Context: an optimization exercise on an open-source flow, tuned for small area and a short achievable clock period. The choices shown serve that exercise and are no tape-out recipe.
RTL that was checked went through simulation tests only; none was proved equivalent to the original.
Not every run is shown, and edits may drop behaviour that the tests do not exercise.
Function not checked in runs 5 to 12: the RTL went through the layout flow alone.

$ cat flow/design.v
module shifter #(
  parameter int AMOUNT = 1
) (
  input  logic [15:0] shift_in,
  output logic [15:0] shift_out
);
  assign shift_out = (shift_in << AMOUNT) | (shift_in >> (16 - AMOUNT));
endmodule
module round (
  input  logic [15:0] x_in, y_in, key_in,
  output logic [15:0] x_out, y_out
);
  logic [15:0] s1, s2, s8;
  shifter #(1) S1 (x_in, s1);
  shifter #(8) S8 (x_in, s8);
  shifter #(2) S2 (x_in, s2);
  assign x_out = (s1 & s8) ^ s2 ^ (y_in ^ key_in);
  assign y_out = x_in;
endmodule
module key_gen (
  input  logic [63:0] key_in,
  input  logic        z,
  output logic [63:0] key_out
);
  logic [15:0] k0, k1, k3, t, t1, k3r;
  assign k0 = key_in[15:0];
  assign k1 = key_in[31:16];
  assign k3 = key_in[63:48];
  shifter #(13) R3 (k3, k3r);    
  assign t = k3r ^ k1;
  shifter #(15) R1 (t, t1);      
  assign key_out = {k0 ^ t ^ t1 ^ {14'h3fff, 1'b0, z}, key_in[63:16]};
endmodule
module simon32_64 (
	input  logic clk, reset,
	input  logic in_valid,
	output logic in_ready,
	input  logic [31:0] plaintext,
	input  logic [63:0] key,
	output logic out_valid,
	output logic [31:0] ciphertext
);
	localparam logic [31:0] Z = 32'hFA2561CD;
	logic        idle, done;
	logic [2:0]  cnt;
	logic [15:0] x, y;
	logic [63:0] k;
	logic [15:0] xr [0:4];
	logic [15:0] yr [0:4];
	logic [63:0] kr [0:4];
	logic [3:0]  zc;
	always_comb begin
		for (int j = 0; j < 4; j++)
			zc[j] = Z[31 - ((4 * cnt + j) & 31)];
	end
	assign xr[0] = x;
	assign yr[0] = y;
	assign kr[0] = k;
	generate
		genvar i;
		for (i = 0; i < 4; i++) begin : rounds
			round   r (xr[i], yr[i], kr[i][15:0], xr[i+1], yr[i+1]);
			key_gen g (kr[i], zc[i], kr[i+1]);
		end
	endgenerate
	always_ff @(posedge clk) begin
		if (idle) begin
			x   <= plaintext[31:16];
			y   <= plaintext[15:0];
			k   <= key;
			cnt <= 3'd0;
		end else begin
			x   <= xr[4];
			y   <= yr[4];
			k   <= kr[4];
			cnt <= cnt + 3'd1;
		end
	end
	always_ff @(posedge clk) begin
		if (reset) begin
			idle      <= 1'b1;
			out_valid <= 1'b0;
		end else begin
			idle      <= idle ? !in_valid : (cnt == 3'd7);
			out_valid <= !idle && (cnt == 3'd7);
		end
	end
	assign in_ready   = idle;
	assign ciphertext = {x, y};
endmodule
$ cat flow/constraint.sdc
create_clock -name core_clock -period 2.5 [get_ports {clk}]
set_input_delay 0.5000 -clock core_clock [delete_from_list [all_inputs] [get_ports {clk}]]
set_output_delay 0.5000 -clock core_clock [all_outputs]
set_load 0.01 [all_outputs]
$ cat flow/config.mk
export PLATFORM = sky130hd
export DESIGN_NAME = simon32_64
export DESIGN_NICKNAME = simon32_64
export VERILOG_FILES = /design/flow/design.v
export SDC_FILE = /design/flow/constraint.sdc
export NUM_CORES = 4
export LEC_CHECK = 0
export CAP_MARGIN = 20
export CORE_MARGIN = 2
export CORE_UTILIZATION = 40
export SLEW_MARGIN = 20
$ cat flow/run.sh
#!/bin/bash
# synth_recipe.tcl (not shown) runs the flow's synth.tcl, then flattens the netlist and writes it again
# the make line also repeats each setting of config.mk as NAME=value (left out here)
make -C /OpenROAD-flow-scripts/flow DESIGN_CONFIG=/design/flow/config.mk WORK_HOME=/design/flow/orfs CLKGATE_MAP_FILE= SYNTH_SCRIPT=/design/flow/synth_recipe.tcl finish
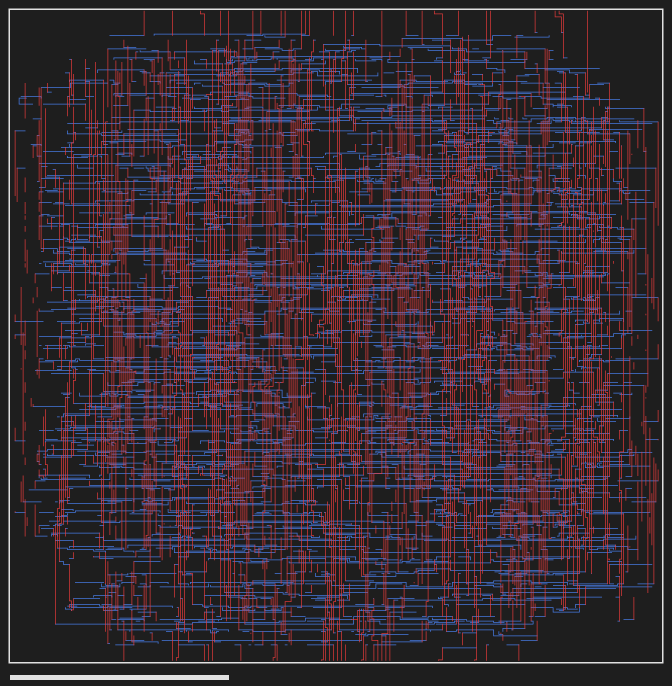
**Above:** run 1 (signal wires by layer).
Scale bar: 50 um. Two of the layers only.
| colour | layer | wire length |
|---|---|---|
| blue | metal 1 | 14200 um |
| red | metal 2 | 16900 um |
Via Count: 7767
Total Routed Length: 34800 um
WL/cell: 22.0 um
total track usage: 31.2%

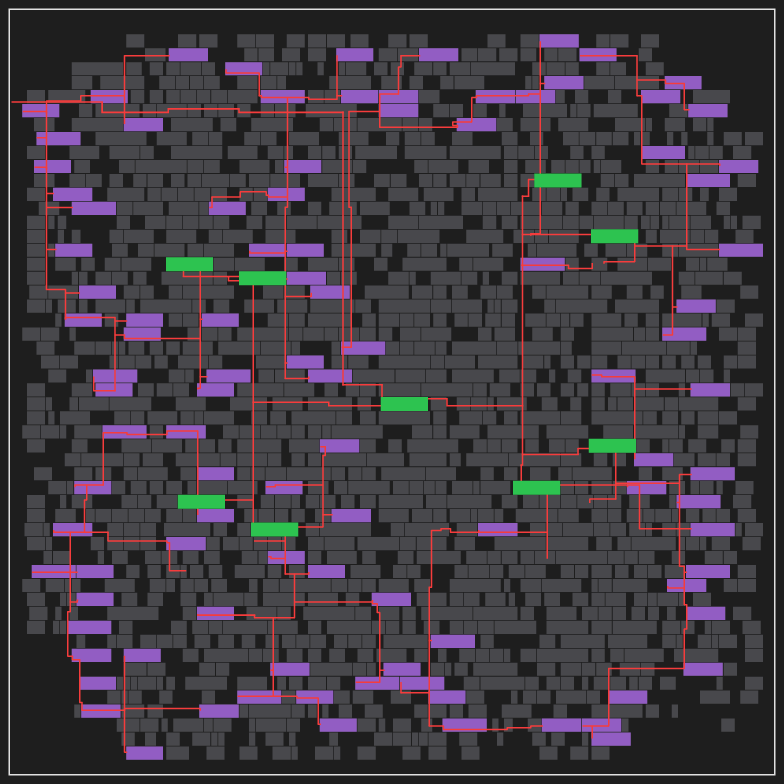
**Above:** run 1 (clock network drawn from the DEF).
[green] clock drivers | count: 9
[purple] flip-flops | count: 101
[red] clock wires | length: 1630 um
flops lie: spread over the die
clk_skew: 0.00923 ns

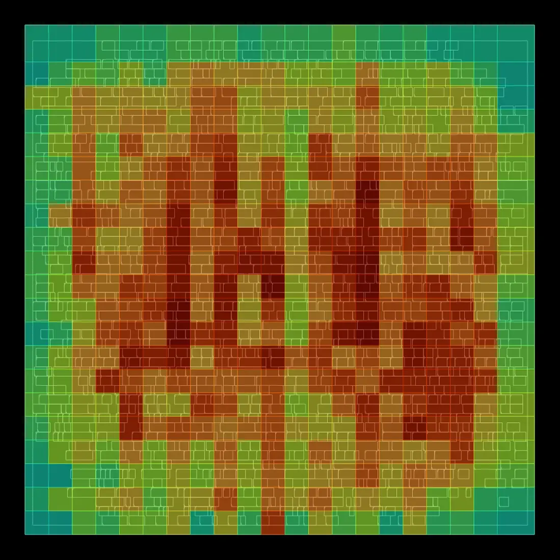
**Above:** run 1 (routing congestion map).
met1 Use GR: 38.2%
final core occ: 74.5%

## run 1: metrics by stage
step                hold WS, ns  cell area (um2)  setup TNS (ns)
finish                    0.516            15200           -5.09
global route              0.547            15200           -8.11
CTS                       0.570            14300           -3.47
detailed placement        0.553            12500          -14.10
global placement          0.548            12500          -13.76
floorplan                 0.429             8590          -0.350
## run 1: worst paths after layout
| check | to | slack (ns) | depth (start not counted) |
|---|---|---|---|
| worst max register to register | x[5]$_DFF_P_ | -0.30 | 13 |
| worst min register to register | cnt[0]$_SDFF_PP0_ | 0.52 | 2 |
| worst max-delay path | x[5]$_DFF_P_ | -0.30 | 13 |
| worst min-delay path | cnt[0]$_SDFF_PP0_ | 0.52 | 2 |
## run 1: cells by family after synthesis
| kind of cell | count (synthesis) | synth area share, % |
|---|---|---|
| buf+inv | 49 | 2.25 |
| xor+xnor | 399 | 54.4 |
| flops | 101 | 24.1 |
| mux | 34 | 4.58 |
| fa+ha+maj | 4 | 0.597 |
| simple gates | 158 | 8.41 |
| compound gates | 85 | 5.67 |
## run 1: cell usage after synthesis
cell type  count
o21ai_0       40
ha_1           4
and2_1         2
mux2_4         1
or3_1          2
xnor3_2        2
or2_0          1
o21a_1         1
mux2_2        31
xnor3_1       64
or2_2          1
nor2_1        12
o211ai_1       1
o22ai_1        1
nand2_1      101
o31ai_1       13
nand2b_1       1
nand3_1        3
o21ai_1        4
inv_1          4
xor3_2         1
nor3b_1        3
xor2_2         1
a21boi_0       1
or4_1          1
or2_1          1
buf_2          4
xnor2_2        3
and3_1        14
a21oi_1       21
a21boi_1       1
mux2i_1        2
xor2_1        94
a31oi_1        1
nor3_1         1
a221o_1        1
xnor2_4        1
xnor2_1      227
nor2b_1        1
clkbuf_1      41
nor4_1        14
dfxtp_1      101
xor3_1         6
## run 1: final cells by class
class	count	area, um2	area share [%]
well taps	270	338	2.22
clock buffers	10	229	1.50
flip-flops and latches	101	2160	14.2
repair buffers	513	4470	29.3
clock inverters	6	55.1	0.362
inverters	4	15.0	0.0986
multi-input cells	680	7960	52.3
## run 1: flip-flops by register name, indices dropped and copies added, names as in the netlist
| name | cells |
|---|---|
| k | 64 |
| x | 16 |
| y | 16 |
| cnt | 3 |
| idle | 1 |
| out_valid | 1 |
## run 1: per-layer routing
layer	wire length, um	vias to the layer above	part of all wire, %	global-route usage [%]
li1	-	3672	-	-
met1	14200	3734	41	38.2
met3	1540	93	4.4	4.19
met5	0	-	0	0
met4	2200	0	6.3	15.9
met2	16900	268	49	53.8
## run 1: worst reg2reg max path: stages, from the launching register on
cell and delay (ns):
dfxtp_4 0.37, xor2_2 0.18, xnor3_2 0.41, buf_6 0.14, buf_6 0.11, buf_6 0.12
xor2_2 0.15, xnor3_2 0.42, buf_6 0.14, buf_6 0.11, a21oi_4 0.22, nor4_4 0.08
xnor3_1 0.19, a21oi_1 0.06
## run 1: repair_timing
item | CTS | global route
buffers inserted | 40 | 38
setup endpoints to repair | 53 | 50
cloned | 0 | 0
resized for setup | 266 | 134
hold buffers | 0 | 0
pin swaps | 95 | 69
==> impl_metrics.ini, run 1 <==
[run_status]
outcome = complete, but fails checks
violatedChecks = setup timing

[cts]
cts_root_buf = clkbuf_16
htreeDepth = 3

[timing]
relSlewSlack_pct = 49.8
setup_viol = 33
setup_slack_ns = -0.303

[layout]
drive_gt1_share_pct = 54.6
n_antenna_cell = 0

[routing]
dr.pass1.iters = 5
viasPerCell = 4.90
antenna_left = 0

[setup_path]
crit_path_start_kind = register
slowest_delay_ns = 0.42
critPathKind = register to register
worstReg2RegStart = y[4]$_DFF_P_

[grt]
antenna_found_initial = 0
grt_max_degree = 75

[floorplanning]
die_w_um = 149

[synth]
netlist_area_um2 = 8390
synth.distinct_cells = 43
synth_top_cell_area_share_pct = 24.1
==> run 1 -> run 2 <==
--- a/flow/design.v
+++ b/flow/design.v
@@ -41,50 +41,60 @@
 	output logic [31:0] ciphertext
 );
 	localparam logic [31:0] Z = 32'hFA2561CD;
-	logic        idle, done;
-	logic [2:0]  cnt;
-	logic [15:0] x, y;
-	logic [63:0] k;
-	logic [15:0] xr [0:4];
-	logic [15:0] yr [0:4];
-	logic [63:0] kr [0:4];
-	logic [3:0]  zc;
+	logic [15:0] xa, ya, xb, yb;
+	logic [63:0] ka, kb;
+	logic [2:0]  ma, mb;
+	logic        va, free_b;
+	logic        ld;
+	logic [15:0] xab [0:2], yab [0:2], xba [0:2], yba [0:2];
+	logic [63:0] kab [0:2], kba [0:2];
+	logic [1:0]  zab, zba;
 	always_comb begin
-		for (int j = 0; j < 4; j++)
-			zc[j] = Z[31 - ((4 * cnt + j) & 31)];
+		for (int j = 0; j < 2; j++) begin
+			zab[j] = Z[31 - (4 * ma + j)];
+			zba[j] = Z[31 - (4 * mb + 2 + j)];
+		end
 	end
-	assign xr[0] = x;
-	assign yr[0] = y;
-	assign kr[0] = k;
+	assign xab[0] = xa;  assign yab[0] = ya;  assign kab[0] = ka;
+	assign xba[0] = xb;  assign yba[0] = yb;  assign kba[0] = kb;
 	generate
 		genvar i;
-		for (i = 0; i < 4; i++) begin : rounds
-			round   r (xr[i], yr[i], kr[i][15:0], xr[i+1], yr[i+1]);
-			key_gen g (kr[i], zc[i], kr[i+1]);
+		for (i = 0; i < 2; i++) begin : rounds
+			round   rab (xab[i], yab[i], kab[i][15:0], xab[i+1], yab[i+1]);
+			key_gen gab (kab[i], zab[i], kab[i+1]);
+			round   rba (xba[i], yba[i], kba[i][15:0], xba[i+1], yba[i+1]);
+			key_gen gba (kba[i], zba[i], kba[i+1]);
 		end
 	endgenerate
+	assign ld = in_valid && free_b;
 	always_ff @(posedge clk) begin
-		if (idle) begin
-			x   <= plaintext[31:16];
-			y   <= plaintext[15:0];
-			k   <= key;
-			cnt <= 3'd0;
+		xb <= xab[2];
+		yb <= yab[2];
+		kb <= kab[2];
+		mb <= ma;
+		if (ld) begin
+			xa <= plaintext[31:16];
+			ya <= plaintext[15:0];
+			ka <= key;
+			ma <= 3'd0;
 		end else begin
-			x   <= xr[4];
-			y   <= yr[4];
-			k   <= kr[4];
-			cnt <= cnt + 3'd1;
+			xa <= xba[2];
+			ya <= yba[2];
+			ka <= kba[2];
+			ma <= mb + 3'd1;
 		end
 	end
 	always_ff @(posedge clk) begin
 		if (reset) begin
-			idle      <= 1'b1;
+			va        <= 1'b0;
+			free_b    <= 1'b1;
 			out_valid <= 1'b0;
 		end else begin
-			idle      <= idle ? !in_valid : (cnt == 3'd7);
-			out_valid <= !idle && (cnt == 3'd7);
+			va        <= ld || (!free_b && mb != 3'd7);
+			free_b    <= !va;
+			out_valid <= !free_b && mb == 3'd7;
 		end
 	end
-	assign in_ready   = idle;
-	assign ciphertext = {x, y};
+	assign in_ready   = free_b;
+	assign ciphertext = {xa, ya};
 endmodule
--- a/flow/config.mk
+++ b/flow/config.mk
@@ -7,5 +7,7 @@
 export LEC_CHECK = 0
 export CAP_MARGIN = 20
 export CORE_MARGIN = 2
-export CORE_UTILIZATION = 40
+export CORE_UTILIZATION = 60
+export CTS_BUF_LIST = sky130_fd_sc_hd__clkbuf_4 sky130_fd_sc_hd__clkbuf_8
+export SETUP_SLACK_MARGIN = 1.0
 export SLEW_MARGIN = 20
==> run 2 against run 1 <==
The run now fails in global routing (5_1_grt). Area after synthesis is 10% higher. Synthesized cell count is 16% higher.
==> impl_metrics.ini, run 2 <==
[synth]
synth.top_cells.by_count = xnor2_1, dfxtp_1, nand2_1
seq_area_frac_synth_pct = 43.6
synth_top_cell_area_share_pct = 43.6
netlist_area_um2 = 9230
synth_cells = 961
synth_edf_count = 0
ys_seq_elements = 201
syn_nets = 1066
ys.warnings.count = 13
synth.distinct_cells = 22
yosys_most_used_dff = dfxtp_1
syn_area_per_cell_um2 = 9.61
synthTopCellsByArea = dfxtp_1, xnor2_1, nand2_1
ys_async_sr_fraction_pct = 0
yosysMostFrequentCell = xnor2_1
yosys.area.top_type = dfxtp_1

[floorplanning]
die_w_um = 128
rows = 45
initial_core_util_pct = 61.0
num_io_pins = 133
die_y_um = 128

[placement]
dpl.hpwl_um = 21000
io_buffer_count = 132
place.gp.congestion = 1.00

[cts]
cts_buffer_depth = 3
holdBufCountCts = 0
htreeDepth = 2
cts_buffers = 34
cts_root_buf = clkbuf_8
clock-sinks = 201

[timing]
grt-worst-endpoint = ka[62]$_DFF_P_/D
worstEpCategory = sequential cell input

[run_status]
error = [ERROR DPL-0038] Utilization greater than 100%, impossible to legalize
lastStage = global routing (5_1_grt)
outcome = stopped before the end

[grt]
grt_max_degree = 82
[run 2: cell count changes after synthesis, sizes merged, moves of 7 or more]
cell,before,now
nand2,101,193
nor2,12,83
xor3,7,0
xnor2,231,328
dfxtp,101,201
o21ai,44,31
nor4,14,0
xor2,95,61
mux2,32,0
and3,14,0
xnor3,66,7
clkbuf,41,21
o31ai,13,0
a21oi,21,13
[run 2: per-stage QoR]
step | setup slack, ns | cells | hold WS (ns) | area (um2)
2_1_floorplan | 0.861 | 961 | 0.335 | 9400
3_3_place_gp | 0.430 | 1267 | 0.345 | 11000
3_5_place_dp | 0.403 | 1267 | 0.348 | 11000
4_1_cts | 0.744 | 1400 | 0.363 | 13700
[run 2: worst min path at each step]
stage	endpoint	slack [ns]	cells past startpoint
after detailed placement	kb[4]$_DFF_P_	0.35	0
after floorplan	mb[0]$_DFF_P_	0.33	0
after CTS	kb[6]$_DFF_P_	0.36	0
after global placement	mb[0]$_DFF_P_	0.34	0
[run 2: cells by family after synthesis]
family | count (synthesis) | synth area share, %
AOI/OAI and AO/OA | 46 | 2.57
xor gates and xnor gates | 396 | 40.0
adders and majority gates | 6 | 0.813
buffers and inverters | 26 | 1.10
DFF | 201 | 43.6
muxes | 1 | 0.108
and+or+nand+nor | 285 | 11.8
[run 2: what timing repair did]
action | in CTS
buffers inserted | 72
pin swaps | 112
endpoints found under the setup margin | 106
gates cloned | 0
gates resized for setup | 462
==> run 2 -> run 3 <==
--- a/flow/config.mk
+++ b/flow/config.mk
@@ -7,7 +7,6 @@
 export LEC_CHECK = 0
 export CAP_MARGIN = 20
 export CORE_MARGIN = 2
-export CORE_UTILIZATION = 60
-export CTS_BUF_LIST = sky130_fd_sc_hd__clkbuf_4 sky130_fd_sc_hd__clkbuf_8
+export CORE_UTILIZATION = 40
 export SETUP_SLACK_MARGIN = 1.0
 export SLEW_MARGIN = 20
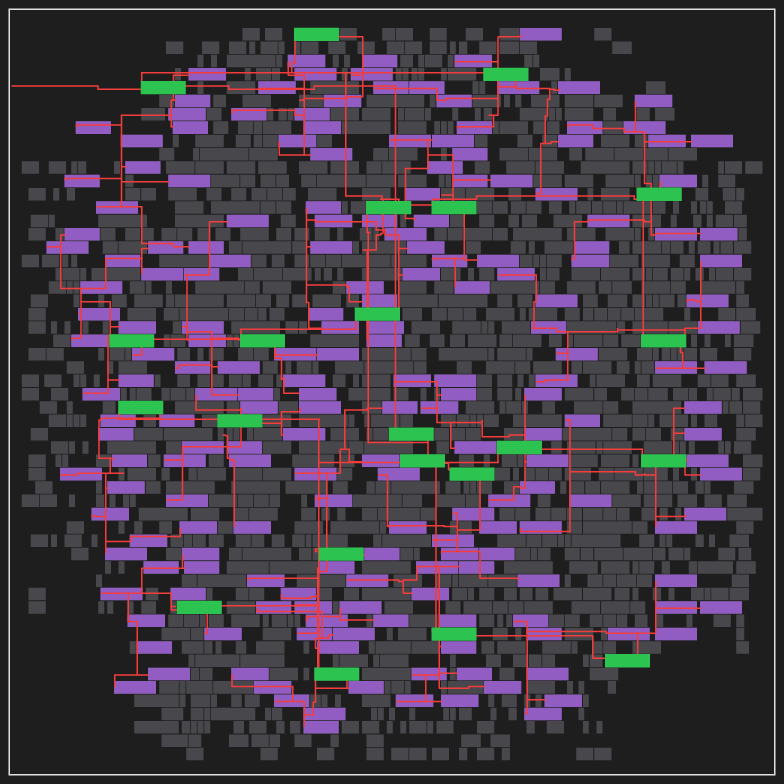
**Above:** run 3 (clock network drawn from the DEF).
[purple] flip-flops | count: 201
[green] clock drivers | count: 22
[red] clock wires | length: 2570 um
routed clock nets: 23
clk_skew: 0.0104 ns

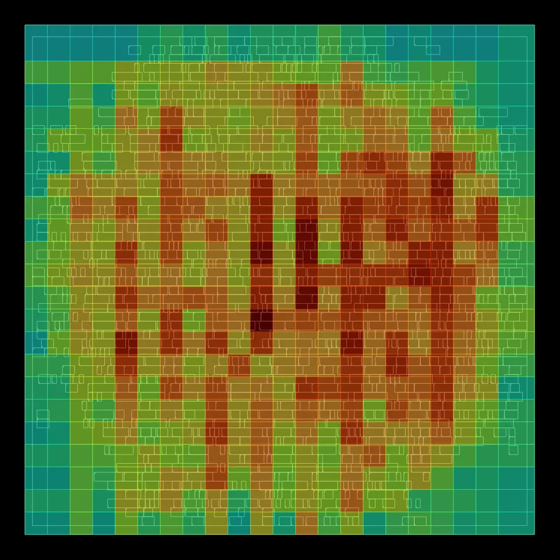
**Above:** run 3 (routing congestion map).
final core occ: 67.0%
grt met2 use: 40.5%
GR Layer Usage met3: 4.92%

==> run 3 against run 2 <==
Now clean on timing, DRC and antenna. Synthesized cell count is the same. Area after synthesis stayed put.
==> impl_metrics.ini, run 3 <==
[floorplanning]
rows = 55
die_w_um = 156
num_io_pins = 133
die_y_um = 156

[cts]
cts_buffers = 22
htreeDepth = 1
cts_buffer_depth = 3
cts_root_buf = clkbuf_16

[synth]
yosys_most_used_dff = dfxtp_1
syn_nets = 1066
synth_edf_count = 0
ys_async_sr_fraction_pct = 0
syn_area_per_cell_um2 = 9.61
synth.top_cells.by_count = xnor2_1, dfxtp_1, nand2_1
ys_seq_elements = 201
synth_top_cell_area_share_pct = 43.6
yosys.area.top_type = dfxtp_1
seq_area_frac_synth_pct = 43.6
netlist_area_um2 = 9230
synth.distinct_cells = 22

[placement]
place_inst = 1370
dpl.hpwl_um = 22600
io_buffer_count = 132
place.gp.congestion = 0.951

[grt]
grt_max_degree = 45

[layout]
reg_top3 = ka: 64 flops, kb: 64 flops

[run_status]
outcome = finished clean
==> run 3: cell counts after synthesis <==
No cell type changed its count.
==> run 3: worst max-delay path, cell delays in order, from the launching register on <==
cell     delay (ns)
dfxtp_2        0.35
xnor2_4        0.19
xnor3_2        0.40
xnor2_2        0.22
xor2_1         0.25
xnor2_1        0.17
o21ai_1        0.07
==> run 3: worst paths after layout <==
kind	start	endpoint	slack [ns]	cells after the start
worst max-delay path	kb[52]$_DFF_P_	ka[61]$_DFF_P_	0.73	6
worst min-delay path	ma[0]$_SDFF_PP0_	mb[0]$_DFF_P_	0.35	0
worst max register to register	kb[52]$_DFF_P_	ka[61]$_DFF_P_	0.73	6
worst min register to register	ma[0]$_SDFF_PP0_	mb[0]$_DFF_P_	0.35	0
==> run 3: area by class of cell <==
| type | instances | area [um2] |
|---|---|---|
| clock buffers | 35 | 671 |
| clock inverters | 3 | 15.0 |
| fillers | 1693 | 7480 |
| inverters | 4 | 15.0 |
| multi-input cells | 734 | 7240 |
| flip-flops and latches | 201 | 4390 |
| well taps | 285 | 357 |
| repair buffers | 269 | 2460 |
==> run 3: layer usage <==
metal  track usage (%)  vias to the layer above
met3              4.92                       53
met4              9.57                        0
li1                  -                     3500
met5                 0                        -
met2              40.5                      229
met1              33.2                     3399
==> run 3: cell families (layout without fill, tap and decap cells) <==
family                   Yosys count  count (layout)  share of synthesized area [%]
XOR/XNOR                         396             396                           40.0
AO/OA/AOI/OAI                     46              46                           2.57
AND/OR/NAND/NOR                  285             285                           11.8
multiplexers                       1               1                          0.108
buffers and inverters             26             311                           1.10
adder cells (fa/ha/maj)            6               6                          0.813
flip-flops                       201             201                           43.6
==> run 3: timing repair <==
| action | in CTS | in global routing |
|---|---|---|
| buffers inserted | 85 | 38 |
| endpoints found under the setup margin | 107 | 87 |
| pin swaps | 108 | 145 |
| gates resized for setup | 451 | 203 |
| hold endpoints to repair | 0 | 0 |
==> run 3: metrics by stage <==
step / instance area, um2 / worst slack [ns] / utilization [%]
after detailed placement: 11100 / 0.504 / 49.2
after global routing: 15200 / 0.604 / 67.0
after CTS: 13800 / 0.749 / 61.1
final: 15200 / 0.728 / 67.0
after floorplan: 9400 / 0.861 / -
after global placement: 11100 / 0.500 / 49.2
**Run 3: signal wires by layer**

Scale bar: 50 um. Two of the layers only.
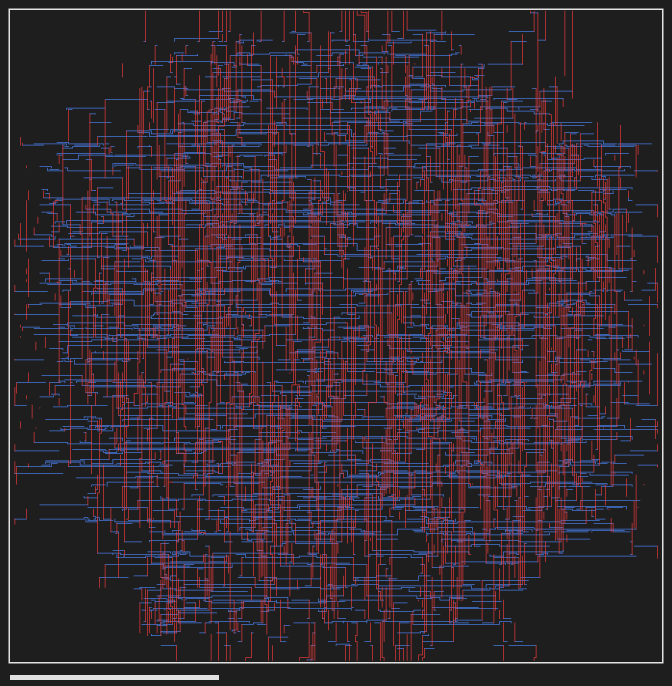

==> run 3 -> run 4 <==
--- a/flow/config.mk
+++ b/flow/config.mk
@@ -8,5 +8,4 @@
 export CAP_MARGIN = 20
 export CORE_MARGIN = 2
 export CORE_UTILIZATION = 40
-export SETUP_SLACK_MARGIN = 1.0
 export SLEW_MARGIN = 20
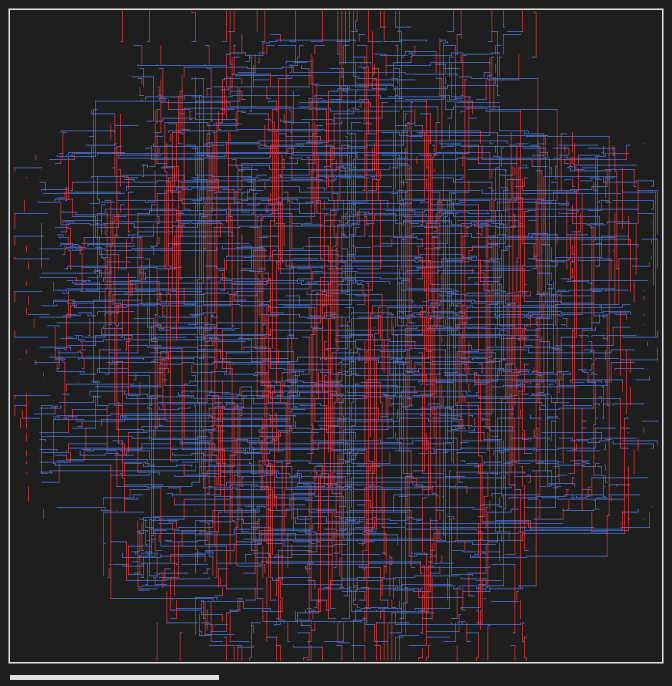
**Above:** run 4 (signal wires by layer).
Scale bar: 50 um. Two of the layers only.
| colour | layer | wire length |
|---|---|---|
| red | metal 2 | 12700 um |
| blue | metal 1 | 12900 um |
Total Routed Length: 27700 um
Via Count: 6506
total track usage: 23.0%

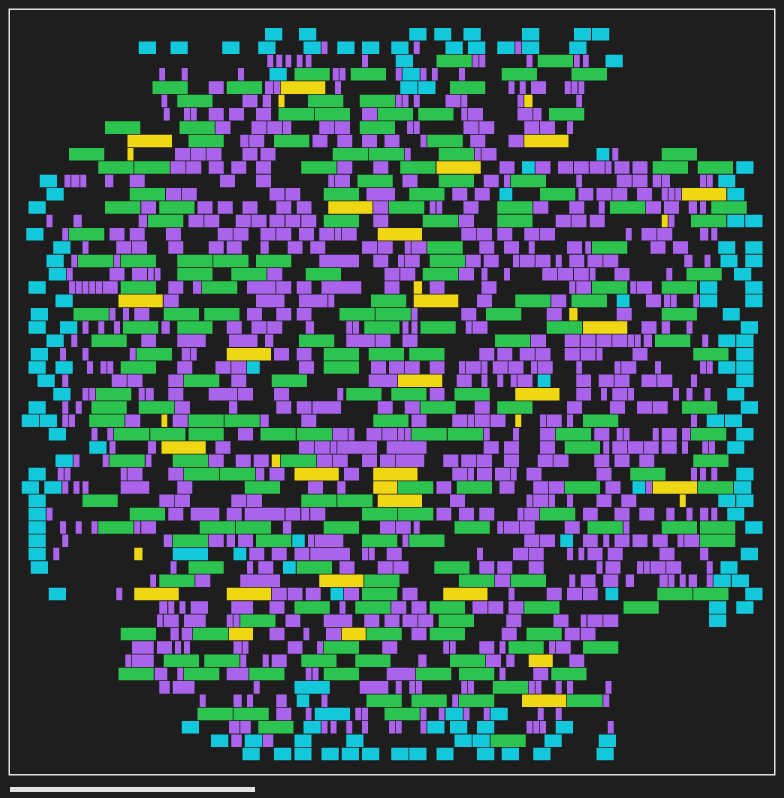
**Above:** run 4 (placed cells, one colour a class).
Scale bar: 50 um.
| colour | class | cells |
|---|---|---|
| purple | combinational and other logic | 738 |
| green | flops | 201 |
| cyan | other buffers and delay cells | 149 |
| yellow | clock drivers and dummy loads | 38 |
final core occ: 51.6%
core area: 22600 um2
post-route cell area: 11700 um2
sequential cell area share: 34.5%
site row count: 55

==> run 4 against run 3 <==
Register-to-register slack got worse by 0.27 ns. Largest cell class unchanged. Setup slack got worse by 0.45 ns. Critical endpoint is now ciphertext[26]. Clock skew about the same. Maximum frequency decreased by 20%.
==> impl_metrics.ini, run 4 <==
[synth]
ys_seq_elements = 201
syn_area_per_cell_um2 = 9.61
synth.top_cells.by_count = xnor2_1, dfxtp_1, nand2_1
synthTopCellsByArea = dfxtp_1, xnor2_1, nand2_1
synth_edf_count = 0
syn_nets = 1066
ys_async_sr_fraction_pct = 0
seq_area_frac_synth_pct = 43.6
ys.warnings.count = 13
synth.distinct_cells = 22
yosysMostFrequentCell = xnor2_1
yosys_most_used_dff = dfxtp_1
yosys.area.top_type = dfxtp_1
netlist_area_um2 = 9230
synth_top_cell_area_share_pct = 43.6

[cts]
cts_root_buf = clkbuf_16
htreeDepth = 1
cts_buffers = 23
post_cts_buffers = 0
clock_latency_ns = 0.51
path_clk_slew_ns = 0.05
cts_resized = 0
cts_buffer_depth = 3

[setup_path]
cp.required_ns = 2.00
crit_path_start_kind = register
crit_path_end_kind = output pin
slowest_delay_ns = 0.62
cpLargestDelayFamily = buffers and inverters
path_cells = clkdlybuf4s50_1
r2r_slack_ns = 0.46
cp_slowest_cell = clkdlybuf4s50_1
cp.buffers_inverters = 1

[floorplanning]
initial_core_util_pct = 40.8
die_y_um = 156
num_io_pins = 133
die_area_um2 = 24300
die_w_um = 156

[layout]
syn2layout_area_growth_pct = 26.4
layout_commonest_cell = xnor2_1
reg_top3 = ka: 64 flops, kb: 64 flops
nFillCells = 2117
finalNetCount = 1218

[routing]
drc = 0
drt-initial-drc-count = 356
viasPerCell = 4.61
drt-wirelength-per-cell_um = 19.7

[run_status]
outcome = finished clean

[timing]
tns_ns = 0
setup_slack_ns = 0.277
fin_skew_ns = 0.0109
hold_violations = 0
period_share_pct = 88.9

[grt]
grt_pass1_wl_um = 40600
grt_max_degree = 60

[placement]
io_buffer_count = 132
place_area_um2 = 11000
place.gp.congestion = 0.913
dpl.hpwl_um = 22600
post-place-ws_ns = 0.458
-- run 4: cell counts after synthesis --
Identical to the previous run, type by type.
-- run 4: kinds of logic after synthesis --
| logic type | count (synthesis) | synth area share (%) |
|---|---|---|
| xor gates and xnor gates | 396 | 40.0 |
| and+or+nand+nor | 285 | 11.8 |
| DFF | 201 | 43.6 |
| AOI/OAI and AO/OA | 46 | 2.57 |
| buffers and inverters | 26 | 1.10 |
| adders and majority gates | 6 | 0.813 |
| muxes | 1 | 0.108 |
-- run 4: worst paths after layout --
kind / start / end / cells after the start
min reg2reg: ka[40]$_DFF_P_ / kb[8]$_DFF_P_ / 0
max reg2reg: mb[0]$_DFF_P_ / ka[60]$_DFF_P_ / 7
min: ka[40]$_DFF_P_ / kb[8]$_DFF_P_ / 0
max: xa[10]$_DFF_P_ / ciphertext[26] / 1
-- run 4: area by class of cell --
| cell class | instances | area (um2) | share of cell area (%) |
|---|---|---|---|
| multi-input cells | 734 | 5110 | 43.8 |
| flip-flops and latches | 201 | 4020 | 34.5 |
| repair buffers | 149 | 1490 | 12.7 |
| clock buffers | 33 | 653 | 5.60 |
| well taps | 285 | 357 | 3.06 |
| clock inverters | 5 | 25.0 | 0.214 |
| inverters | 4 | 15.0 | 0.129 |
-- run 4: metrics by stage --
stage                     utilization [%]  std cells
after floorplan                         -        961
after global placement               48.6       1373
after detailed placement             48.6       1373
after CTS                            51.6       1411
after global routing                 51.6       1411
final                                51.6       1411
-- run 4: routing by layer --
| layer | vias up | global-route usage [%] | wire (um) |
|---|---|---|---|
| met5 | - | 0 | 0 |
| met4 | 0 | 6.90 | 799 |
| met3 | 49 | 3.11 | 1390 |
| met2 | 189 | 37.8 | 12700 |
| met1 | 3008 | 31.7 | 12900 |
| li1 | 3260 | - | - |
**Run 4: clock network drawn from the DEF**

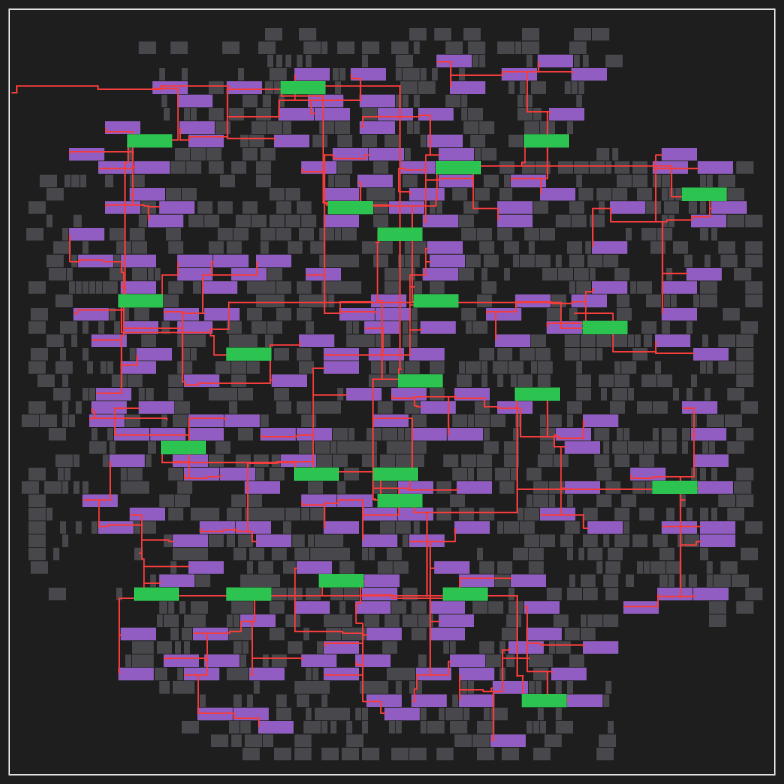

==> run 4 -> run 5 <==
==> flow/design.v (replaced) <==
module shifter #(
  parameter int AMOUNT = 1
) (
  input  logic [15:0] shift_in,
  output logic [15:0] shift_out
);
  assign shift_out = (shift_in << AMOUNT) | (shift_in >> (16 - AMOUNT));
endmodule
module round (
  input  logic [15:0] x_in, w_in, k1, k2,
  output logic [15:0] x_out, w_out
);
  logic [15:0] a1, a2, a8, x1, b1, b2, b8;
  shifter #(1) A1 (x_in, a1);
  shifter #(8) A8 (x_in, a8);
  shifter #(2) A2 (x_in, a2);
  assign x1 = (a1 & a8) ^ (a2 ^ w_in);
  shifter #(1) B1 (x1, b1);
  shifter #(8) B8 (x1, b8);
  shifter #(2) B2 (x1, b2);
  assign x_out = (b1 & b8) ^ (b2 ^ (x_in ^ k1));
  assign w_out = x1 ^ k2;
endmodule
module key_gen (
  input  logic [63:0] key_in,
  input  logic        z0, z1,
  output logic [63:0] key_out
);
  logic [15:0] k0, k1, k2, k3, k4, k5, p, q, p3, p4, k1r, k2r, k3r3, k3r4, k3r6, k3r8;
  assign k0 = key_in[15:0];
  assign k1 = key_in[31:16];
  assign k2 = key_in[47:32];
  assign k3 = key_in[63:48];
  shifter #(15) R1a (k1, k1r);       
  shifter #(15) R1b (k2, k2r);       
  shifter #(13) R3  (k3, k3r3);      
  shifter #(12) R4  (k3, k3r4);      
  shifter #(10) R6  (k3, k3r6);      
  shifter #(8)  R8  (k3, k3r8);      
  assign p  = k0 ^ k1 ^ k1r ^ {14'h3fff, 1'b0, z0};
  assign q  = k3r3 ^ k3r4;
  assign k4 = p ^ q;
  shifter #(13) P3 (p, p3);          
  shifter #(12) P4 (p, p4);          
  assign k5 = (p3 ^ p4) ^ ((k1 ^ k2 ^ k2r ^ {14'h3fff, 1'b0, z1}) ^ (k3r6 ^ k3r8));
  assign key_out = {k5, k4, k3, k2};
endmodule
module simon32_64 (
	input  logic clk, reset,
	input  logic in_valid,
	output logic in_ready,
	input  logic [31:0] plaintext,
	input  logic [63:0] key,
	output logic out_valid,
	output logic [31:0] ciphertext
);
	localparam logic [2:0] FIRST = 3'b110;
	localparam logic [2:0] LAST  = 3'b101;
	logic [15:0] xa, wa, xb, wb;
	logic [63:0] ka, kb;
	logic [2:0]  ca, cb, cb_next;
	logic [1:0]  zb;
	logic        va, free_b, ld, last_b;
	logic [15:0] xab, wab, xba, wba;
	logic [63:0] kab, kba;
	always_comb begin
		case (cb)
			3'b110:  begin zb = 2'b11; cb_next = 3'b100; end
			3'b100:  begin zb = 2'b10; cb_next = 3'b000; end
			3'b000:  begin zb = 2'b10; cb_next = 3'b010; end
			3'b010:  begin zb = 2'b01; cb_next = 3'b011; end
			3'b011:  begin zb = 2'b10; cb_next = 3'b001; end
			3'b001:  begin zb = 2'b01; cb_next = 3'b111; end
			3'b111:  begin zb = 2'b00; cb_next = 3'b101; end
			default: begin zb = 2'b01; cb_next = 3'b110; end
		endcase
	end
	assign last_b = (cb == LAST);
	round   rab (xa, wa, ka[31:16], ka[47:32], xab, wab);
	key_gen gab (ka, ca[2], ca[1], kab);
	round   rba (xb, wb, kb[31:16], kb[47:32] & {16{!last_b}}, xba, wba);
	key_gen gba (kb, zb[1], zb[0], kba);
	assign ld = in_valid && free_b;
	always_ff @(posedge clk) begin
		xb <= xab;
		wb <= wab;
		kb <= kab;
		cb <= ca;
		if (ld) begin
			xa <= plaintext[31:16];
			wa <= plaintext[15:0] ^ key[15:0];
			ka <= key;
			ca <= FIRST;
		end else begin
			xa <= xba;
			wa <= wba;
			ka <= kba;
			ca <= cb_next;
		end
	end
	always_ff @(posedge clk) begin
		if (reset) begin
			va        <= 1'b0;
			free_b    <= 1'b1;
			out_valid <= 1'b0;
		end else begin
			va        <= ld || (!free_b && !last_b);
			free_b    <= !va;
			out_valid <= !free_b && last_b;
		end
	end
	assign in_ready   = free_b;
	assign ciphertext = {xa, wa};
endmodule
--- a/flow/config.mk
+++ b/flow/config.mk
@@ -8,4 +8,5 @@
 export CAP_MARGIN = 20
 export CORE_MARGIN = 2
 export CORE_UTILIZATION = 40
+export SETUP_SLACK_MARGIN = 0.5
 export SLEW_MARGIN = 20
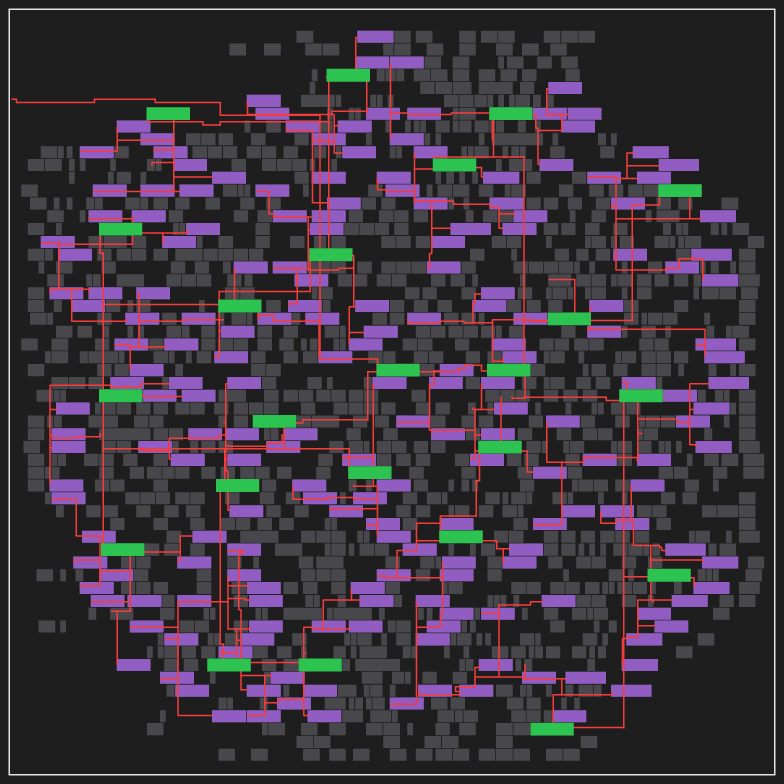
**Above:** run 5 (clock network drawn from the DEF).
[green] clock drivers | count: 23
[purple] flip-flops | count: 201
[red] clock wires | length: 2660 um
routed clock nets: 24
flops lie: spread over the die
clock latency (worst-skew pair): 0.52 ns

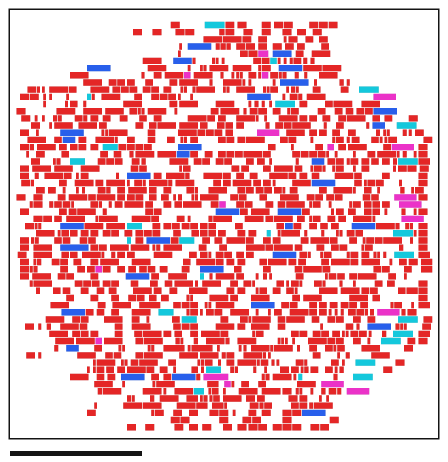
**Above:** run 5 (cells by drive strength).
Scale bar: 50 um.
| colour | size | cells | share | most used |
|---|---|---|---|---|
| cyan | _2 cells | 26 | 2.2% | dfxtp_2 |
| blue | _6 and larger | 33 | 2.7% | clkbuf_16 |
| red | _0 and _1 cells | 1131 | 94% | xnor2_1 |
| magenta | _3 and _4 cells | 18 | 1.5% | dfxtp_4 |
Non-clk bufs: 141
post-route cell area: 12500 um2

==> run 5 against run 4 <==
Final area increased by 7.2%. Clock skew grew 0.0023 ns. Sequential share of layout area decreased by 1.9 points. Synthesized cell count up 11%. Register-to-register slack improved by 0.15 ns. Critical path type unchanged. Largest cell class unchanged.
==> impl_metrics.ini, run 5 <==
[floorplanning]
die_y_um = 162
core_um2 = 24500

[timing]
fin_skew_ns = 0.0132
hold_violations = 0
tns_ns = 0

[routing]
drt-wirelength-per-cell_um = 20.1
routed.top_layer = met4
drc = 0
dr_wl_met3_um = 1480

[placement]
io_buffer_count = 132
place.gp.congestion = 0.866

[synth]
ys_seq_elements = 201
yosysMostFrequentCell = xnor2_1

[setup_path]
cp.required_ns = 2.00
crit_path_start_kind = register
endpoint = ciphertext[16]
r2r_cells = 7
crit_path_end_kind = output pin
startpoint = xa[0]$_DFF_P_
slowest_delay_ns = 0.56

[layout]
layout_commonest_cell = xnor2_1

[run_status]
outcome = finished clean

[cts]
htreeDepth = 1
cts_buffer_depth = 3

[grt]
grt_usage_pct = 23.6
run 5: timing repair:
item	CTS	global route
endpoints found under the setup margin	21	9
resized for setup	30	9
hold endpoints to repair	0	0
hold buffers	0	0
run 5: worst min path at each step:
stage / slack, ns / end / cells after the start / from
after floorplan: 0.31 / cb[0]$_DFF_P_ / 0 / ca[0]$_SDFF_PP0_
after global placement: 0.31 / cb[0]$_DFF_P_ / 0 / ca[0]$_SDFF_PP0_
after detailed placement: 0.31 / cb[0]$_DFF_P_ / 0 / ca[0]$_SDFF_PP0_
after CTS: 0.33 / cb[0]$_DFF_P_ / 0 / ca[0]$_SDFF_PP0_
after global routing: 0.34 / cb[0]$_DFF_P_ / 0 / ca[0]$_SDFF_PP0_
final: 0.33 / cb[0]$_DFF_P_ / 0 / ca[0]$_SDFF_PP0_
run 5: metal layers:
metal	vias up	GRT usage, %
met5	-	0
met4	0	6.72
met3	46	2.94
met2	196	38.6
li1	3532	-
met1	3332	32.7
run 5: cell families after synthesis:
kind of cell    Yosys count  share of synthesized area, %
xor+xnor                495                          44.3
simple gates            251                          9.55
flops                   201                          40.3
compound gates           69                          3.60
buf+inv                  44                          1.66
fa+ha+maj                 4                         0.501
mux                       1                         0.113
run 5: through the flow:
step | instances | utilization [%] | instance area (um2) | setup WS (ns)
global route | 1532 | 51.1 | 12500 | 0.482
global placement | 1490 | 47.7 | 11700 | 0.642
floorplan | 1065 | - | 10000 | 0.730
CTS | 1532 | 51.0 | 12500 | 0.407
detailed placement | 1490 | 47.7 | 11700 | 0.588
finish | 1533 | 51.1 | 12500 | 0.512
run 5: cell type report:
cell class,instances,area [um2],area share (%)
Multi-Input combinational cell,820,5830,46.6
Sequential cell,201,4070,32.6
Timing Repair Buffer,141,1430,11.4
Clock buffer,34,667,5.33
Tap cell,324,405,3.24
Clock inverter,8,93.8,0.750
Inverter,4,15.0,0.120
Antenna cell,1,2.50,0.0200
**Run 5: routing congestion map**

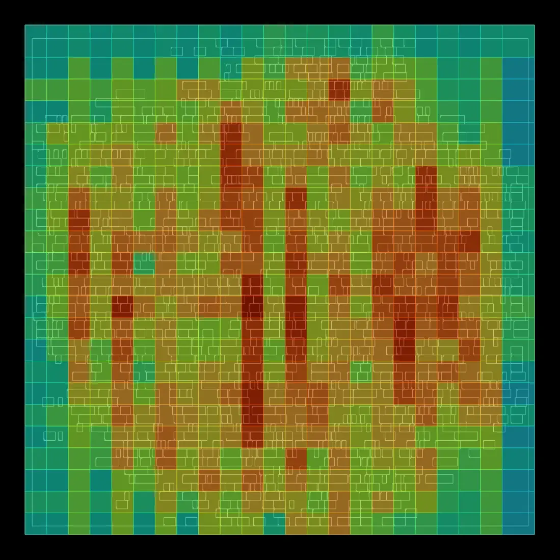

==> run 5 -> run 6 <==
--- a/flow/config.mk
+++ b/flow/config.mk
@@ -8,5 +8,4 @@
 export CAP_MARGIN = 20
 export CORE_MARGIN = 2
 export CORE_UTILIZATION = 40
-export SETUP_SLACK_MARGIN = 0.5
 export SLEW_MARGIN = 20
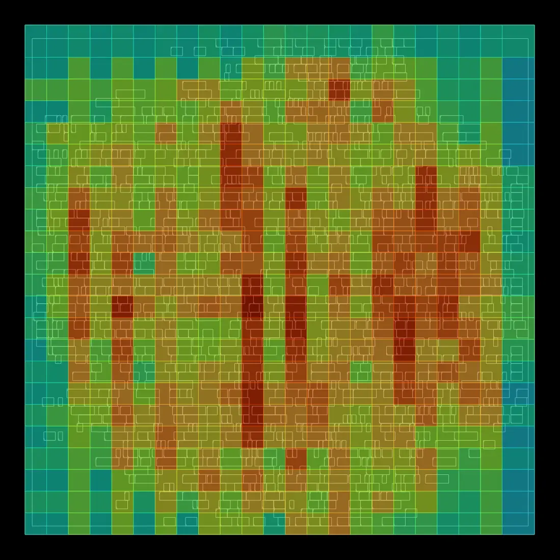
**Above:** run 6 (routing congestion map).
final core occ: 50.8%
WL/cell: 20.1 um

==> run 6 against run 5 <==
Clock skew shrank 0.0011 ns. Largest cell class unchanged. Core utilization shrank 0.31 points. Final area shrank 0.61%. Sequential cell count is the same. Critical path depth is the same. First-iteration DRC count grew 2.1%. Setup slack lost 0.24 ns. Synthesized cell count is the same.
==> impl_metrics.ini, run 6 <==
[setup_path]
cp_slowest_cell = clkdlybuf4s50_1
crit_path_end_kind = output pin
slowest_delay_ns = 0.62
r2r_cells = 7
endpoint = ciphertext[22]
startpoint = xa[6]$_DFF_P_
crit_path_start_kind = register
cp.required_ns = 2.00

[timing]
setup_slack_ns = 0.275
fin_skew_ns = 0.0121
hold_violations = 0
setup_viol = 0
final.min_clock_period_ns = 2.23
tns_ns = 0

[grt]
grtUsageMet1_pct = 32.7
use_met2_pct = 38.6
grt_overflow = 0
grt_usage_pct = 23.6
gr-usage-met3_pct = 2.94
busiest_layer = met2

[routing]
antenna_left = 0
viasPerCell = 4.65
dr.pass1.iters = 5
drc = 0

[synth]
ys_async_sr_fraction_pct = 0
synth_top_cell_area_share_pct = 40.3
yosysMostFrequentCell = xnor2_1
ys_seq_elements = 201
ys.warnings.count = 1

[layout]
multi_input_area_um2 = 5810
layout_commonest_cell = xnor2_1
layout.cells.non_filler = 1533
ff_latch_area_um2 = 4020

[floorplanning]
die_y_um = 162
die_w_um = 162
num_io_pins = 133

[cts]
clock_latency_ns = 0.52
cts_buffer_depth = 3
htreeDepth = 1
cts_resized = 0
holdBufCountCts = 0

[placement]
place.gp.congestion = 0.866
post-place-ws_ns = 0.588
io_buffer_count = 132
place_inst = 1490

[run_status]
outcome = finished clean
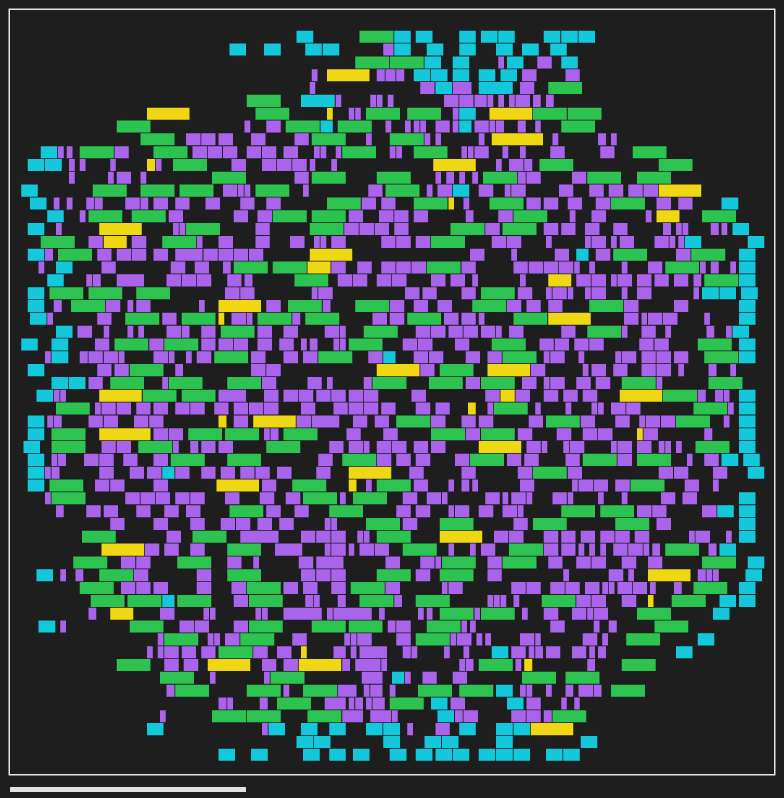
**Above:** run 6 (placed cells, one colour a class).
Scale bar: 50 um.
| colour | class | cells |
|---|---|---|
| purple | combinational and other logic | 824 |
| green | flops | 201 |
| yellow | clock drivers and dummy loads | 42 |
| cyan | other buffers and delay cells | 141 |
post-route cell area: 12400 um2
core area: 24500 um2
site row count: 57

## run 6: cell counts after synthesis
Identical to the previous run, type by type.
## run 6: logic make-up after synthesis
logic type,count (synthesis),share of synthesized area [%]
and+or+nand+nor,251,9.55
AOI/OAI and AO/OA,69,3.60
buffers and inverters,44,1.66
DFF,201,40.3
adders and majority gates,4,0.501
xor gates and xnor gates,495,44.3
muxes,1,0.113
## run 6: worst min-delay path by stage
| stage | startpoint | endpoint | slack, ns | cells past startpoint |
|---|---|---|---|---|
| finish | ca[0]$_SDFF_PP0_ | cb[0]$_DFF_P_ | 0.33 | 0 |
| global placement | ca[0]$_SDFF_PP0_ | cb[0]$_DFF_P_ | 0.31 | 0 |
| global route | ca[0]$_SDFF_PP0_ | cb[0]$_DFF_P_ | 0.34 | 0 |
| floorplan | ca[0]$_SDFF_PP0_ | cb[0]$_DFF_P_ | 0.31 | 0 |
| detailed placement | ca[0]$_SDFF_PP0_ | cb[0]$_DFF_P_ | 0.31 | 0 |
| CTS | ca[0]$_SDFF_PP0_ | cb[0]$_DFF_P_ | 0.33 | 0 |
## run 6: cell type report
| type | instances | share of cell area [%] |
|---|---|---|
| Clock inverter | 8 | 0.755 |
| Antenna cell | 1 | 0.0201 |
| Inverter | 4 | 0.121 |
| Sequential cell | 201 | 32.4 |
| Clock buffer | 34 | 5.36 |
| Tap cell | 324 | 3.26 |
| Timing Repair Buffer | 141 | 11.4 |
| Multi-Input combinational cell | 820 | 46.8 |
## run 6: metrics by stage
stage | hold WS, ns
after floorplan | 0.310
after global placement | 0.312
after detailed placement | 0.314
after CTS | 0.329
after global routing | 0.344
final | 0.327
## run 6: layer usage
| metal | up-vias | share of wire [%] |
|---|---|---|
| met5 | - | 0 |
| met4 | 0 | 2.9 |
| met3 | 46 | 4.6 |
| met2 | 196 | 46 |
| met1 | 3360 | 47 |
| li1 | 3530 | - |
**Run 6: signal wires by layer**

Scale bar: 50 um. Two of the layers only.
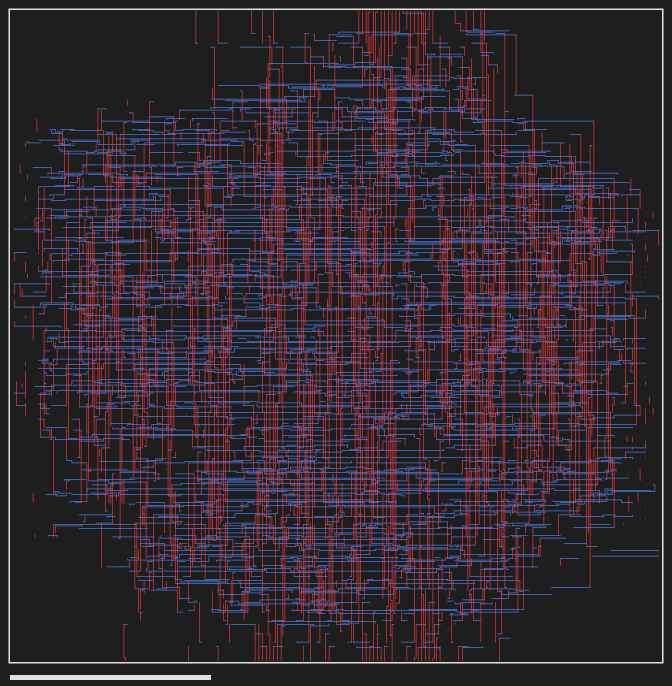

==> run 6 -> run 7 <==
==> flow/flow/run.sh (new file) <==
#!/bin/bash
# Standard layout, with the port buffers made from plain buffers instead of
# the delay cells buffer_ports picks by default.
set -euo pipefail
export BUFFER_PORTS_ARGS="-buffer_cell sky130_fd_sc_hd__buf_2"
bash standard.sh finish > standard_finish.log 2>&1
==> flow/standard.sh (new file) <==
#!/bin/bash
# synth_recipe.tcl (not shown) runs the flow's synth.tcl, then flattens the netlist and writes it again
# the make line also repeats each setting of config.mk as NAME=value (left out here)
make -C /OpenROAD-flow-scripts/flow DESIGN_CONFIG=/design/flow/config.mk WORK_HOME=/design/flow/orfs CLKGATE_MAP_FILE= SYNTH_SCRIPT=/design/flow/synth_recipe.tcl "${@:-finish}"
--- a/flow/config.mk
+++ b/flow/config.mk
@@ -8,4 +8,5 @@
 export CAP_MARGIN = 20
 export CORE_MARGIN = 2
 export CORE_UTILIZATION = 40
+export SETUP_SLACK_MARGIN = 0.5
 export SLEW_MARGIN = 20
removed: flow/run.sh
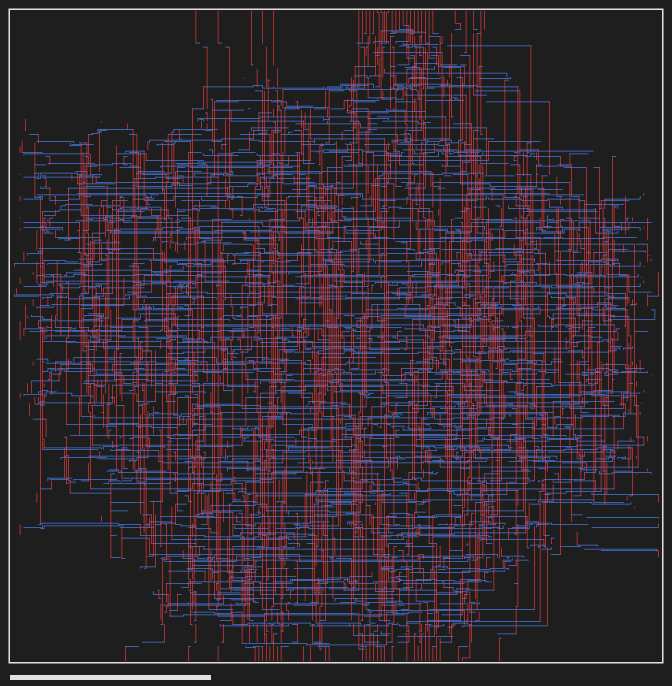
**Above:** run 7 (signal wires by layer).
Scale bar: 50 um. Two of the layers only.
| colour | layer | wire length |
|---|---|---|
| blue | metal 1 | 14200 um |
| red | metal 2 | 13800 um |
total track usage: 23.1%
Via Count: 7081
Total Routed Length: 30100 um
WL/cell: 19.7 um

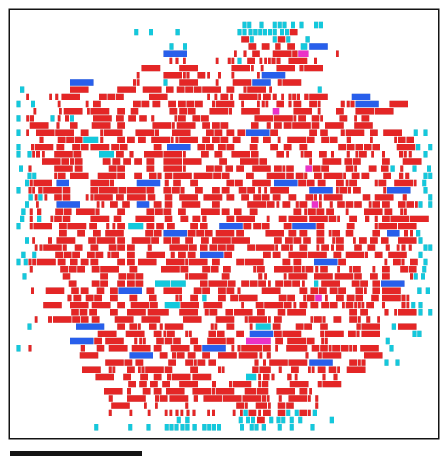
**Above:** run 7 (cells by drive strength).
Scale bar: 50 um.
| colour | size | cells | share | most used |
|---|---|---|---|---|
| blue | _6 and larger | 30 | 2.5% | clkbuf_16 |
| magenta | _3 and _4 cells | 6 | 0.50% | buf_4 |
| cyan | _2 cells | 145 | 12% | buf_2 |
| red | _0 and _1 cells | 1020 | 85% | xnor2_1 |
Worst Slack Setup Final: 0.603 ns
Area growth syn-to-layout: 17.1%
Non-clk bufs: 139

==> run 7 against run 6 <==
Highest routed layer unchanged. Sequential cell count stayed put. Wire length is 2.5% lower. Sequential share of layout area is 2.0 points higher. Critical endpoint is now ka[61]$_DFF_P_. Global-route usage is 0.52 points lower. Synthesized cell count stayed put. Setup slack better by 0.33 ns.
==> impl_metrics.ini, run 7 <==
[run_status]
outcome = finished clean

[floorplanning]
die_y_um = 162
core_um2 = 24500
num_io_pins = 133
rows = 57
die_w_um = 162

[synth]
ys_async_sr_fraction_pct = 0
synthAdderAreaFrac_pct = 0.501
ys_seq_elements = 201
synthMuxAreaShare_pct = 0.113
ys.warnings.count = 1
synthSimpleGateAreaFrac_pct = 9.55
yosysMostFrequentCell = xnor2_1
synth_compound_area_share_pct = 3.60
synth_top_cell_area_share_pct = 40.3
synth_xor_area_share_pct = 44.3

[cts]
cts_buffers = 22
htreeDepth = 1
cts_resized = 0
holdBufCountCts = 0
cts_buffer_depth = 3

[setup_path]
cp.required_ns = 2.88
crit_path_start_kind = register
r2r_cells = 7
cp_slowest_cell = dfxtp_1
startpoint = cb[0]$_DFF_P_
slowest_delay_ns = 0.39

[routing]
viasPerCell = 4.64
dr.pass1.iters = 5
drc = 0
antenna_left = 0

[grt]
grt_overflow = 0

[timing]
tns_ns = 0
whs_ns = 0.185
setup_viol = 0
fin_skew_ns = 0.0110
hold_violations = 0
final.min_clock_period_ns = 1.90

[hold_path]
worstHoldStart = key[24]

[layout]
ff_latch_area_um2 = 4020
layout_commonest_cell = xnor2_1
n_antenna_cell = 0
multi_input_area_um2 = 5830

[placement]
place.gp.congestion = 0.905
post-place-ws_ns = 0.610
place_inst = 1488
io_buffer_count = 132
## run 7: cell count changes in the layout (fill, tap and decap cells not counted), moves of 2 or more
cell	before	now
clkdlybuf4s50_1	132	0
buf_4	7	4
buf_2	0	132
clkbuf_8	5	3
## run 7: tightest hold or removal path, cell delays in order
cell     delay, ns
buf_2         0.08
nand2_1       0.04
nand2_1       0.04
## run 7: final cells by class
type / count / area share, %
sequential: 201 / 34.4
timing repair buffer: 139 / 6.41
inverter: 4 / 0.128
clock inverter: 5 / 0.427
tap: 324 / 3.46
clock buffer: 32 / 5.46
multi-input combinational: 820 / 49.7
## run 7: worst min-delay path by stage
stage	end	slack [ns]	depth (start not counted)
floorplan	cb[0]$_DFF_P_	0.31	0
global placement	cb[0]$_DFF_P_	0.31	0
detailed placement	cb[0]$_DFF_P_	0.31	0
CTS	ka[29]$_DFF_P_	0.17	3
global route	va$_SDFF_PP0_	0.19	2
finish	ka[24]$_DFF_P_	0.19	3
## run 7: cells by family after synthesis
logic type | Yosys count
adders and majority gates | 4
muxes | 1
AOI/OAI and AO/OA | 69
xor gates and xnor gates | 495
DFF | 201
buffers and inverters | 44
and+or+nand+nor | 251
## run 7: routing by layer
| layer | vias up | GRT usage (%) | part of all wire (%) |
|---|---|---|---|
| met1 | 3341 | 32.2 | 47 |
| met4 | 0 | 4.87 | 1.9 |
| li1 | 3519 | - | - |
| met2 | 184 | 38.1 | 46 |
| met3 | 37 | 3.27 | 5.2 |
| met5 | - | 0 | 0 |
## run 7: through the flow
stage          util [%]  area, um2
2_1_floorplan         -      10000
3_3_place_gp       45.0      11000
3_5_place_dp       45.0      11000
4_1_cts            47.8      11700
5_1_grt            47.9      11700
6_report           47.9      11700
**Run 7: clock network drawn from the DEF**

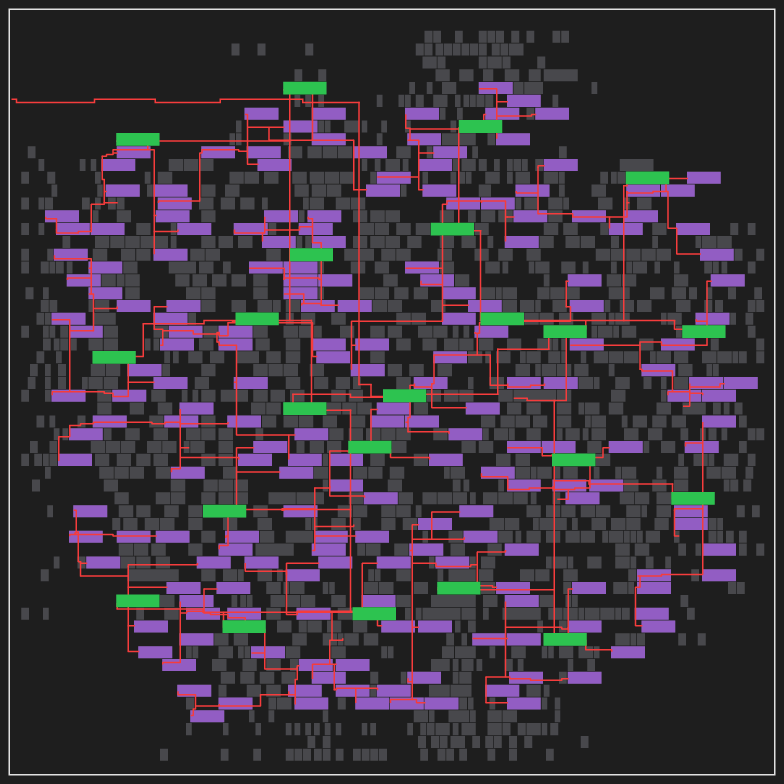

==> run 7 -> run 8 <==
--- a/flow/config.mk
+++ b/flow/config.mk
@@ -8,5 +8,4 @@
 export CAP_MARGIN = 20
 export CORE_MARGIN = 2
 export CORE_UTILIZATION = 40
-export SETUP_SLACK_MARGIN = 0.5
 export SLEW_MARGIN = 20
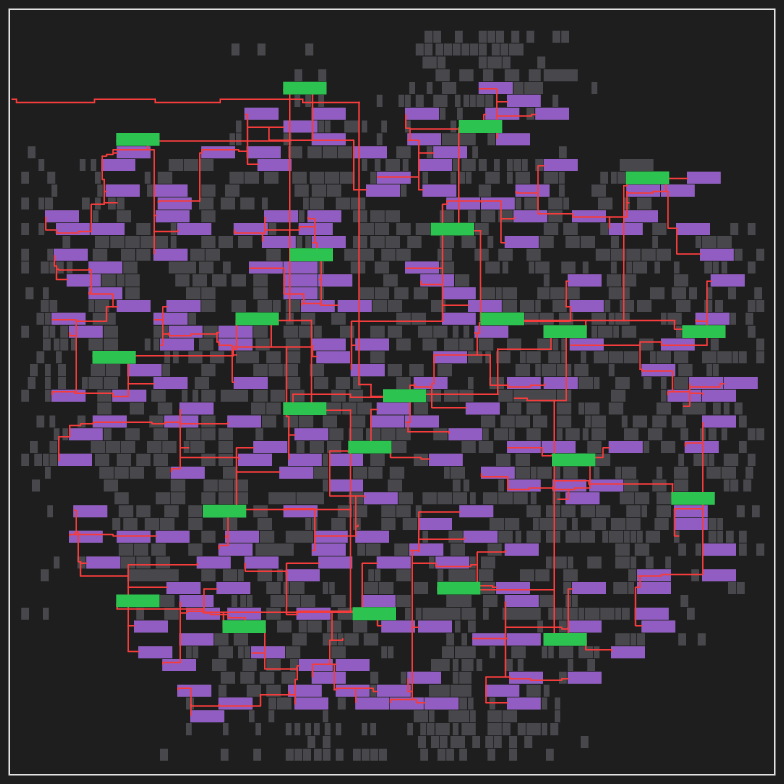
**Above:** run 8 (clock network drawn from the DEF).
[red] clock wires | length: 2520 um
[green] clock drivers | count: 22
[purple] flip-flops | count: 201
routed clock nets: 23
clk_skew: 0.0101 ns
clock latency (worst-skew pair): 0.51 ns

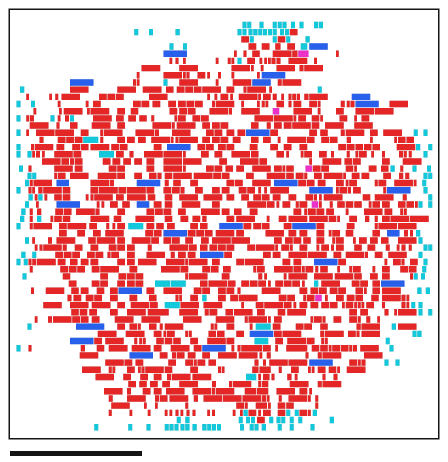
**Above:** run 8 (cells by drive strength).
Scale bar: 50 um.
| colour | size | cells | share | most used |
|---|---|---|---|---|
| blue | _6 and larger | 30 | 2.5% | clkbuf_16 |
| magenta | _3 and _4 cells | 5 | 0.42% | buf_4 |
| cyan | _2 cells | 146 | 12% | buf_2 |
| red | _0 and _1 cells | 1020 | 85% | xnor2_1 |
post-route cell area: 11700 um2
Worst Slack Setup Final: 0.609 ns
Area growth syn-to-layout: 17.0%

==> run 8 against run 7 <==
Global-route usage unchanged. Clock-buffer cell count unchanged. Wire length about the same. Synthesized cell count unchanged. Largest cell class unchanged.
==> impl_metrics.ini, run 8 <==
[setup_path]
slowest_delay_ns = 0.45
cp.required_ns = 2.90
crit_path_start_kind = register
cp_slowest_cell = xnor3_1

[cts]
cts_resized = 0
cts_buffer_depth = 3
htreeDepth = 1
cts_buffers = 22
holdBufCountCts = 0

[synth]
yosysMostFrequentCell = xnor2_1
ys.warnings.count = 1

[placement]
io_buffer_count = 132
place.gp.congestion = 0.905

[floorplanning]
core_um2 = 24500
die_y_um = 162
num_io_pins = 133

[run_status]
outcome = finished clean

[hold_path]
min_path_cells = 2
worstHoldStart = reset

[routing]
drt-wirelength-per-cell_um = 19.7
dr.pass1.iters = 4
antenna_left = 0
viasPerCell = 4.64
drc = 0
wl_um = 30000

[timing]
tns_ns = 0
setup_viol = 0
whs_ns = 0.186
hold_violations = 0
final.min_clock_period_ns = 1.89

[layout]
n_antenna_cell = 0
layout_commonest_cell = xnor2_1
ff_latch_area_um2 = 4020
final_util_pct = 47.8
multi_input_area_um2 = 5810

[grt]
grt_overflow = 0
grt_usage_pct = 23.1

[power_and_ir_drop]
run 8: cell counts after synthesis:
Identical to the previous run, type by type.
run 8: kinds of logic after synthesis:
logic type | share of synthesized area (%)
compound gates | 3.60
xor+xnor | 44.3
fa+ha+maj | 0.501
buf+inv | 1.66
flops | 40.3
mux | 0.113
simple gates | 9.55
run 8: layout make-up:
cell class,instances,area share (%)
clock buffers,32,5.47
multi-input cells,820,49.7
inverters,4,0.128
repair buffers,139,6.42
flip-flops and latches,201,34.4
clock inverters,5,0.428
well taps,324,3.47
run 8: through the flow:
step | worst slack, ns | instances | cell area [um2]
2_1_floorplan | 0.730 | 1065 | 10000
3_3_place_gp | 0.640 | 1488 | 11000
3_5_place_dp | 0.610 | 1488 | 11000
4_1_cts | 0.606 | 1525 | 11700
5_1_grt | 0.489 | 1525 | 11700
6_report | 0.609 | 1525 | 11700
run 8: worst max-delay path by stage:
stage / start / to / slack (ns) / cells past startpoint
after floorplan: cb[1]$_DFF_P_ / ka[32]$_DFF_P_ / 0.73 / 7
after global placement: cb[1]$_DFF_P_ / wa[9]$_DFF_P_ / 0.64 / 6
after detailed placement: cb[1]$_DFF_P_ / wa[9]$_DFF_P_ / 0.61 / 6
after CTS: cb[1]$_DFF_P_ / wa[9]$_DFF_P_ / 0.61 / 6
after global routing: cb[0]$_DFF_P_ / ka[32]$_DFF_P_ / 0.49 / 7
final: cb[0]$_DFF_P_ / ka[32]$_DFF_P_ / 0.61 / 7
run 8: metal layers:
layer / track usage, % / up-vias / part of all wire, %
li1: - / 3518 / -
met1: 32.2 / 3341 / 47
met2: 38.1 / 176 / 46
met3: 3.27 / 39 / 4.8
met4: 4.87 / 0 / 1.9
met5: 0 / - / 0
**Run 8: signal wires by layer**

Scale bar: 50 um. Two of the layers only.
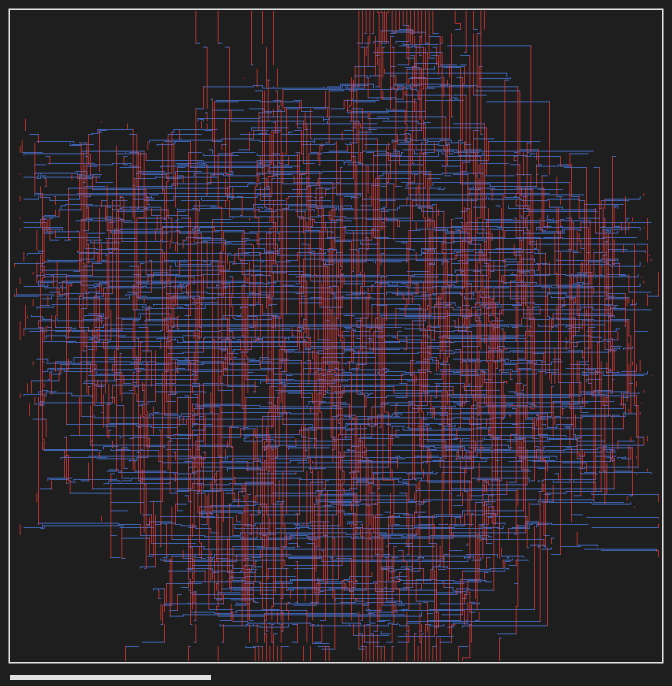

==> run 8 -> run 9 <==
--- a/flow/design.v
+++ b/flow/design.v
@@ -54,48 +54,56 @@
 	output logic out_valid,
 	output logic [31:0] ciphertext
 );
-	localparam logic [2:0] FIRST = 3'b110;
-	localparam logic [2:0] LAST  = 3'b101;
+	localparam logic [2:0] A_FIRST = 3'b110;
+	localparam logic [3:0] B_LAST  = 4'b1101;
 	logic [15:0] xa, wa, xb, wb;
 	logic [63:0] ka, kb;
-	logic [2:0]  ca, cb, cb_next;
-	logic [1:0]  zb;
-	logic        va, free_b, ld, last_b;
+	logic [2:0]  ca, ca_next;
+	logic [3:0]  cb, cb_next;
+	logic        va, free_b, last_b;
 	logic [15:0] xab, wab, xba, wba;
 	logic [63:0] kab, kba;
 	always_comb begin
+		case (ca)
+			3'b110:  cb_next = 4'b1100;
+			3'b100:  cb_next = 4'b1000;
+			3'b000:  cb_next = 4'b1001;
+			3'b010:  cb_next = 4'b0100;
+			3'b011:  cb_next = 4'b1010;
+			3'b001:  cb_next = 4'b0101;
+			3'b111:  cb_next = 4'b0000;
+			default: cb_next = 4'b1101;
+		endcase
 		case (cb)
-			3'b110:  begin zb = 2'b11; cb_next = 3'b100; end
-			3'b100:  begin zb = 2'b10; cb_next = 3'b000; end
-			3'b000:  begin zb = 2'b10; cb_next = 3'b010; end
-			3'b010:  begin zb = 2'b01; cb_next = 3'b011; end
-			3'b011:  begin zb = 2'b10; cb_next = 3'b001; end
-			3'b001:  begin zb = 2'b01; cb_next = 3'b111; end
-			3'b111:  begin zb = 2'b00; cb_next = 3'b101; end
-			default: begin zb = 2'b01; cb_next = 3'b110; end
+			4'b1100: ca_next = 3'b100;
+			4'b1000: ca_next = 3'b000;
+			4'b1001: ca_next = 3'b010;
+			4'b0100: ca_next = 3'b011;
+			4'b1010: ca_next = 3'b001;
+			4'b0101: ca_next = 3'b111;
+			default: ca_next = 3'b101;
 		endcase
 	end
-	assign last_b = (cb == LAST);
+	assign last_b = (cb == B_LAST);
 	round   rab (xa, wa, ka[31:16], ka[47:32], xab, wab);
 	key_gen gab (ka, ca[2], ca[1], kab);
 	round   rba (xb, wb, kb[31:16], kb[47:32] & {16{!last_b}}, xba, wba);
-	key_gen gba (kb, zb[1], zb[0], kba);
-	assign ld = in_valid && free_b;
+	key_gen gba (kb, cb[3], cb[2], kba);
 	always_ff @(posedge clk) begin
 		xb <= xab;
 		wb <= wab;
 		kb <= kab;
-		cb <= ca;
-		if (ld) begin
+		cb <= cb_next;
+		if (free_b) begin
 			xa <= plaintext[31:16];
 			wa <= plaintext[15:0] ^ key[15:0];
 			ka <= key;
-			ca <= FIRST;
+			ca <= A_FIRST;
 		end else begin
 			xa <= xba;
 			wa <= wba;
 			ka <= kba;
-			ca <= cb_next;
+			ca <= ca_next;
 		end
 	end
 	always_ff @(posedge clk) begin
@@ -104,7 +112,7 @@
 			free_b    <= 1'b1;
 			out_valid <= 1'b0;
 		end else begin
-			va        <= ld || (!free_b && !last_b);
+			va        <= free_b ? in_valid : !last_b;
 			free_b    <= !va;
 			out_valid <= !free_b && last_b;
 		end
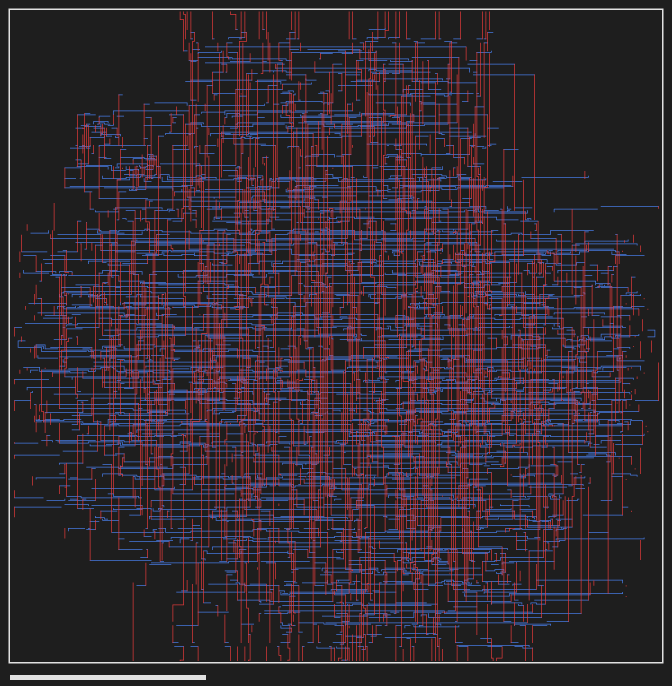
**Above:** run 9 (signal wires by layer).
Scale bar: 50 um. Two of the layers only.
| colour | layer | wire length |
|---|---|---|
| red | metal 2 | 14600 um |
| blue | metal 1 | 14600 um |
total track usage: 23.1%
Via Count: 7089
WL/cell: 22.0 um
Total Routed Length: 32300 um

==> run 9 against run 8 <==
Register-to-register slack worse by 0.14 ns. Global-route usage is essentially flat. Wire length is 7.6% higher. Setup slack got worse by 0.14 ns. Final cell count fell by 3.4%. Highest routed layer unchanged.
==> impl_metrics.ini, run 9 <==
[run_status]
outcome = finished clean

[synth]
synthTopCellsByArea = dfxtp_1, xnor2_1, xnor3_1
seq_area_frac_synth_pct = 38.2
yosysMostFrequentCell = xnor2_1
ys.warnings.count = 1

[timing]
setup_viol = 0
fin_skew_ns = 0.00924
setup_slack_ns = 0.473
period_share_pct = 81.1
hold_violations = 0
report.final.slew_viol_count = 0
tns_ns = 0
final.min_clock_period_ns = 2.03

[layout]
final_cell_mix = xnor2_1, dfxtp_1, buf_2
layout_commonest_cell = xnor2_1
n_antenna_cell = 0
drive_gt1_share_pct = 20.3
syn2layout_area_growth_pct = 16.0

[grt]
use_met2_pct = 36.8
grt_overflow = 0
antenna_found_initial = 1
gr-usage-met3_pct = 4.75
grt_pass1_wl_um = 46900
grt_pass1_vias = 7179
grtUsageMet1_pct = 31.6
busiest_layer = met2

[cts]
path_clk_slew_ns = 0.06
clock-sinks = 202
cts_buffers = 23
cts_resized = 0
cts_buffer_depth = 3
cts_tree = done
clock_latency_ns = 0.51
htreeDepth = 1
cts_root_buf = clkbuf_16
holdBufCountCts = 0

[placement]
place.gp.congestion = 0.868
io_buffer_count = 132
place_area_um2 = 11500
post-place-ws_ns = 0.490

[routing]
drc = 0
dr.pass1.iters = 4
antenna_left = 0
viasPerCell = 4.81

[floorplanning]
die_y_um = 167
num_io_pins = 133

[setup_path]
slowest_delay_ns = 0.69
crit_path_start_kind = register
startpoint = kb[16]$_DFF_P_
cp_slowest_cell = dfxtp_1
cp.required_ns = 2.94
critPathKind = register to register

[hold_path]
worstHoldStart = reset

[job]
drv_cap = 0
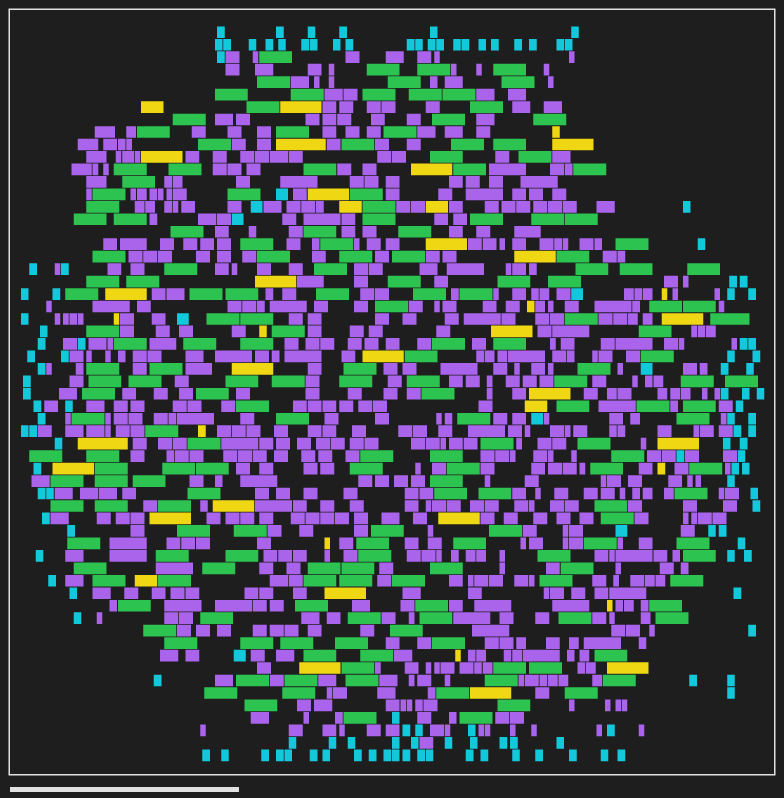
**Above:** run 9 (placed cells, one colour a class).
Scale bar: 50 um.
| colour | class | cells |
|---|---|---|
| green | flops | 202 |
| yellow | clock drivers and dummy loads | 40 |
| cyan | other buffers and delay cells | 141 |
| purple | combinational and other logic | 755 |
final core occ: 47.1%
core area: 26100 um2
site row count: 59
post-route cell area: 12300 um2

-- run 9: cell count changes after synthesis, moves of 17 or more --
cell | before | now
nand2_1 | 172 | 81
xnor3_1 | 3 | 35
xnor2_1 | 401 | 371
a31oi_1 | 0 | 17
nor2_1 | 74 | 40
mux2_2 | 1 | 48
a21oi_1 | 42 | 7
o21ai_0 | 13 | 32
-- run 9: final cells by class --
type                            count  area [um2]
Clock buffer                       33         663
Clock inverter                      7        85.1
Multi-Input combinational cell    751        6330
Fill cell                        2545       13800
Tap cell                          335         419
Sequential cell                   202        4050
Timing Repair Buffer              141         728
Inverter                            4        15.0
-- run 9: layer usage --
layer  vias up  share of wire, %
met5         -                 0
met4         0               3.3
met3        51               6.4
met2       246                45
met1      3365                45
li1       3427                 -
-- run 9: worst paths after layout --
path,endpoint,depth (start not counted)
max,ka[61]$_DFF_P_,4
min,va$_SDFF_PP0_,2
max reg2reg,ka[61]$_DFF_P_,4
min reg2reg,kb[17]$_DFF_P_,0
-- run 9: critical path: cells and delay by family (launching register included) --
| family | cells | cell delay, ns |
|---|---|---|
| AO/OA/AOI/OAI | 1 | 0.13 |
| XOR/XNOR | 3 | 1.14 |
| flip-flops | 1 | 0.69 |
-- run 9: kinds of logic (layout without fill, tap and decap cells) --
kind of cell / after synthesis / count (layout) / share of synthesized area, %
compound gates: 72 / 72 / 3.66
xor+xnor: 481 / 481 / 44.7
fa+ha+maj: 5 / 5 / 0.591
buf+inv: 44 / 185 / 2.06
flops: 202 / 202 / 38.2
mux: 48 / 48 / 5.10
simple gates: 145 / 145 / 5.71
-- run 9: stage by stage --
stage | instances | hold WS (ns) | util, %
floorplan | 997 | 0.349 | -
global placement | 1433 | 0.361 | 44.3
detailed placement | 1433 | 0.358 | 44.3
CTS | 1473 | 0.168 | 47.1
global route | 1473 | 0.185 | 47.1
finish | 1473 | 0.181 | 47.1
==> run 9 -> run 10 <==
--- a/flow/config.mk
+++ b/flow/config.mk
@@ -5,6 +5,7 @@
 export SDC_FILE = /design/flow/constraint.sdc
 export NUM_CORES = 4
 export LEC_CHECK = 0
+export ABC_CLOCK_PERIOD_IN_PS = 1200
 export CAP_MARGIN = 20
 export CORE_MARGIN = 2
 export CORE_UTILIZATION = 40
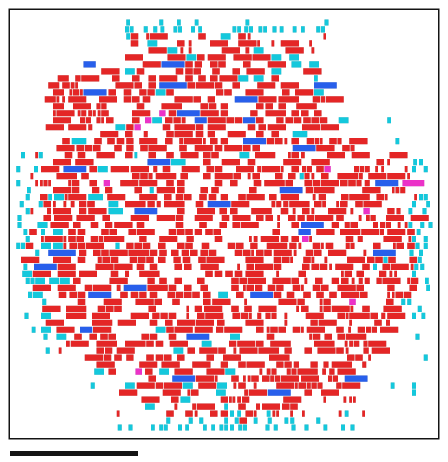
**Above:** run 10 (cells by drive strength).
Scale bar: 50 um.
| colour | size | cells | share | most used |
|---|---|---|---|---|
| blue | _6 and larger | 30 | 2.6% | clkbuf_16 |
| red | _0 and _1 cells | 907 | 80% | xnor2_1 |
| cyan | _2 cells | 191 | 17% | buf_2 |
| magenta | _3 and _4 cells | 10 | 0.88% | buf_4 |
Area growth syn-to-layout: 16.0%
Non-clk bufs: 141

==> run 10 against run 9 <==
Still clean on timing, DRC and antenna. Maximum frequency did not move. Largest cell class unchanged.
==> impl_metrics.ini, run 10 <==
[cts]
cts_buffers = 23
cts_resized = 0
clock-sinks = 202
path_clk_slew_ns = 0.06
htreeDepth = 1
cts_tree = done

[job]
drv_cap = 0

[routing]
antenna_left = 0
drt-wirelength-per-cell_um = 22.0
dr.pass1.iters = 4
drc = 0
viasPerCell = 4.81

[setup_path]
critPathKind = register to register
r2r_cells = 4
slowest_delay_ns = 0.69
cp_slowest_cell = dfxtp_1
timing.rr.end = ka[61]$_DFF_P_
crit_path_start_kind = register

[floorplanning]
core_um2 = 26100
rows = 59
num_io_pins = 133

[layout]
drive_gt1_share_pct = 20.3
nFillCells = 2545

[grt]
grt_usage_pct = 23.1
grt_pass1_vias = 7179
antenna_found_initial = 1
grt_pass1_wl_um = 46900

[timing]
final.min_clock_period_ns = 2.03
period_share_pct = 81.1
setup_slack_ns = 0.473
whs_ns = 0.181
report.final.slew_viol_count = 0

[synth]
seq_area_frac_synth_pct = 38.2

[hold_path]
holdPathEnd = va$_SDFF_PP0_

[placement]
io_buffer_count = 132

[run_status]
outcome = finished clean
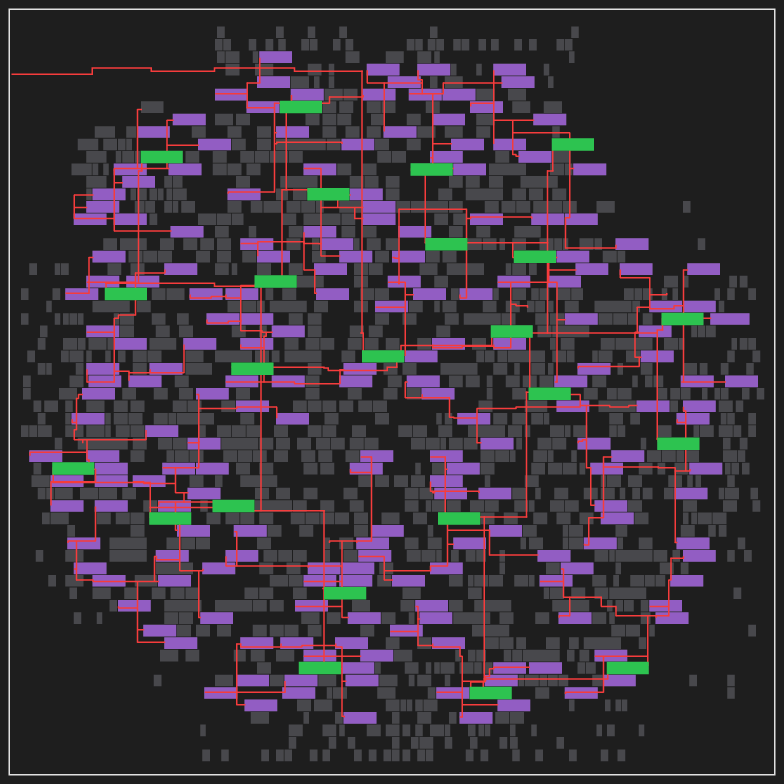
**Above:** run 10 (clock network drawn from the DEF).
[red] clock wires | length: 2610 um
[purple] flip-flops | count: 202
[green] clock drivers | count: 23
routed clock nets: 24
flops lie: spread over the die
clk_skew: 0.00924 ns

run 10: cell counts in the layout (fill, tap and decap cells not counted):
No cell type changed its count.
run 10: worst max-delay path by stage:
| stage | start | endpoint | slack (ns) | cells past startpoint |
|---|---|---|---|---|
| floorplan | kb[31]$_DFF_P_ | ka[59]$_DFF_P_ | 0.93 | 4 |
| global placement | kb[16]$_DFF_P_ | ka[61]$_DFF_P_ | 0.52 | 4 |
| detailed placement | kb[16]$_DFF_P_ | ka[61]$_DFF_P_ | 0.49 | 4 |
| CTS | kb[16]$_DFF_P_ | ka[61]$_DFF_P_ | 0.48 | 4 |
| global route | kb[16]$_DFF_P_ | ka[61]$_DFF_P_ | 0.44 | 4 |
| finish | kb[16]$_DFF_P_ | ka[61]$_DFF_P_ | 0.47 | 4 |
run 10: final cells by class:
type | instances | area (um2) | area share, %
timing repair buffer | 141 | 728 | 5.93
clock buffer | 33 | 663 | 5.40
inverter | 4 | 15.0 | 0.122
clock inverter | 7 | 85.1 | 0.693
multi-input combinational | 751 | 6330 | 51.5
tap | 335 | 419 | 3.41
sequential | 202 | 4050 | 32.9
run 10: critical path: cells and delay by family (launching register included):
family / cells / cell delay, ns
DFF: 1 / 0.69
xor gates and xnor gates: 3 / 1.14
AOI/OAI and AO/OA: 1 / 0.13
run 10: cell families (layout without fill, tap and decap cells):
group / Yosys count / after routing / synth area share, %
XOR/XNOR: 481 / 481 / 44.7
buffers and inverters: 44 / 185 / 2.06
AO/OA/AOI/OAI: 72 / 72 / 3.66
AND/OR/NAND/NOR: 145 / 145 / 5.71
multiplexers: 48 / 48 / 5.10
adder cells (fa/ha/maj): 5 / 5 / 0.591
flip-flops: 202 / 202 / 38.2
run 10: per-stage QoR:
step           util [%]  cell area (um2)  instances
2_1_floorplan         -            10600        997
3_3_place_gp       44.3            11500       1433
3_5_place_dp       44.3            11500       1433
4_1_cts            47.1            12300       1473
5_1_grt            47.1            12300       1473
6_report           47.1            12300       1473
run 10: per-layer routing:
metal  track usage, %  wire, um  vias to the layer above
li1                 -         -                     3427
met1             31.6     14600                     3365
met3             4.75      2050                       51
met5                0         0                        -
met2             36.8     14600                      246
met4             7.01      1070                        0
**Run 10: routing congestion map**

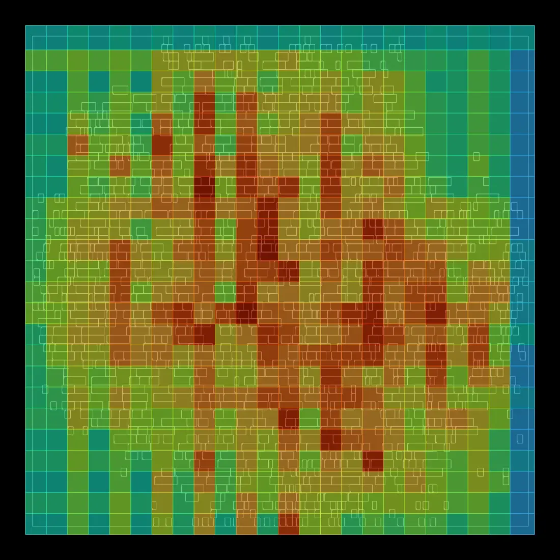

==> run 10 -> run 11 <==
--- a/flow/config.mk
+++ b/flow/config.mk
@@ -9,4 +9,5 @@
 export CAP_MARGIN = 20
 export CORE_MARGIN = 2
 export CORE_UTILIZATION = 40
+export SETUP_SLACK_MARGIN = 0.8
 export SLEW_MARGIN = 20
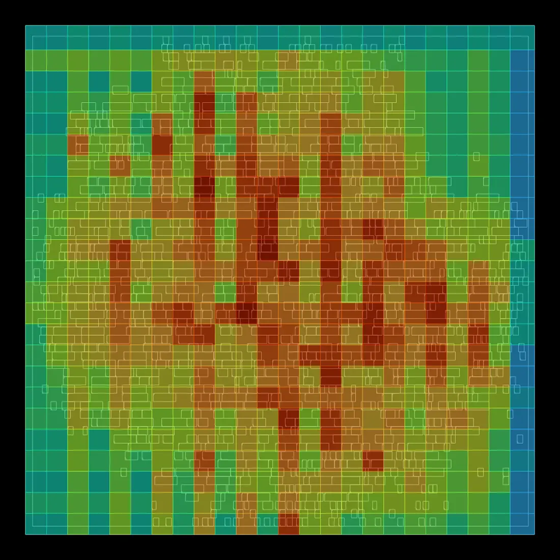
**Above:** run 11 (routing congestion map).
final core occ: 48.1%
grt met2 use: 37.0%
GR Layer Usage met3: 5.13%

==> run 11 against run 10 <==
Still clean. Non-clock buffer count is 6 higher. Worst hold slack got worse by 0.0012 ns. Setup slack improved by 0.34 ns. First-iteration DRC count shrank 16%. Area after synthesis did not move. Sequential cell count is the same. Core utilization is 1.0 points higher. Register-to-register slack gained 0.34 ns. Sequential share of layout area is 0.12 points lower. Critical endpoint unchanged.
==> impl_metrics.ini, run 11 <==
[floorplanning]
num_io_pins = 133
core_um2 = 26100
die_y_um = 167
rows = 59

[setup_path]
cpLargestDelayFamily = XOR/XNOR gates
slowest_delay_ns = 0.46
cp.buffers_inverters = 0
cp_slowest_cell = xnor3_1
r2r_cells = 4
critPathKind = register to register
crit_path_start_kind = register

[placement]
place_area_um2 = 11500

[layout]
drive_gt1_share_pct = 25.9

[grt]
antenna_found_initial = 1
grt_pass1_vias = 7265
grt_pass1_wl_um = 47400

[cts]
path_clk_slew_ns = 0.06
cts_buffers = 23
cts_tree = done
htreeDepth = 1
clock-sinks = 202

[routing]
drt-wirelength-per-cell_um = 22.1
drt-initial-drc-count = 460
viasPerCell = 4.83
drc = 0

[timing]
period_share_pct = 67.4
final.min_clock_period_ns = 1.68
report.final.slew_viol_count = 0
setup_slack_ns = 0.815

[hold_path]
min_path_cells = 2

[synth]
seq_area_frac_synth_pct = 38.2

[run_status]
outcome = finished clean

[job]
drv_cap = 0
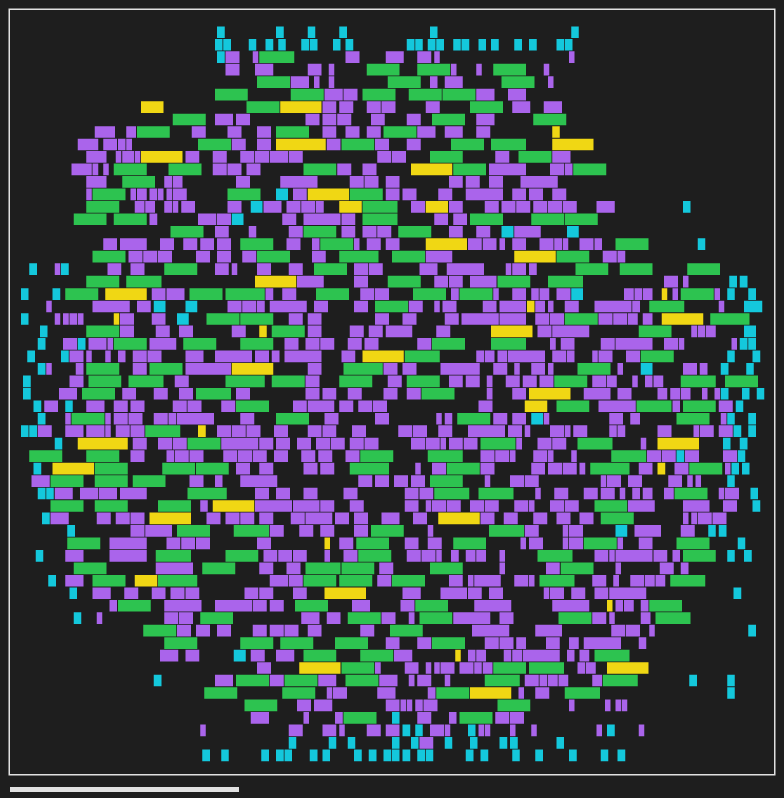
**Above:** run 11 (placed cells, one colour a class).
Scale bar: 50 um.
| colour | class | cells |
|---|---|---|
| cyan | other buffers and delay cells | 147 |
| yellow | clock drivers and dummy loads | 40 |
| green | flops | 202 |
| purple | combinational and other logic | 755 |
sequential cell area share: 32.8%
post-route cell area: 12500 um2

## run 11: metal layers
layer / up-vias / wire length [um] / track usage (%) / share of wire, %
li1: 3449 / - / - / -
met1: 3408 / 14400 / 31.8 / 44
met2: 240 / 14800 / 37.0 / 45
met3: 52 / 2370 / 5.13 / 7.2
met4: 0 / 1110 / 7.23 / 3.4
met5: - / 0 / 0 / 0
## run 11: final timing paths
check                      start        endpoint  slack, ns
hold / removal             reset   va$_SDFF_PP0_       0.18
setup / recovery  kb[51]$_DFF_P_  ka[61]$_DFF_P_       0.82
setup reg to reg  kb[51]$_DFF_P_  ka[61]$_DFF_P_       0.82
hold reg to reg   ka[49]$_DFF_P_  kb[17]$_DFF_P_       0.36
## run 11: cell families (layout without fill, tap and decap cells)
family / Yosys count / count (layout) / share of synthesized area (%)
muxes: 48 / 48 / 5.10
adders and majority gates: 5 / 5 / 0.591
buffers and inverters: 44 / 191 / 2.06
xor gates and xnor gates: 481 / 481 / 44.7
AOI/OAI and AO/OA: 72 / 72 / 3.66
and+or+nand+nor: 145 / 145 / 5.71
DFF: 202 / 202 / 38.2
## run 11: final cells by class
| type | count | area [um2] |
|---|---|---|
| flip-flops and latches | 202 | 4120 |
| fillers | 2525 | 13500 |
| repair buffers | 147 | 777 |
| clock buffers | 33 | 663 |
| clock inverters | 7 | 85.1 |
| multi-input cells | 751 | 6470 |
| inverters | 4 | 15.0 |
| well taps | 335 | 419 |
## run 11: timing repair
item | 4_1_cts | 5_1_grt
buffers inserted | 3 | 3
endpoints found under the setup margin | 27 | 26
pin swaps | 0 | 6
hold buffers | 0 | 0
hold endpoints to repair | 0 | 0
gates resized for setup | 35 | 33
## run 11: stage by stage
step                      hold WS [ns]  instances
after floorplan                  0.349        997
after global routing             0.191       1479
final                            0.180       1479
after global placement           0.361       1433
after CTS                        0.168       1476
after detailed placement         0.358       1433
**Run 11: cells by drive strength**

Scale bar: 50 um.
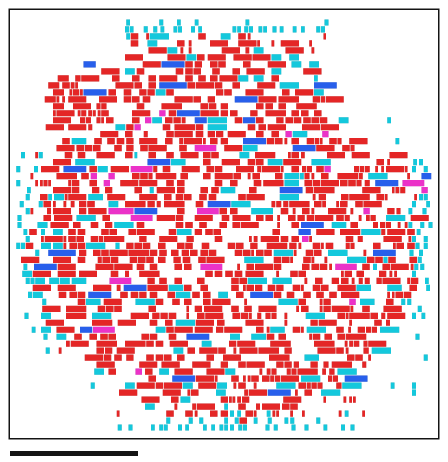

==> run 11 -> run 12 <==
--- a/flow/config.mk
+++ b/flow/config.mk
@@ -5,9 +5,9 @@
 export SDC_FILE = /design/flow/constraint.sdc
 export NUM_CORES = 4
 export LEC_CHECK = 0
-export ABC_CLOCK_PERIOD_IN_PS = 1200
 export CAP_MARGIN = 20
 export CORE_MARGIN = 2
 export CORE_UTILIZATION = 40
-export SETUP_SLACK_MARGIN = 0.8
+export CTS_BUF_LIST = sky130_fd_sc_hd__clkbuf_4 sky130_fd_sc_hd__clkbuf_8
+export SETUP_SLACK_MARGIN = 0.3
 export SLEW_MARGIN = 20
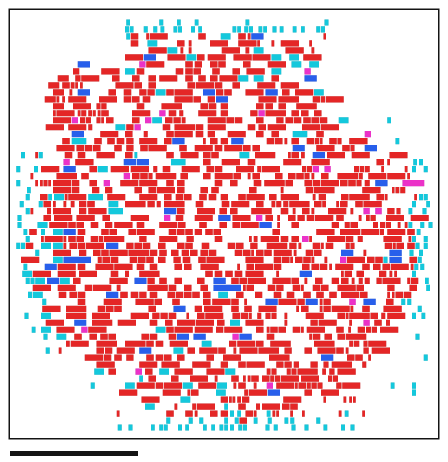
**Above:** run 12 (cells by drive strength).
Scale bar: 50 um.
| colour | size | cells | share | most used |
|---|---|---|---|---|
| red | _0 and _1 cells | 902 | 78% | xnor2_1 |
| magenta | _3 and _4 cells | 26 | 2.2% | clkbuf_4 |
| cyan | _2 cells | 187 | 16% | buf_2 |
| blue | _6 and larger | 45 | 3.9% | clkbuf_8 |
Area growth syn-to-layout: 16.3%
post-route cell area: 12300 um2
Worst Slack Setup Final: 0.447 ns

==> run 12 against run 11 <==
Wire length is 0.23% higher. Sequential share of layout area barely moved. Register-to-register slack got worse by 0.37 ns. Via count rose by 1.1%. Setup slack got worse by 0.37 ns. Highest routed layer unchanged. Critical endpoint unchanged. Synthesized cell count unchanged. Core utilization fell by 0.89 points. First-iteration DRC count fell by 3.7%.
==> impl_metrics.ini, run 12 <==
[grt]
busiest_layer = met2
gr-usage-met3_pct = 5.13
use_met2_pct = 36.9
grtUsageMet1_pct = 31.6

[floorplanning]
core_um2 = 26100
die_y_um = 167
rows = 59

[synth]
seq_area_frac_synth_pct = 38.2

[cts]
cts_resized = 0
clock-sinks = 202
holdBufCountCts = 0
path_clk_slew_ns = 0.06
cts_buffers = 36
cts_tree = done

[setup_path]
cpLargestDelayFamily = XOR/XNOR gates
slowest_delay_ns = 0.70
critPathKind = register to register
cp.buffers_inverters = 0
crit_path_start_kind = register
cp_slowest_cell = dfxtp_1

[run_status]
outcome = finished clean

[routing]
drt-wirelength-per-cell_um = 21.9
drt-initial-drc-count = 443
drc = 0
viasPerCell = 4.84

[timing]
final.min_clock_period_ns = 2.05
report.final.slew_viol_count = 0

[layout]
reg_top3 = ka: 64 flops, kb: 64 flops
drive_gt1_share_pct = 22.2

[job]
drv_cap = 0
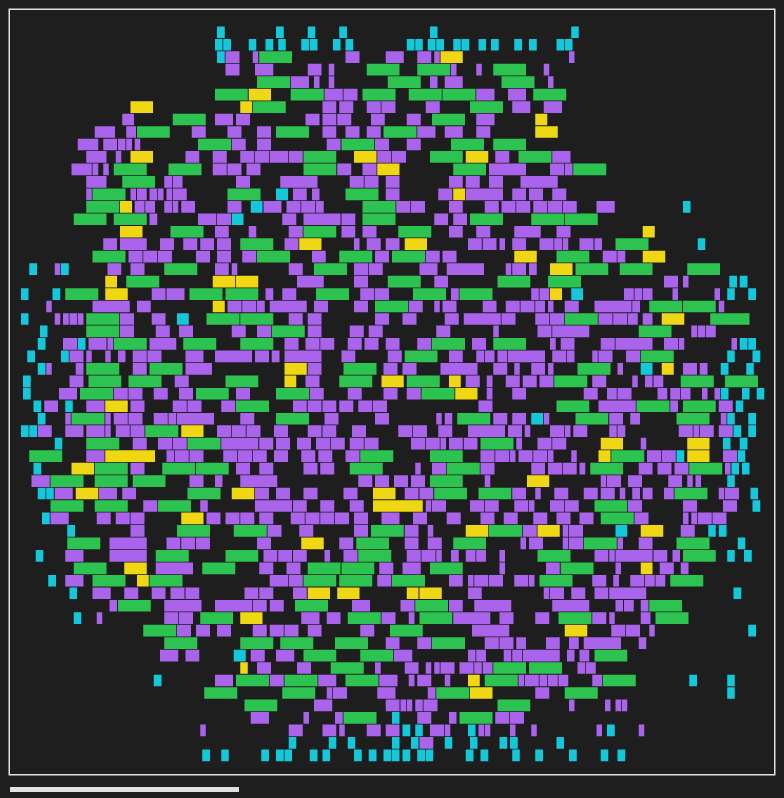
**Above:** run 12 (placed cells, one colour a class).
Scale bar: 50 um.
| colour | class | cells |
|---|---|---|
| green | flops | 202 |
| cyan | other buffers and delay cells | 141 |
| yellow | clock drivers and dummy loads | 62 |
| purple | combinational and other logic | 755 |
sequential cell area share: 32.9%
final core occ: 47.3%

run 12: logic make-up (layout without fill, tap and decap cells):
kind of cell / Yosys count / count (layout) / share of synthesized area, %
buffers and inverters: 44 / 207 / 2.06
flip-flops: 202 / 202 / 38.2
XOR/XNOR: 481 / 481 / 44.7
AND/OR/NAND/NOR: 145 / 145 / 5.71
multiplexers: 48 / 48 / 5.10
adder cells (fa/ha/maj): 5 / 5 / 0.591
AO/OA/AOI/OAI: 72 / 72 / 3.66
run 12: worst paths after layout:
path / slack, ns / depth (start not counted) / end / start
max: 0.45 / 4 / ka[61]$_DFF_P_ / kb[16]$_DFF_P_
min: 0.16 / 2 / va$_SDFF_PP0_ / reset
max reg2reg: 0.45 / 4 / ka[61]$_DFF_P_ / kb[16]$_DFF_P_
min reg2reg: 0.37 / 0 / kb[24]$_DFF_P_ / ka[56]$_DFF_P_
run 12: metal layers:
layer	routed length, um	share of wire (%)
met3	2320	7.1
met1	14700	45
met4	1090	3.3
met2	14700	45
met5	0	0
run 12: layout make-up:
type,instances,area (um2)
fill,2542,13700
multi-input combinational,751,6330
sequential,202,4050
timing repair buffer,141,728
clock buffer,59,712
tap,335,419
clock inverter,3,65.1
inverter,4,15.0
run 12: through the flow:
| stage | area (um2) | worst slack, ns | hold slack, ns | cells |
|---|---|---|---|---|
| after floorplan | 10600 | 0.927 | 0.349 | 997 |
| after global placement | 11500 | 0.523 | 0.361 | 1433 |
| after detailed placement | 11500 | 0.490 | 0.358 | 1433 |
| after CTS | 12300 | 0.474 | 0.137 | 1495 |
| after global routing | 12300 | 0.434 | 0.151 | 1495 |
| final | 12300 | 0.447 | 0.161 | 1495 |
**Run 12: clock network drawn from the DEF**

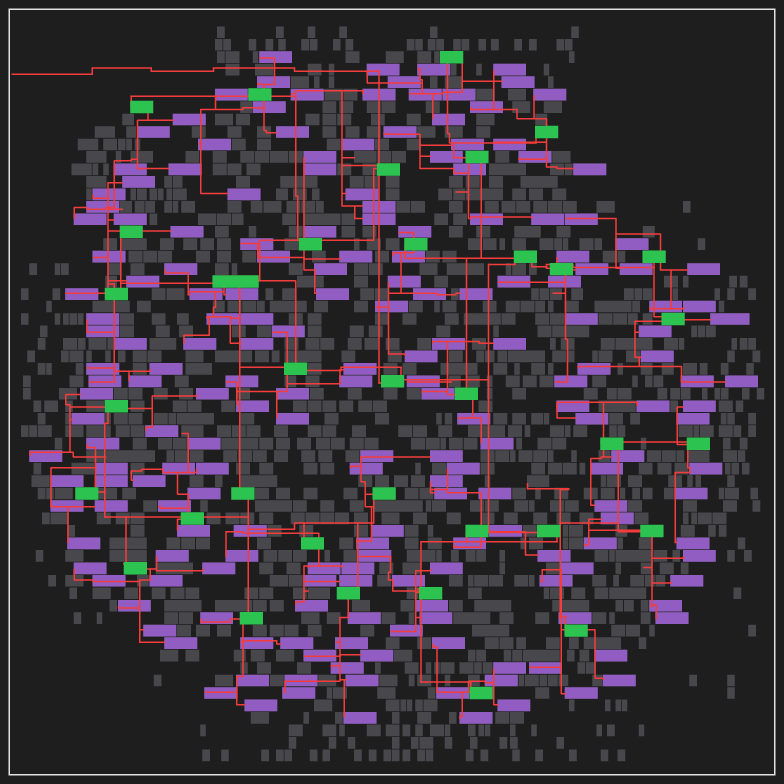

==> run 12 -> run 13 <==
--- a/flow/design.v
+++ b/flow/design.v
@@ -26,24 +26,29 @@
   input  logic        z0, z1,
   output logic [63:0] key_out
 );
-  logic [15:0] k0, k1, k2, k3, k4, k5, p, q, p3, p4, k1r, k2r, k3r3, k3r4, k3r6, k3r8;
-  assign k0 = key_in[15:0];
+  logic [15:0] p, k1, k2, k3, k4, k5, pn, c0, c1, bc0;
+  logic [15:0] k2r1, k3r1, k3r3, k3r4, k3r6, k3r8, pr3, pr4, c0r3, c0r4;
+  assign p  = key_in[15:0];
   assign k1 = key_in[31:16];
   assign k2 = key_in[47:32];
   assign k3 = key_in[63:48];
-  shifter #(15) R1a (k1, k1r);       
-  shifter #(15) R1b (k2, k2r);       
-  shifter #(13) R3  (k3, k3r3);      
-  shifter #(12) R4  (k3, k3r4);      
-  shifter #(10) R6  (k3, k3r6);      
-  shifter #(8)  R8  (k3, k3r8);      
-  assign p  = k0 ^ k1 ^ k1r ^ {14'h3fff, 1'b0, z0};
-  assign q  = k3r3 ^ k3r4;
-  assign k4 = p ^ q;
-  shifter #(13) P3 (p, p3);          
-  shifter #(12) P4 (p, p4);          
-  assign k5 = (p3 ^ p4) ^ ((k1 ^ k2 ^ k2r ^ {14'h3fff, 1'b0, z1}) ^ (k3r6 ^ k3r8));
-  assign key_out = {k5, k4, k3, k2};
+  assign c0 = {14'h3fff, 1'b0, z0};
+  assign c1 = {14'h3fff, 1'b0, z1};
+  shifter #(15) R2a (k2, k2r1);      
+  shifter #(15) R3a (k3, k3r1);      
+  shifter #(13) R3b (k3, k3r3);      
+  shifter #(12) R3c (k3, k3r4);      
+  shifter #(10) R3d (k3, k3r6);      
+  shifter #(8)  R3e (k3, k3r8);      
+  shifter #(13) RPa (p, pr3);        
+  shifter #(12) RPb (p, pr4);        
+  shifter #(13) RCa (c0, c0r3);      
+  shifter #(12) RCb (c0, c0r4);      
+  assign bc0 = c0r3 ^ c0r4;
+  assign k4 = p ^ (k3r3 ^ k3r4) ^ c0;
+  assign k5 = (k1 ^ (k2 ^ k2r1)) ^ ((pr3 ^ pr4) ^ (k3r6 ^ k3r8)) ^ bc0 ^ c1;
+  assign pn = k2 ^ k3 ^ k3r1;
+  assign key_out = {k5, k4, k3, pn};
 endmodule
 module simon32_64 (
 	input  logic clk, reset,
@@ -97,7 +102,7 @@
 		if (free_b) begin
 			xa <= plaintext[31:16];
 			wa <= plaintext[15:0] ^ key[15:0];
-			ka <= key;
+			ka <= {key[63:16], key[15:0] ^ key[31:16] ^ {key[16], key[31:17]}};
 			ca <= A_FIRST;
 		end else begin
 			xa <= xba;
--- a/flow/config.mk
+++ b/flow/config.mk
@@ -8,6 +8,5 @@
 export CAP_MARGIN = 20
 export CORE_MARGIN = 2
 export CORE_UTILIZATION = 40
-export CTS_BUF_LIST = sky130_fd_sc_hd__clkbuf_4 sky130_fd_sc_hd__clkbuf_8
-export SETUP_SLACK_MARGIN = 0.3
+export SETUP_SLACK_MARGIN = 1.0
 export SLEW_MARGIN = 20
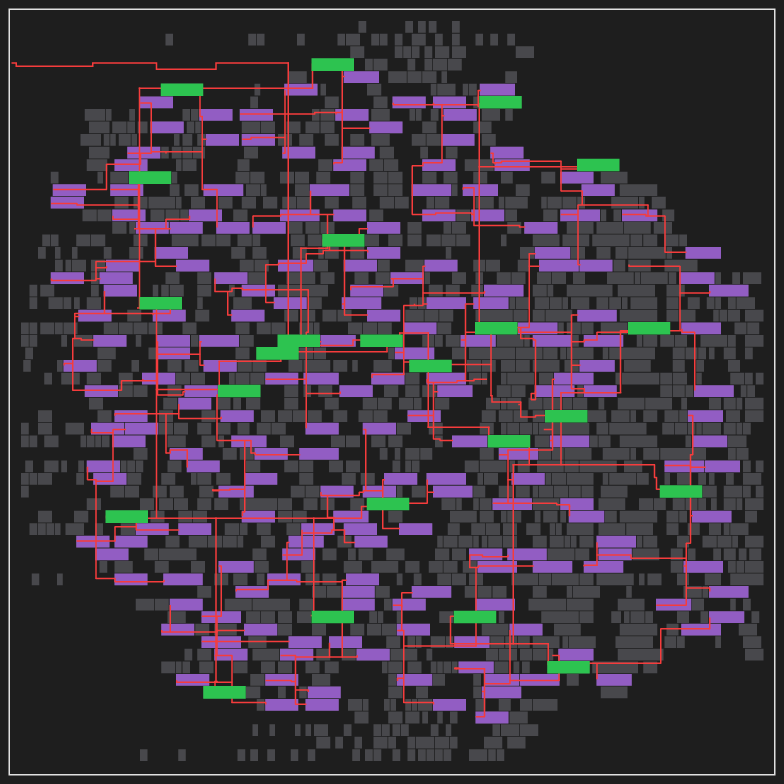
**Above:** run 13 (clock network drawn from the DEF).
[red] clock wires | length: 2730 um
[purple] flip-flops | count: 202
[green] clock drivers | count: 23
routed clock nets: 24
clock latency (worst-skew pair): 0.53 ns

==> run 13 against run 12 <==
Critical path type unchanged. Core utilization is 4.9 points higher. Clock-buffer cell count is 29 lower. Sequential cell count stayed put. Worst hold slack better by 0.0098 ns. Non-clock buffer count is 62 higher. Final cell count is 4.3% higher. Maximum frequency is 27% higher.
==> impl_metrics.ini, run 13 <==
[run_status]
outcome = finished clean

[routing]
drt-wirelength-per-cell_um = 22.3
viasPerCell = 4.97
drc = 0

[floorplanning]
core_um2 = 25800
rows = 59

[setup_path]
slowest_delay_ns = 0.49
cp_slowest_cell = or4_1
crit_path_start_kind = register
startpoint = xb[12]$_DFF_P_

[hold_path]
worstHoldStart = key[35]

[timing]
final.min_clock_period_ns = 1.62
whs_ns = 0.170
report.final.slew_viol_count = 0

[layout]
nFillCells = 2308
multi_input_area_um2 = 6670
final_util_pct = 52.2
drive_gt1_share_pct = 33.3
reg_top3 = ka: 64 flops, kb: 64 flops

[synth]
synth_xor_area_share_pct = 44.4
seq_area_frac_synth_pct = 38.8
synthSimpleGateAreaFrac_pct = 7.43
synthMuxAreaShare_pct = 3.13
synth_compound_area_share_pct = 4.05

[cts]
cts_buffers = 23
cts_tree = done
path_clk_slew_ns = 0.06

[job]
drv_cap = 0
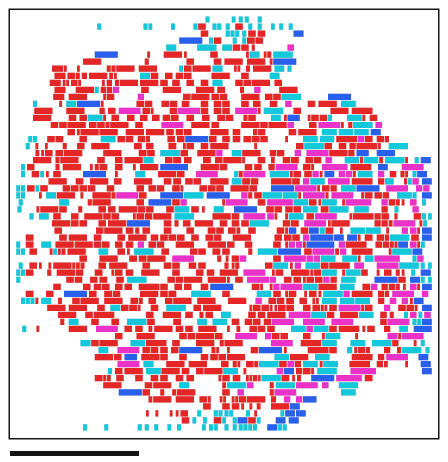
**Above:** run 13 (cells by drive strength).
Scale bar: 50 um.
| colour | size | cells | share | most used |
|---|---|---|---|---|
| cyan | _2 cells | 230 | 19% | buf_2 |
| blue | _6 and larger | 64 | 5.2% | buf_6 |
| red | _0 and _1 cells | 817 | 67% | xnor2_1 |
| magenta | _3 and _4 cells | 113 | 9.2% | buf_4 |
Non-clk bufs: 203
post-route cell area: 13500 um2

==> run 13: worst paths after layout <==
check / end / slack (ns) / depth (start not counted)
max: xa[12]$_DFF_P_ / 0.88 / 4
min: ka[35]$_DFF_P_ / 0.17 / 3
min reg2reg: free_b$_SDFF_PP1_ / 0.38 / 1
max reg2reg: xa[12]$_DFF_P_ / 0.88 / 4
==> run 13: repair_timing <==
item,4_1_cts,5_1_grt
pin swaps,26,14
buffers inserted,44,11
setup endpoints to repair,103,67
gates resized for setup,150,56
hold buffers,0,0
==> run 13: cell type report <==
type,count,share of cell area (%)
clock buffer,30,4.61
clock inverter,7,0.659
multi-input combinational,778,49.5
timing repair buffer,203,10.5
tap,335,3.11
sequential,202,31.5
inverter,4,0.111
==> run 13: logic make-up after synthesis <==
kind of cell,count (synthesis)
muxes,29
and+or+nand+nor,180
AOI/OAI and AO/OA,75
xor gates and xnor gates,489
DFF,202
adders and majority gates,5
buffers and inverters,43
==> run 13: through the flow <==
step | setup slack, ns | instances | cell area (um2)
2_1_floorplan | 1.00 | 1023 | 10500
3_3_place_gp | 0.817 | 1467 | 11500
3_5_place_dp | 0.821 | 1467 | 11500
4_1_cts | 0.892 | 1548 | 13100
5_1_grt | 0.846 | 1559 | 13500
6_report | 0.885 | 1559 | 13500
==> run 13: per-layer routing <==
layer	vias up	part of all wire, %	global-route usage (%)
li1	3656	-	-
met1	3677	42	33.2
met2	337	45	40.6
met3	78	8.1	5.19
met4	0	4.7	10.7
met5	-	0	0
==> run 13: worst max-delay path: cells and delay by family, from the launching register on <==
kind,cells,cell delay (ns)
xor+xnor,2,0.59
flops,1,0.37
simple gates,2,0.58

==> layout pictures side by side <==
Cells by drive strength.
Scale bar: 50 um.
Plate I
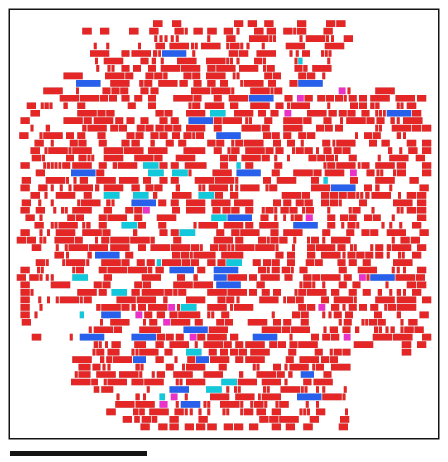
Plate II
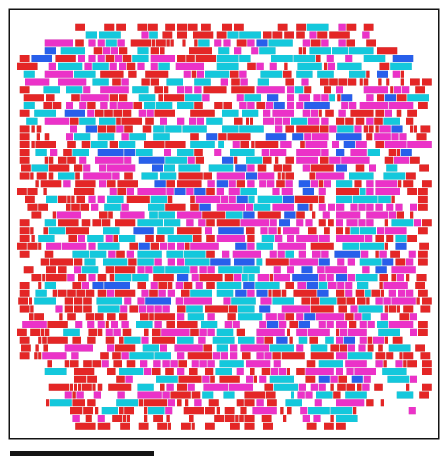
Plate III
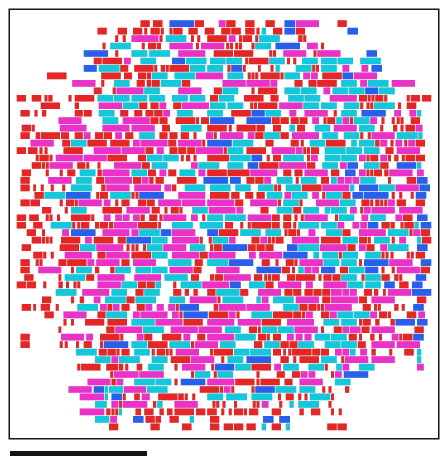
Plate III is run 3.
Plate II is run 1.
Plate I is run 4.

static timing again, ports no longer ideal:
The flow's constraints put no driver on any port. The routed layouts listed below were extracted and timed again, unchanged, in two steps. Step 1: set_driving_cell puts a clkbuf_16 on clk and a buf_2 on each other input, an assumption about the parent block. Step 2, shift: input delay + t, output delay - t, t = (earliest + latest rising clock arrival at the registers) / 2. This alone moves slack from input paths to output paths. Slacks: ideal ports / drivers / drivers and shift; pairs: ideal ports / drivers.
run	shift t [ns]	slack for setup (ns)	worst setup path after step 2	slew at the worst register clock pin (ns)	worst slew at a driven data input, ns
run 1	0.410	-0.303 / -0.303 / -0.303	register to register	0.08 / 0.08	0.05
run 3	0.552	0.728 / 0.728 / 0.488	input to register	0.06 / 0.06	0.05
run 4	0.548	0.277 / 0.230 / 0.458	register to register	0.06 / 0.06	0.05
run 5	0.558	0.512 / 0.466 / 0.609	register to register	0.06 / 0.06	0.05
run 6	0.556	0.275 / 0.229 / 0.578	register to register	0.06 / 0.06	0.05
run 7	0.548	0.603 / 0.603 / 0.603	register to register	0.06 / 0.06	0.03
run 8	0.548	0.609 / 0.609 / 0.609	register to register	0.06 / 0.06	0.03
run 9	0.548	0.473 / 0.473 / 0.473	register to register	0.06 / 0.06	0.04
run 10	0.548	0.473 / 0.473 / 0.473	register to register	0.06 / 0.06	0.04
run 11	0.548	0.815 / 0.807 / 0.815	register to register	0.06 / 0.06	0.04
run 12	0.567	0.447 / 0.447 / 0.447	register to register	0.06 / 0.06	0.04
run 13	0.565	0.885 / 0.863 / 0.885	register to register	0.06 / 0.06	0.04
For run 3, which loses most, drivers alone change the setup slack by 0.000 ns; drivers and shift together by -0.240 ns.
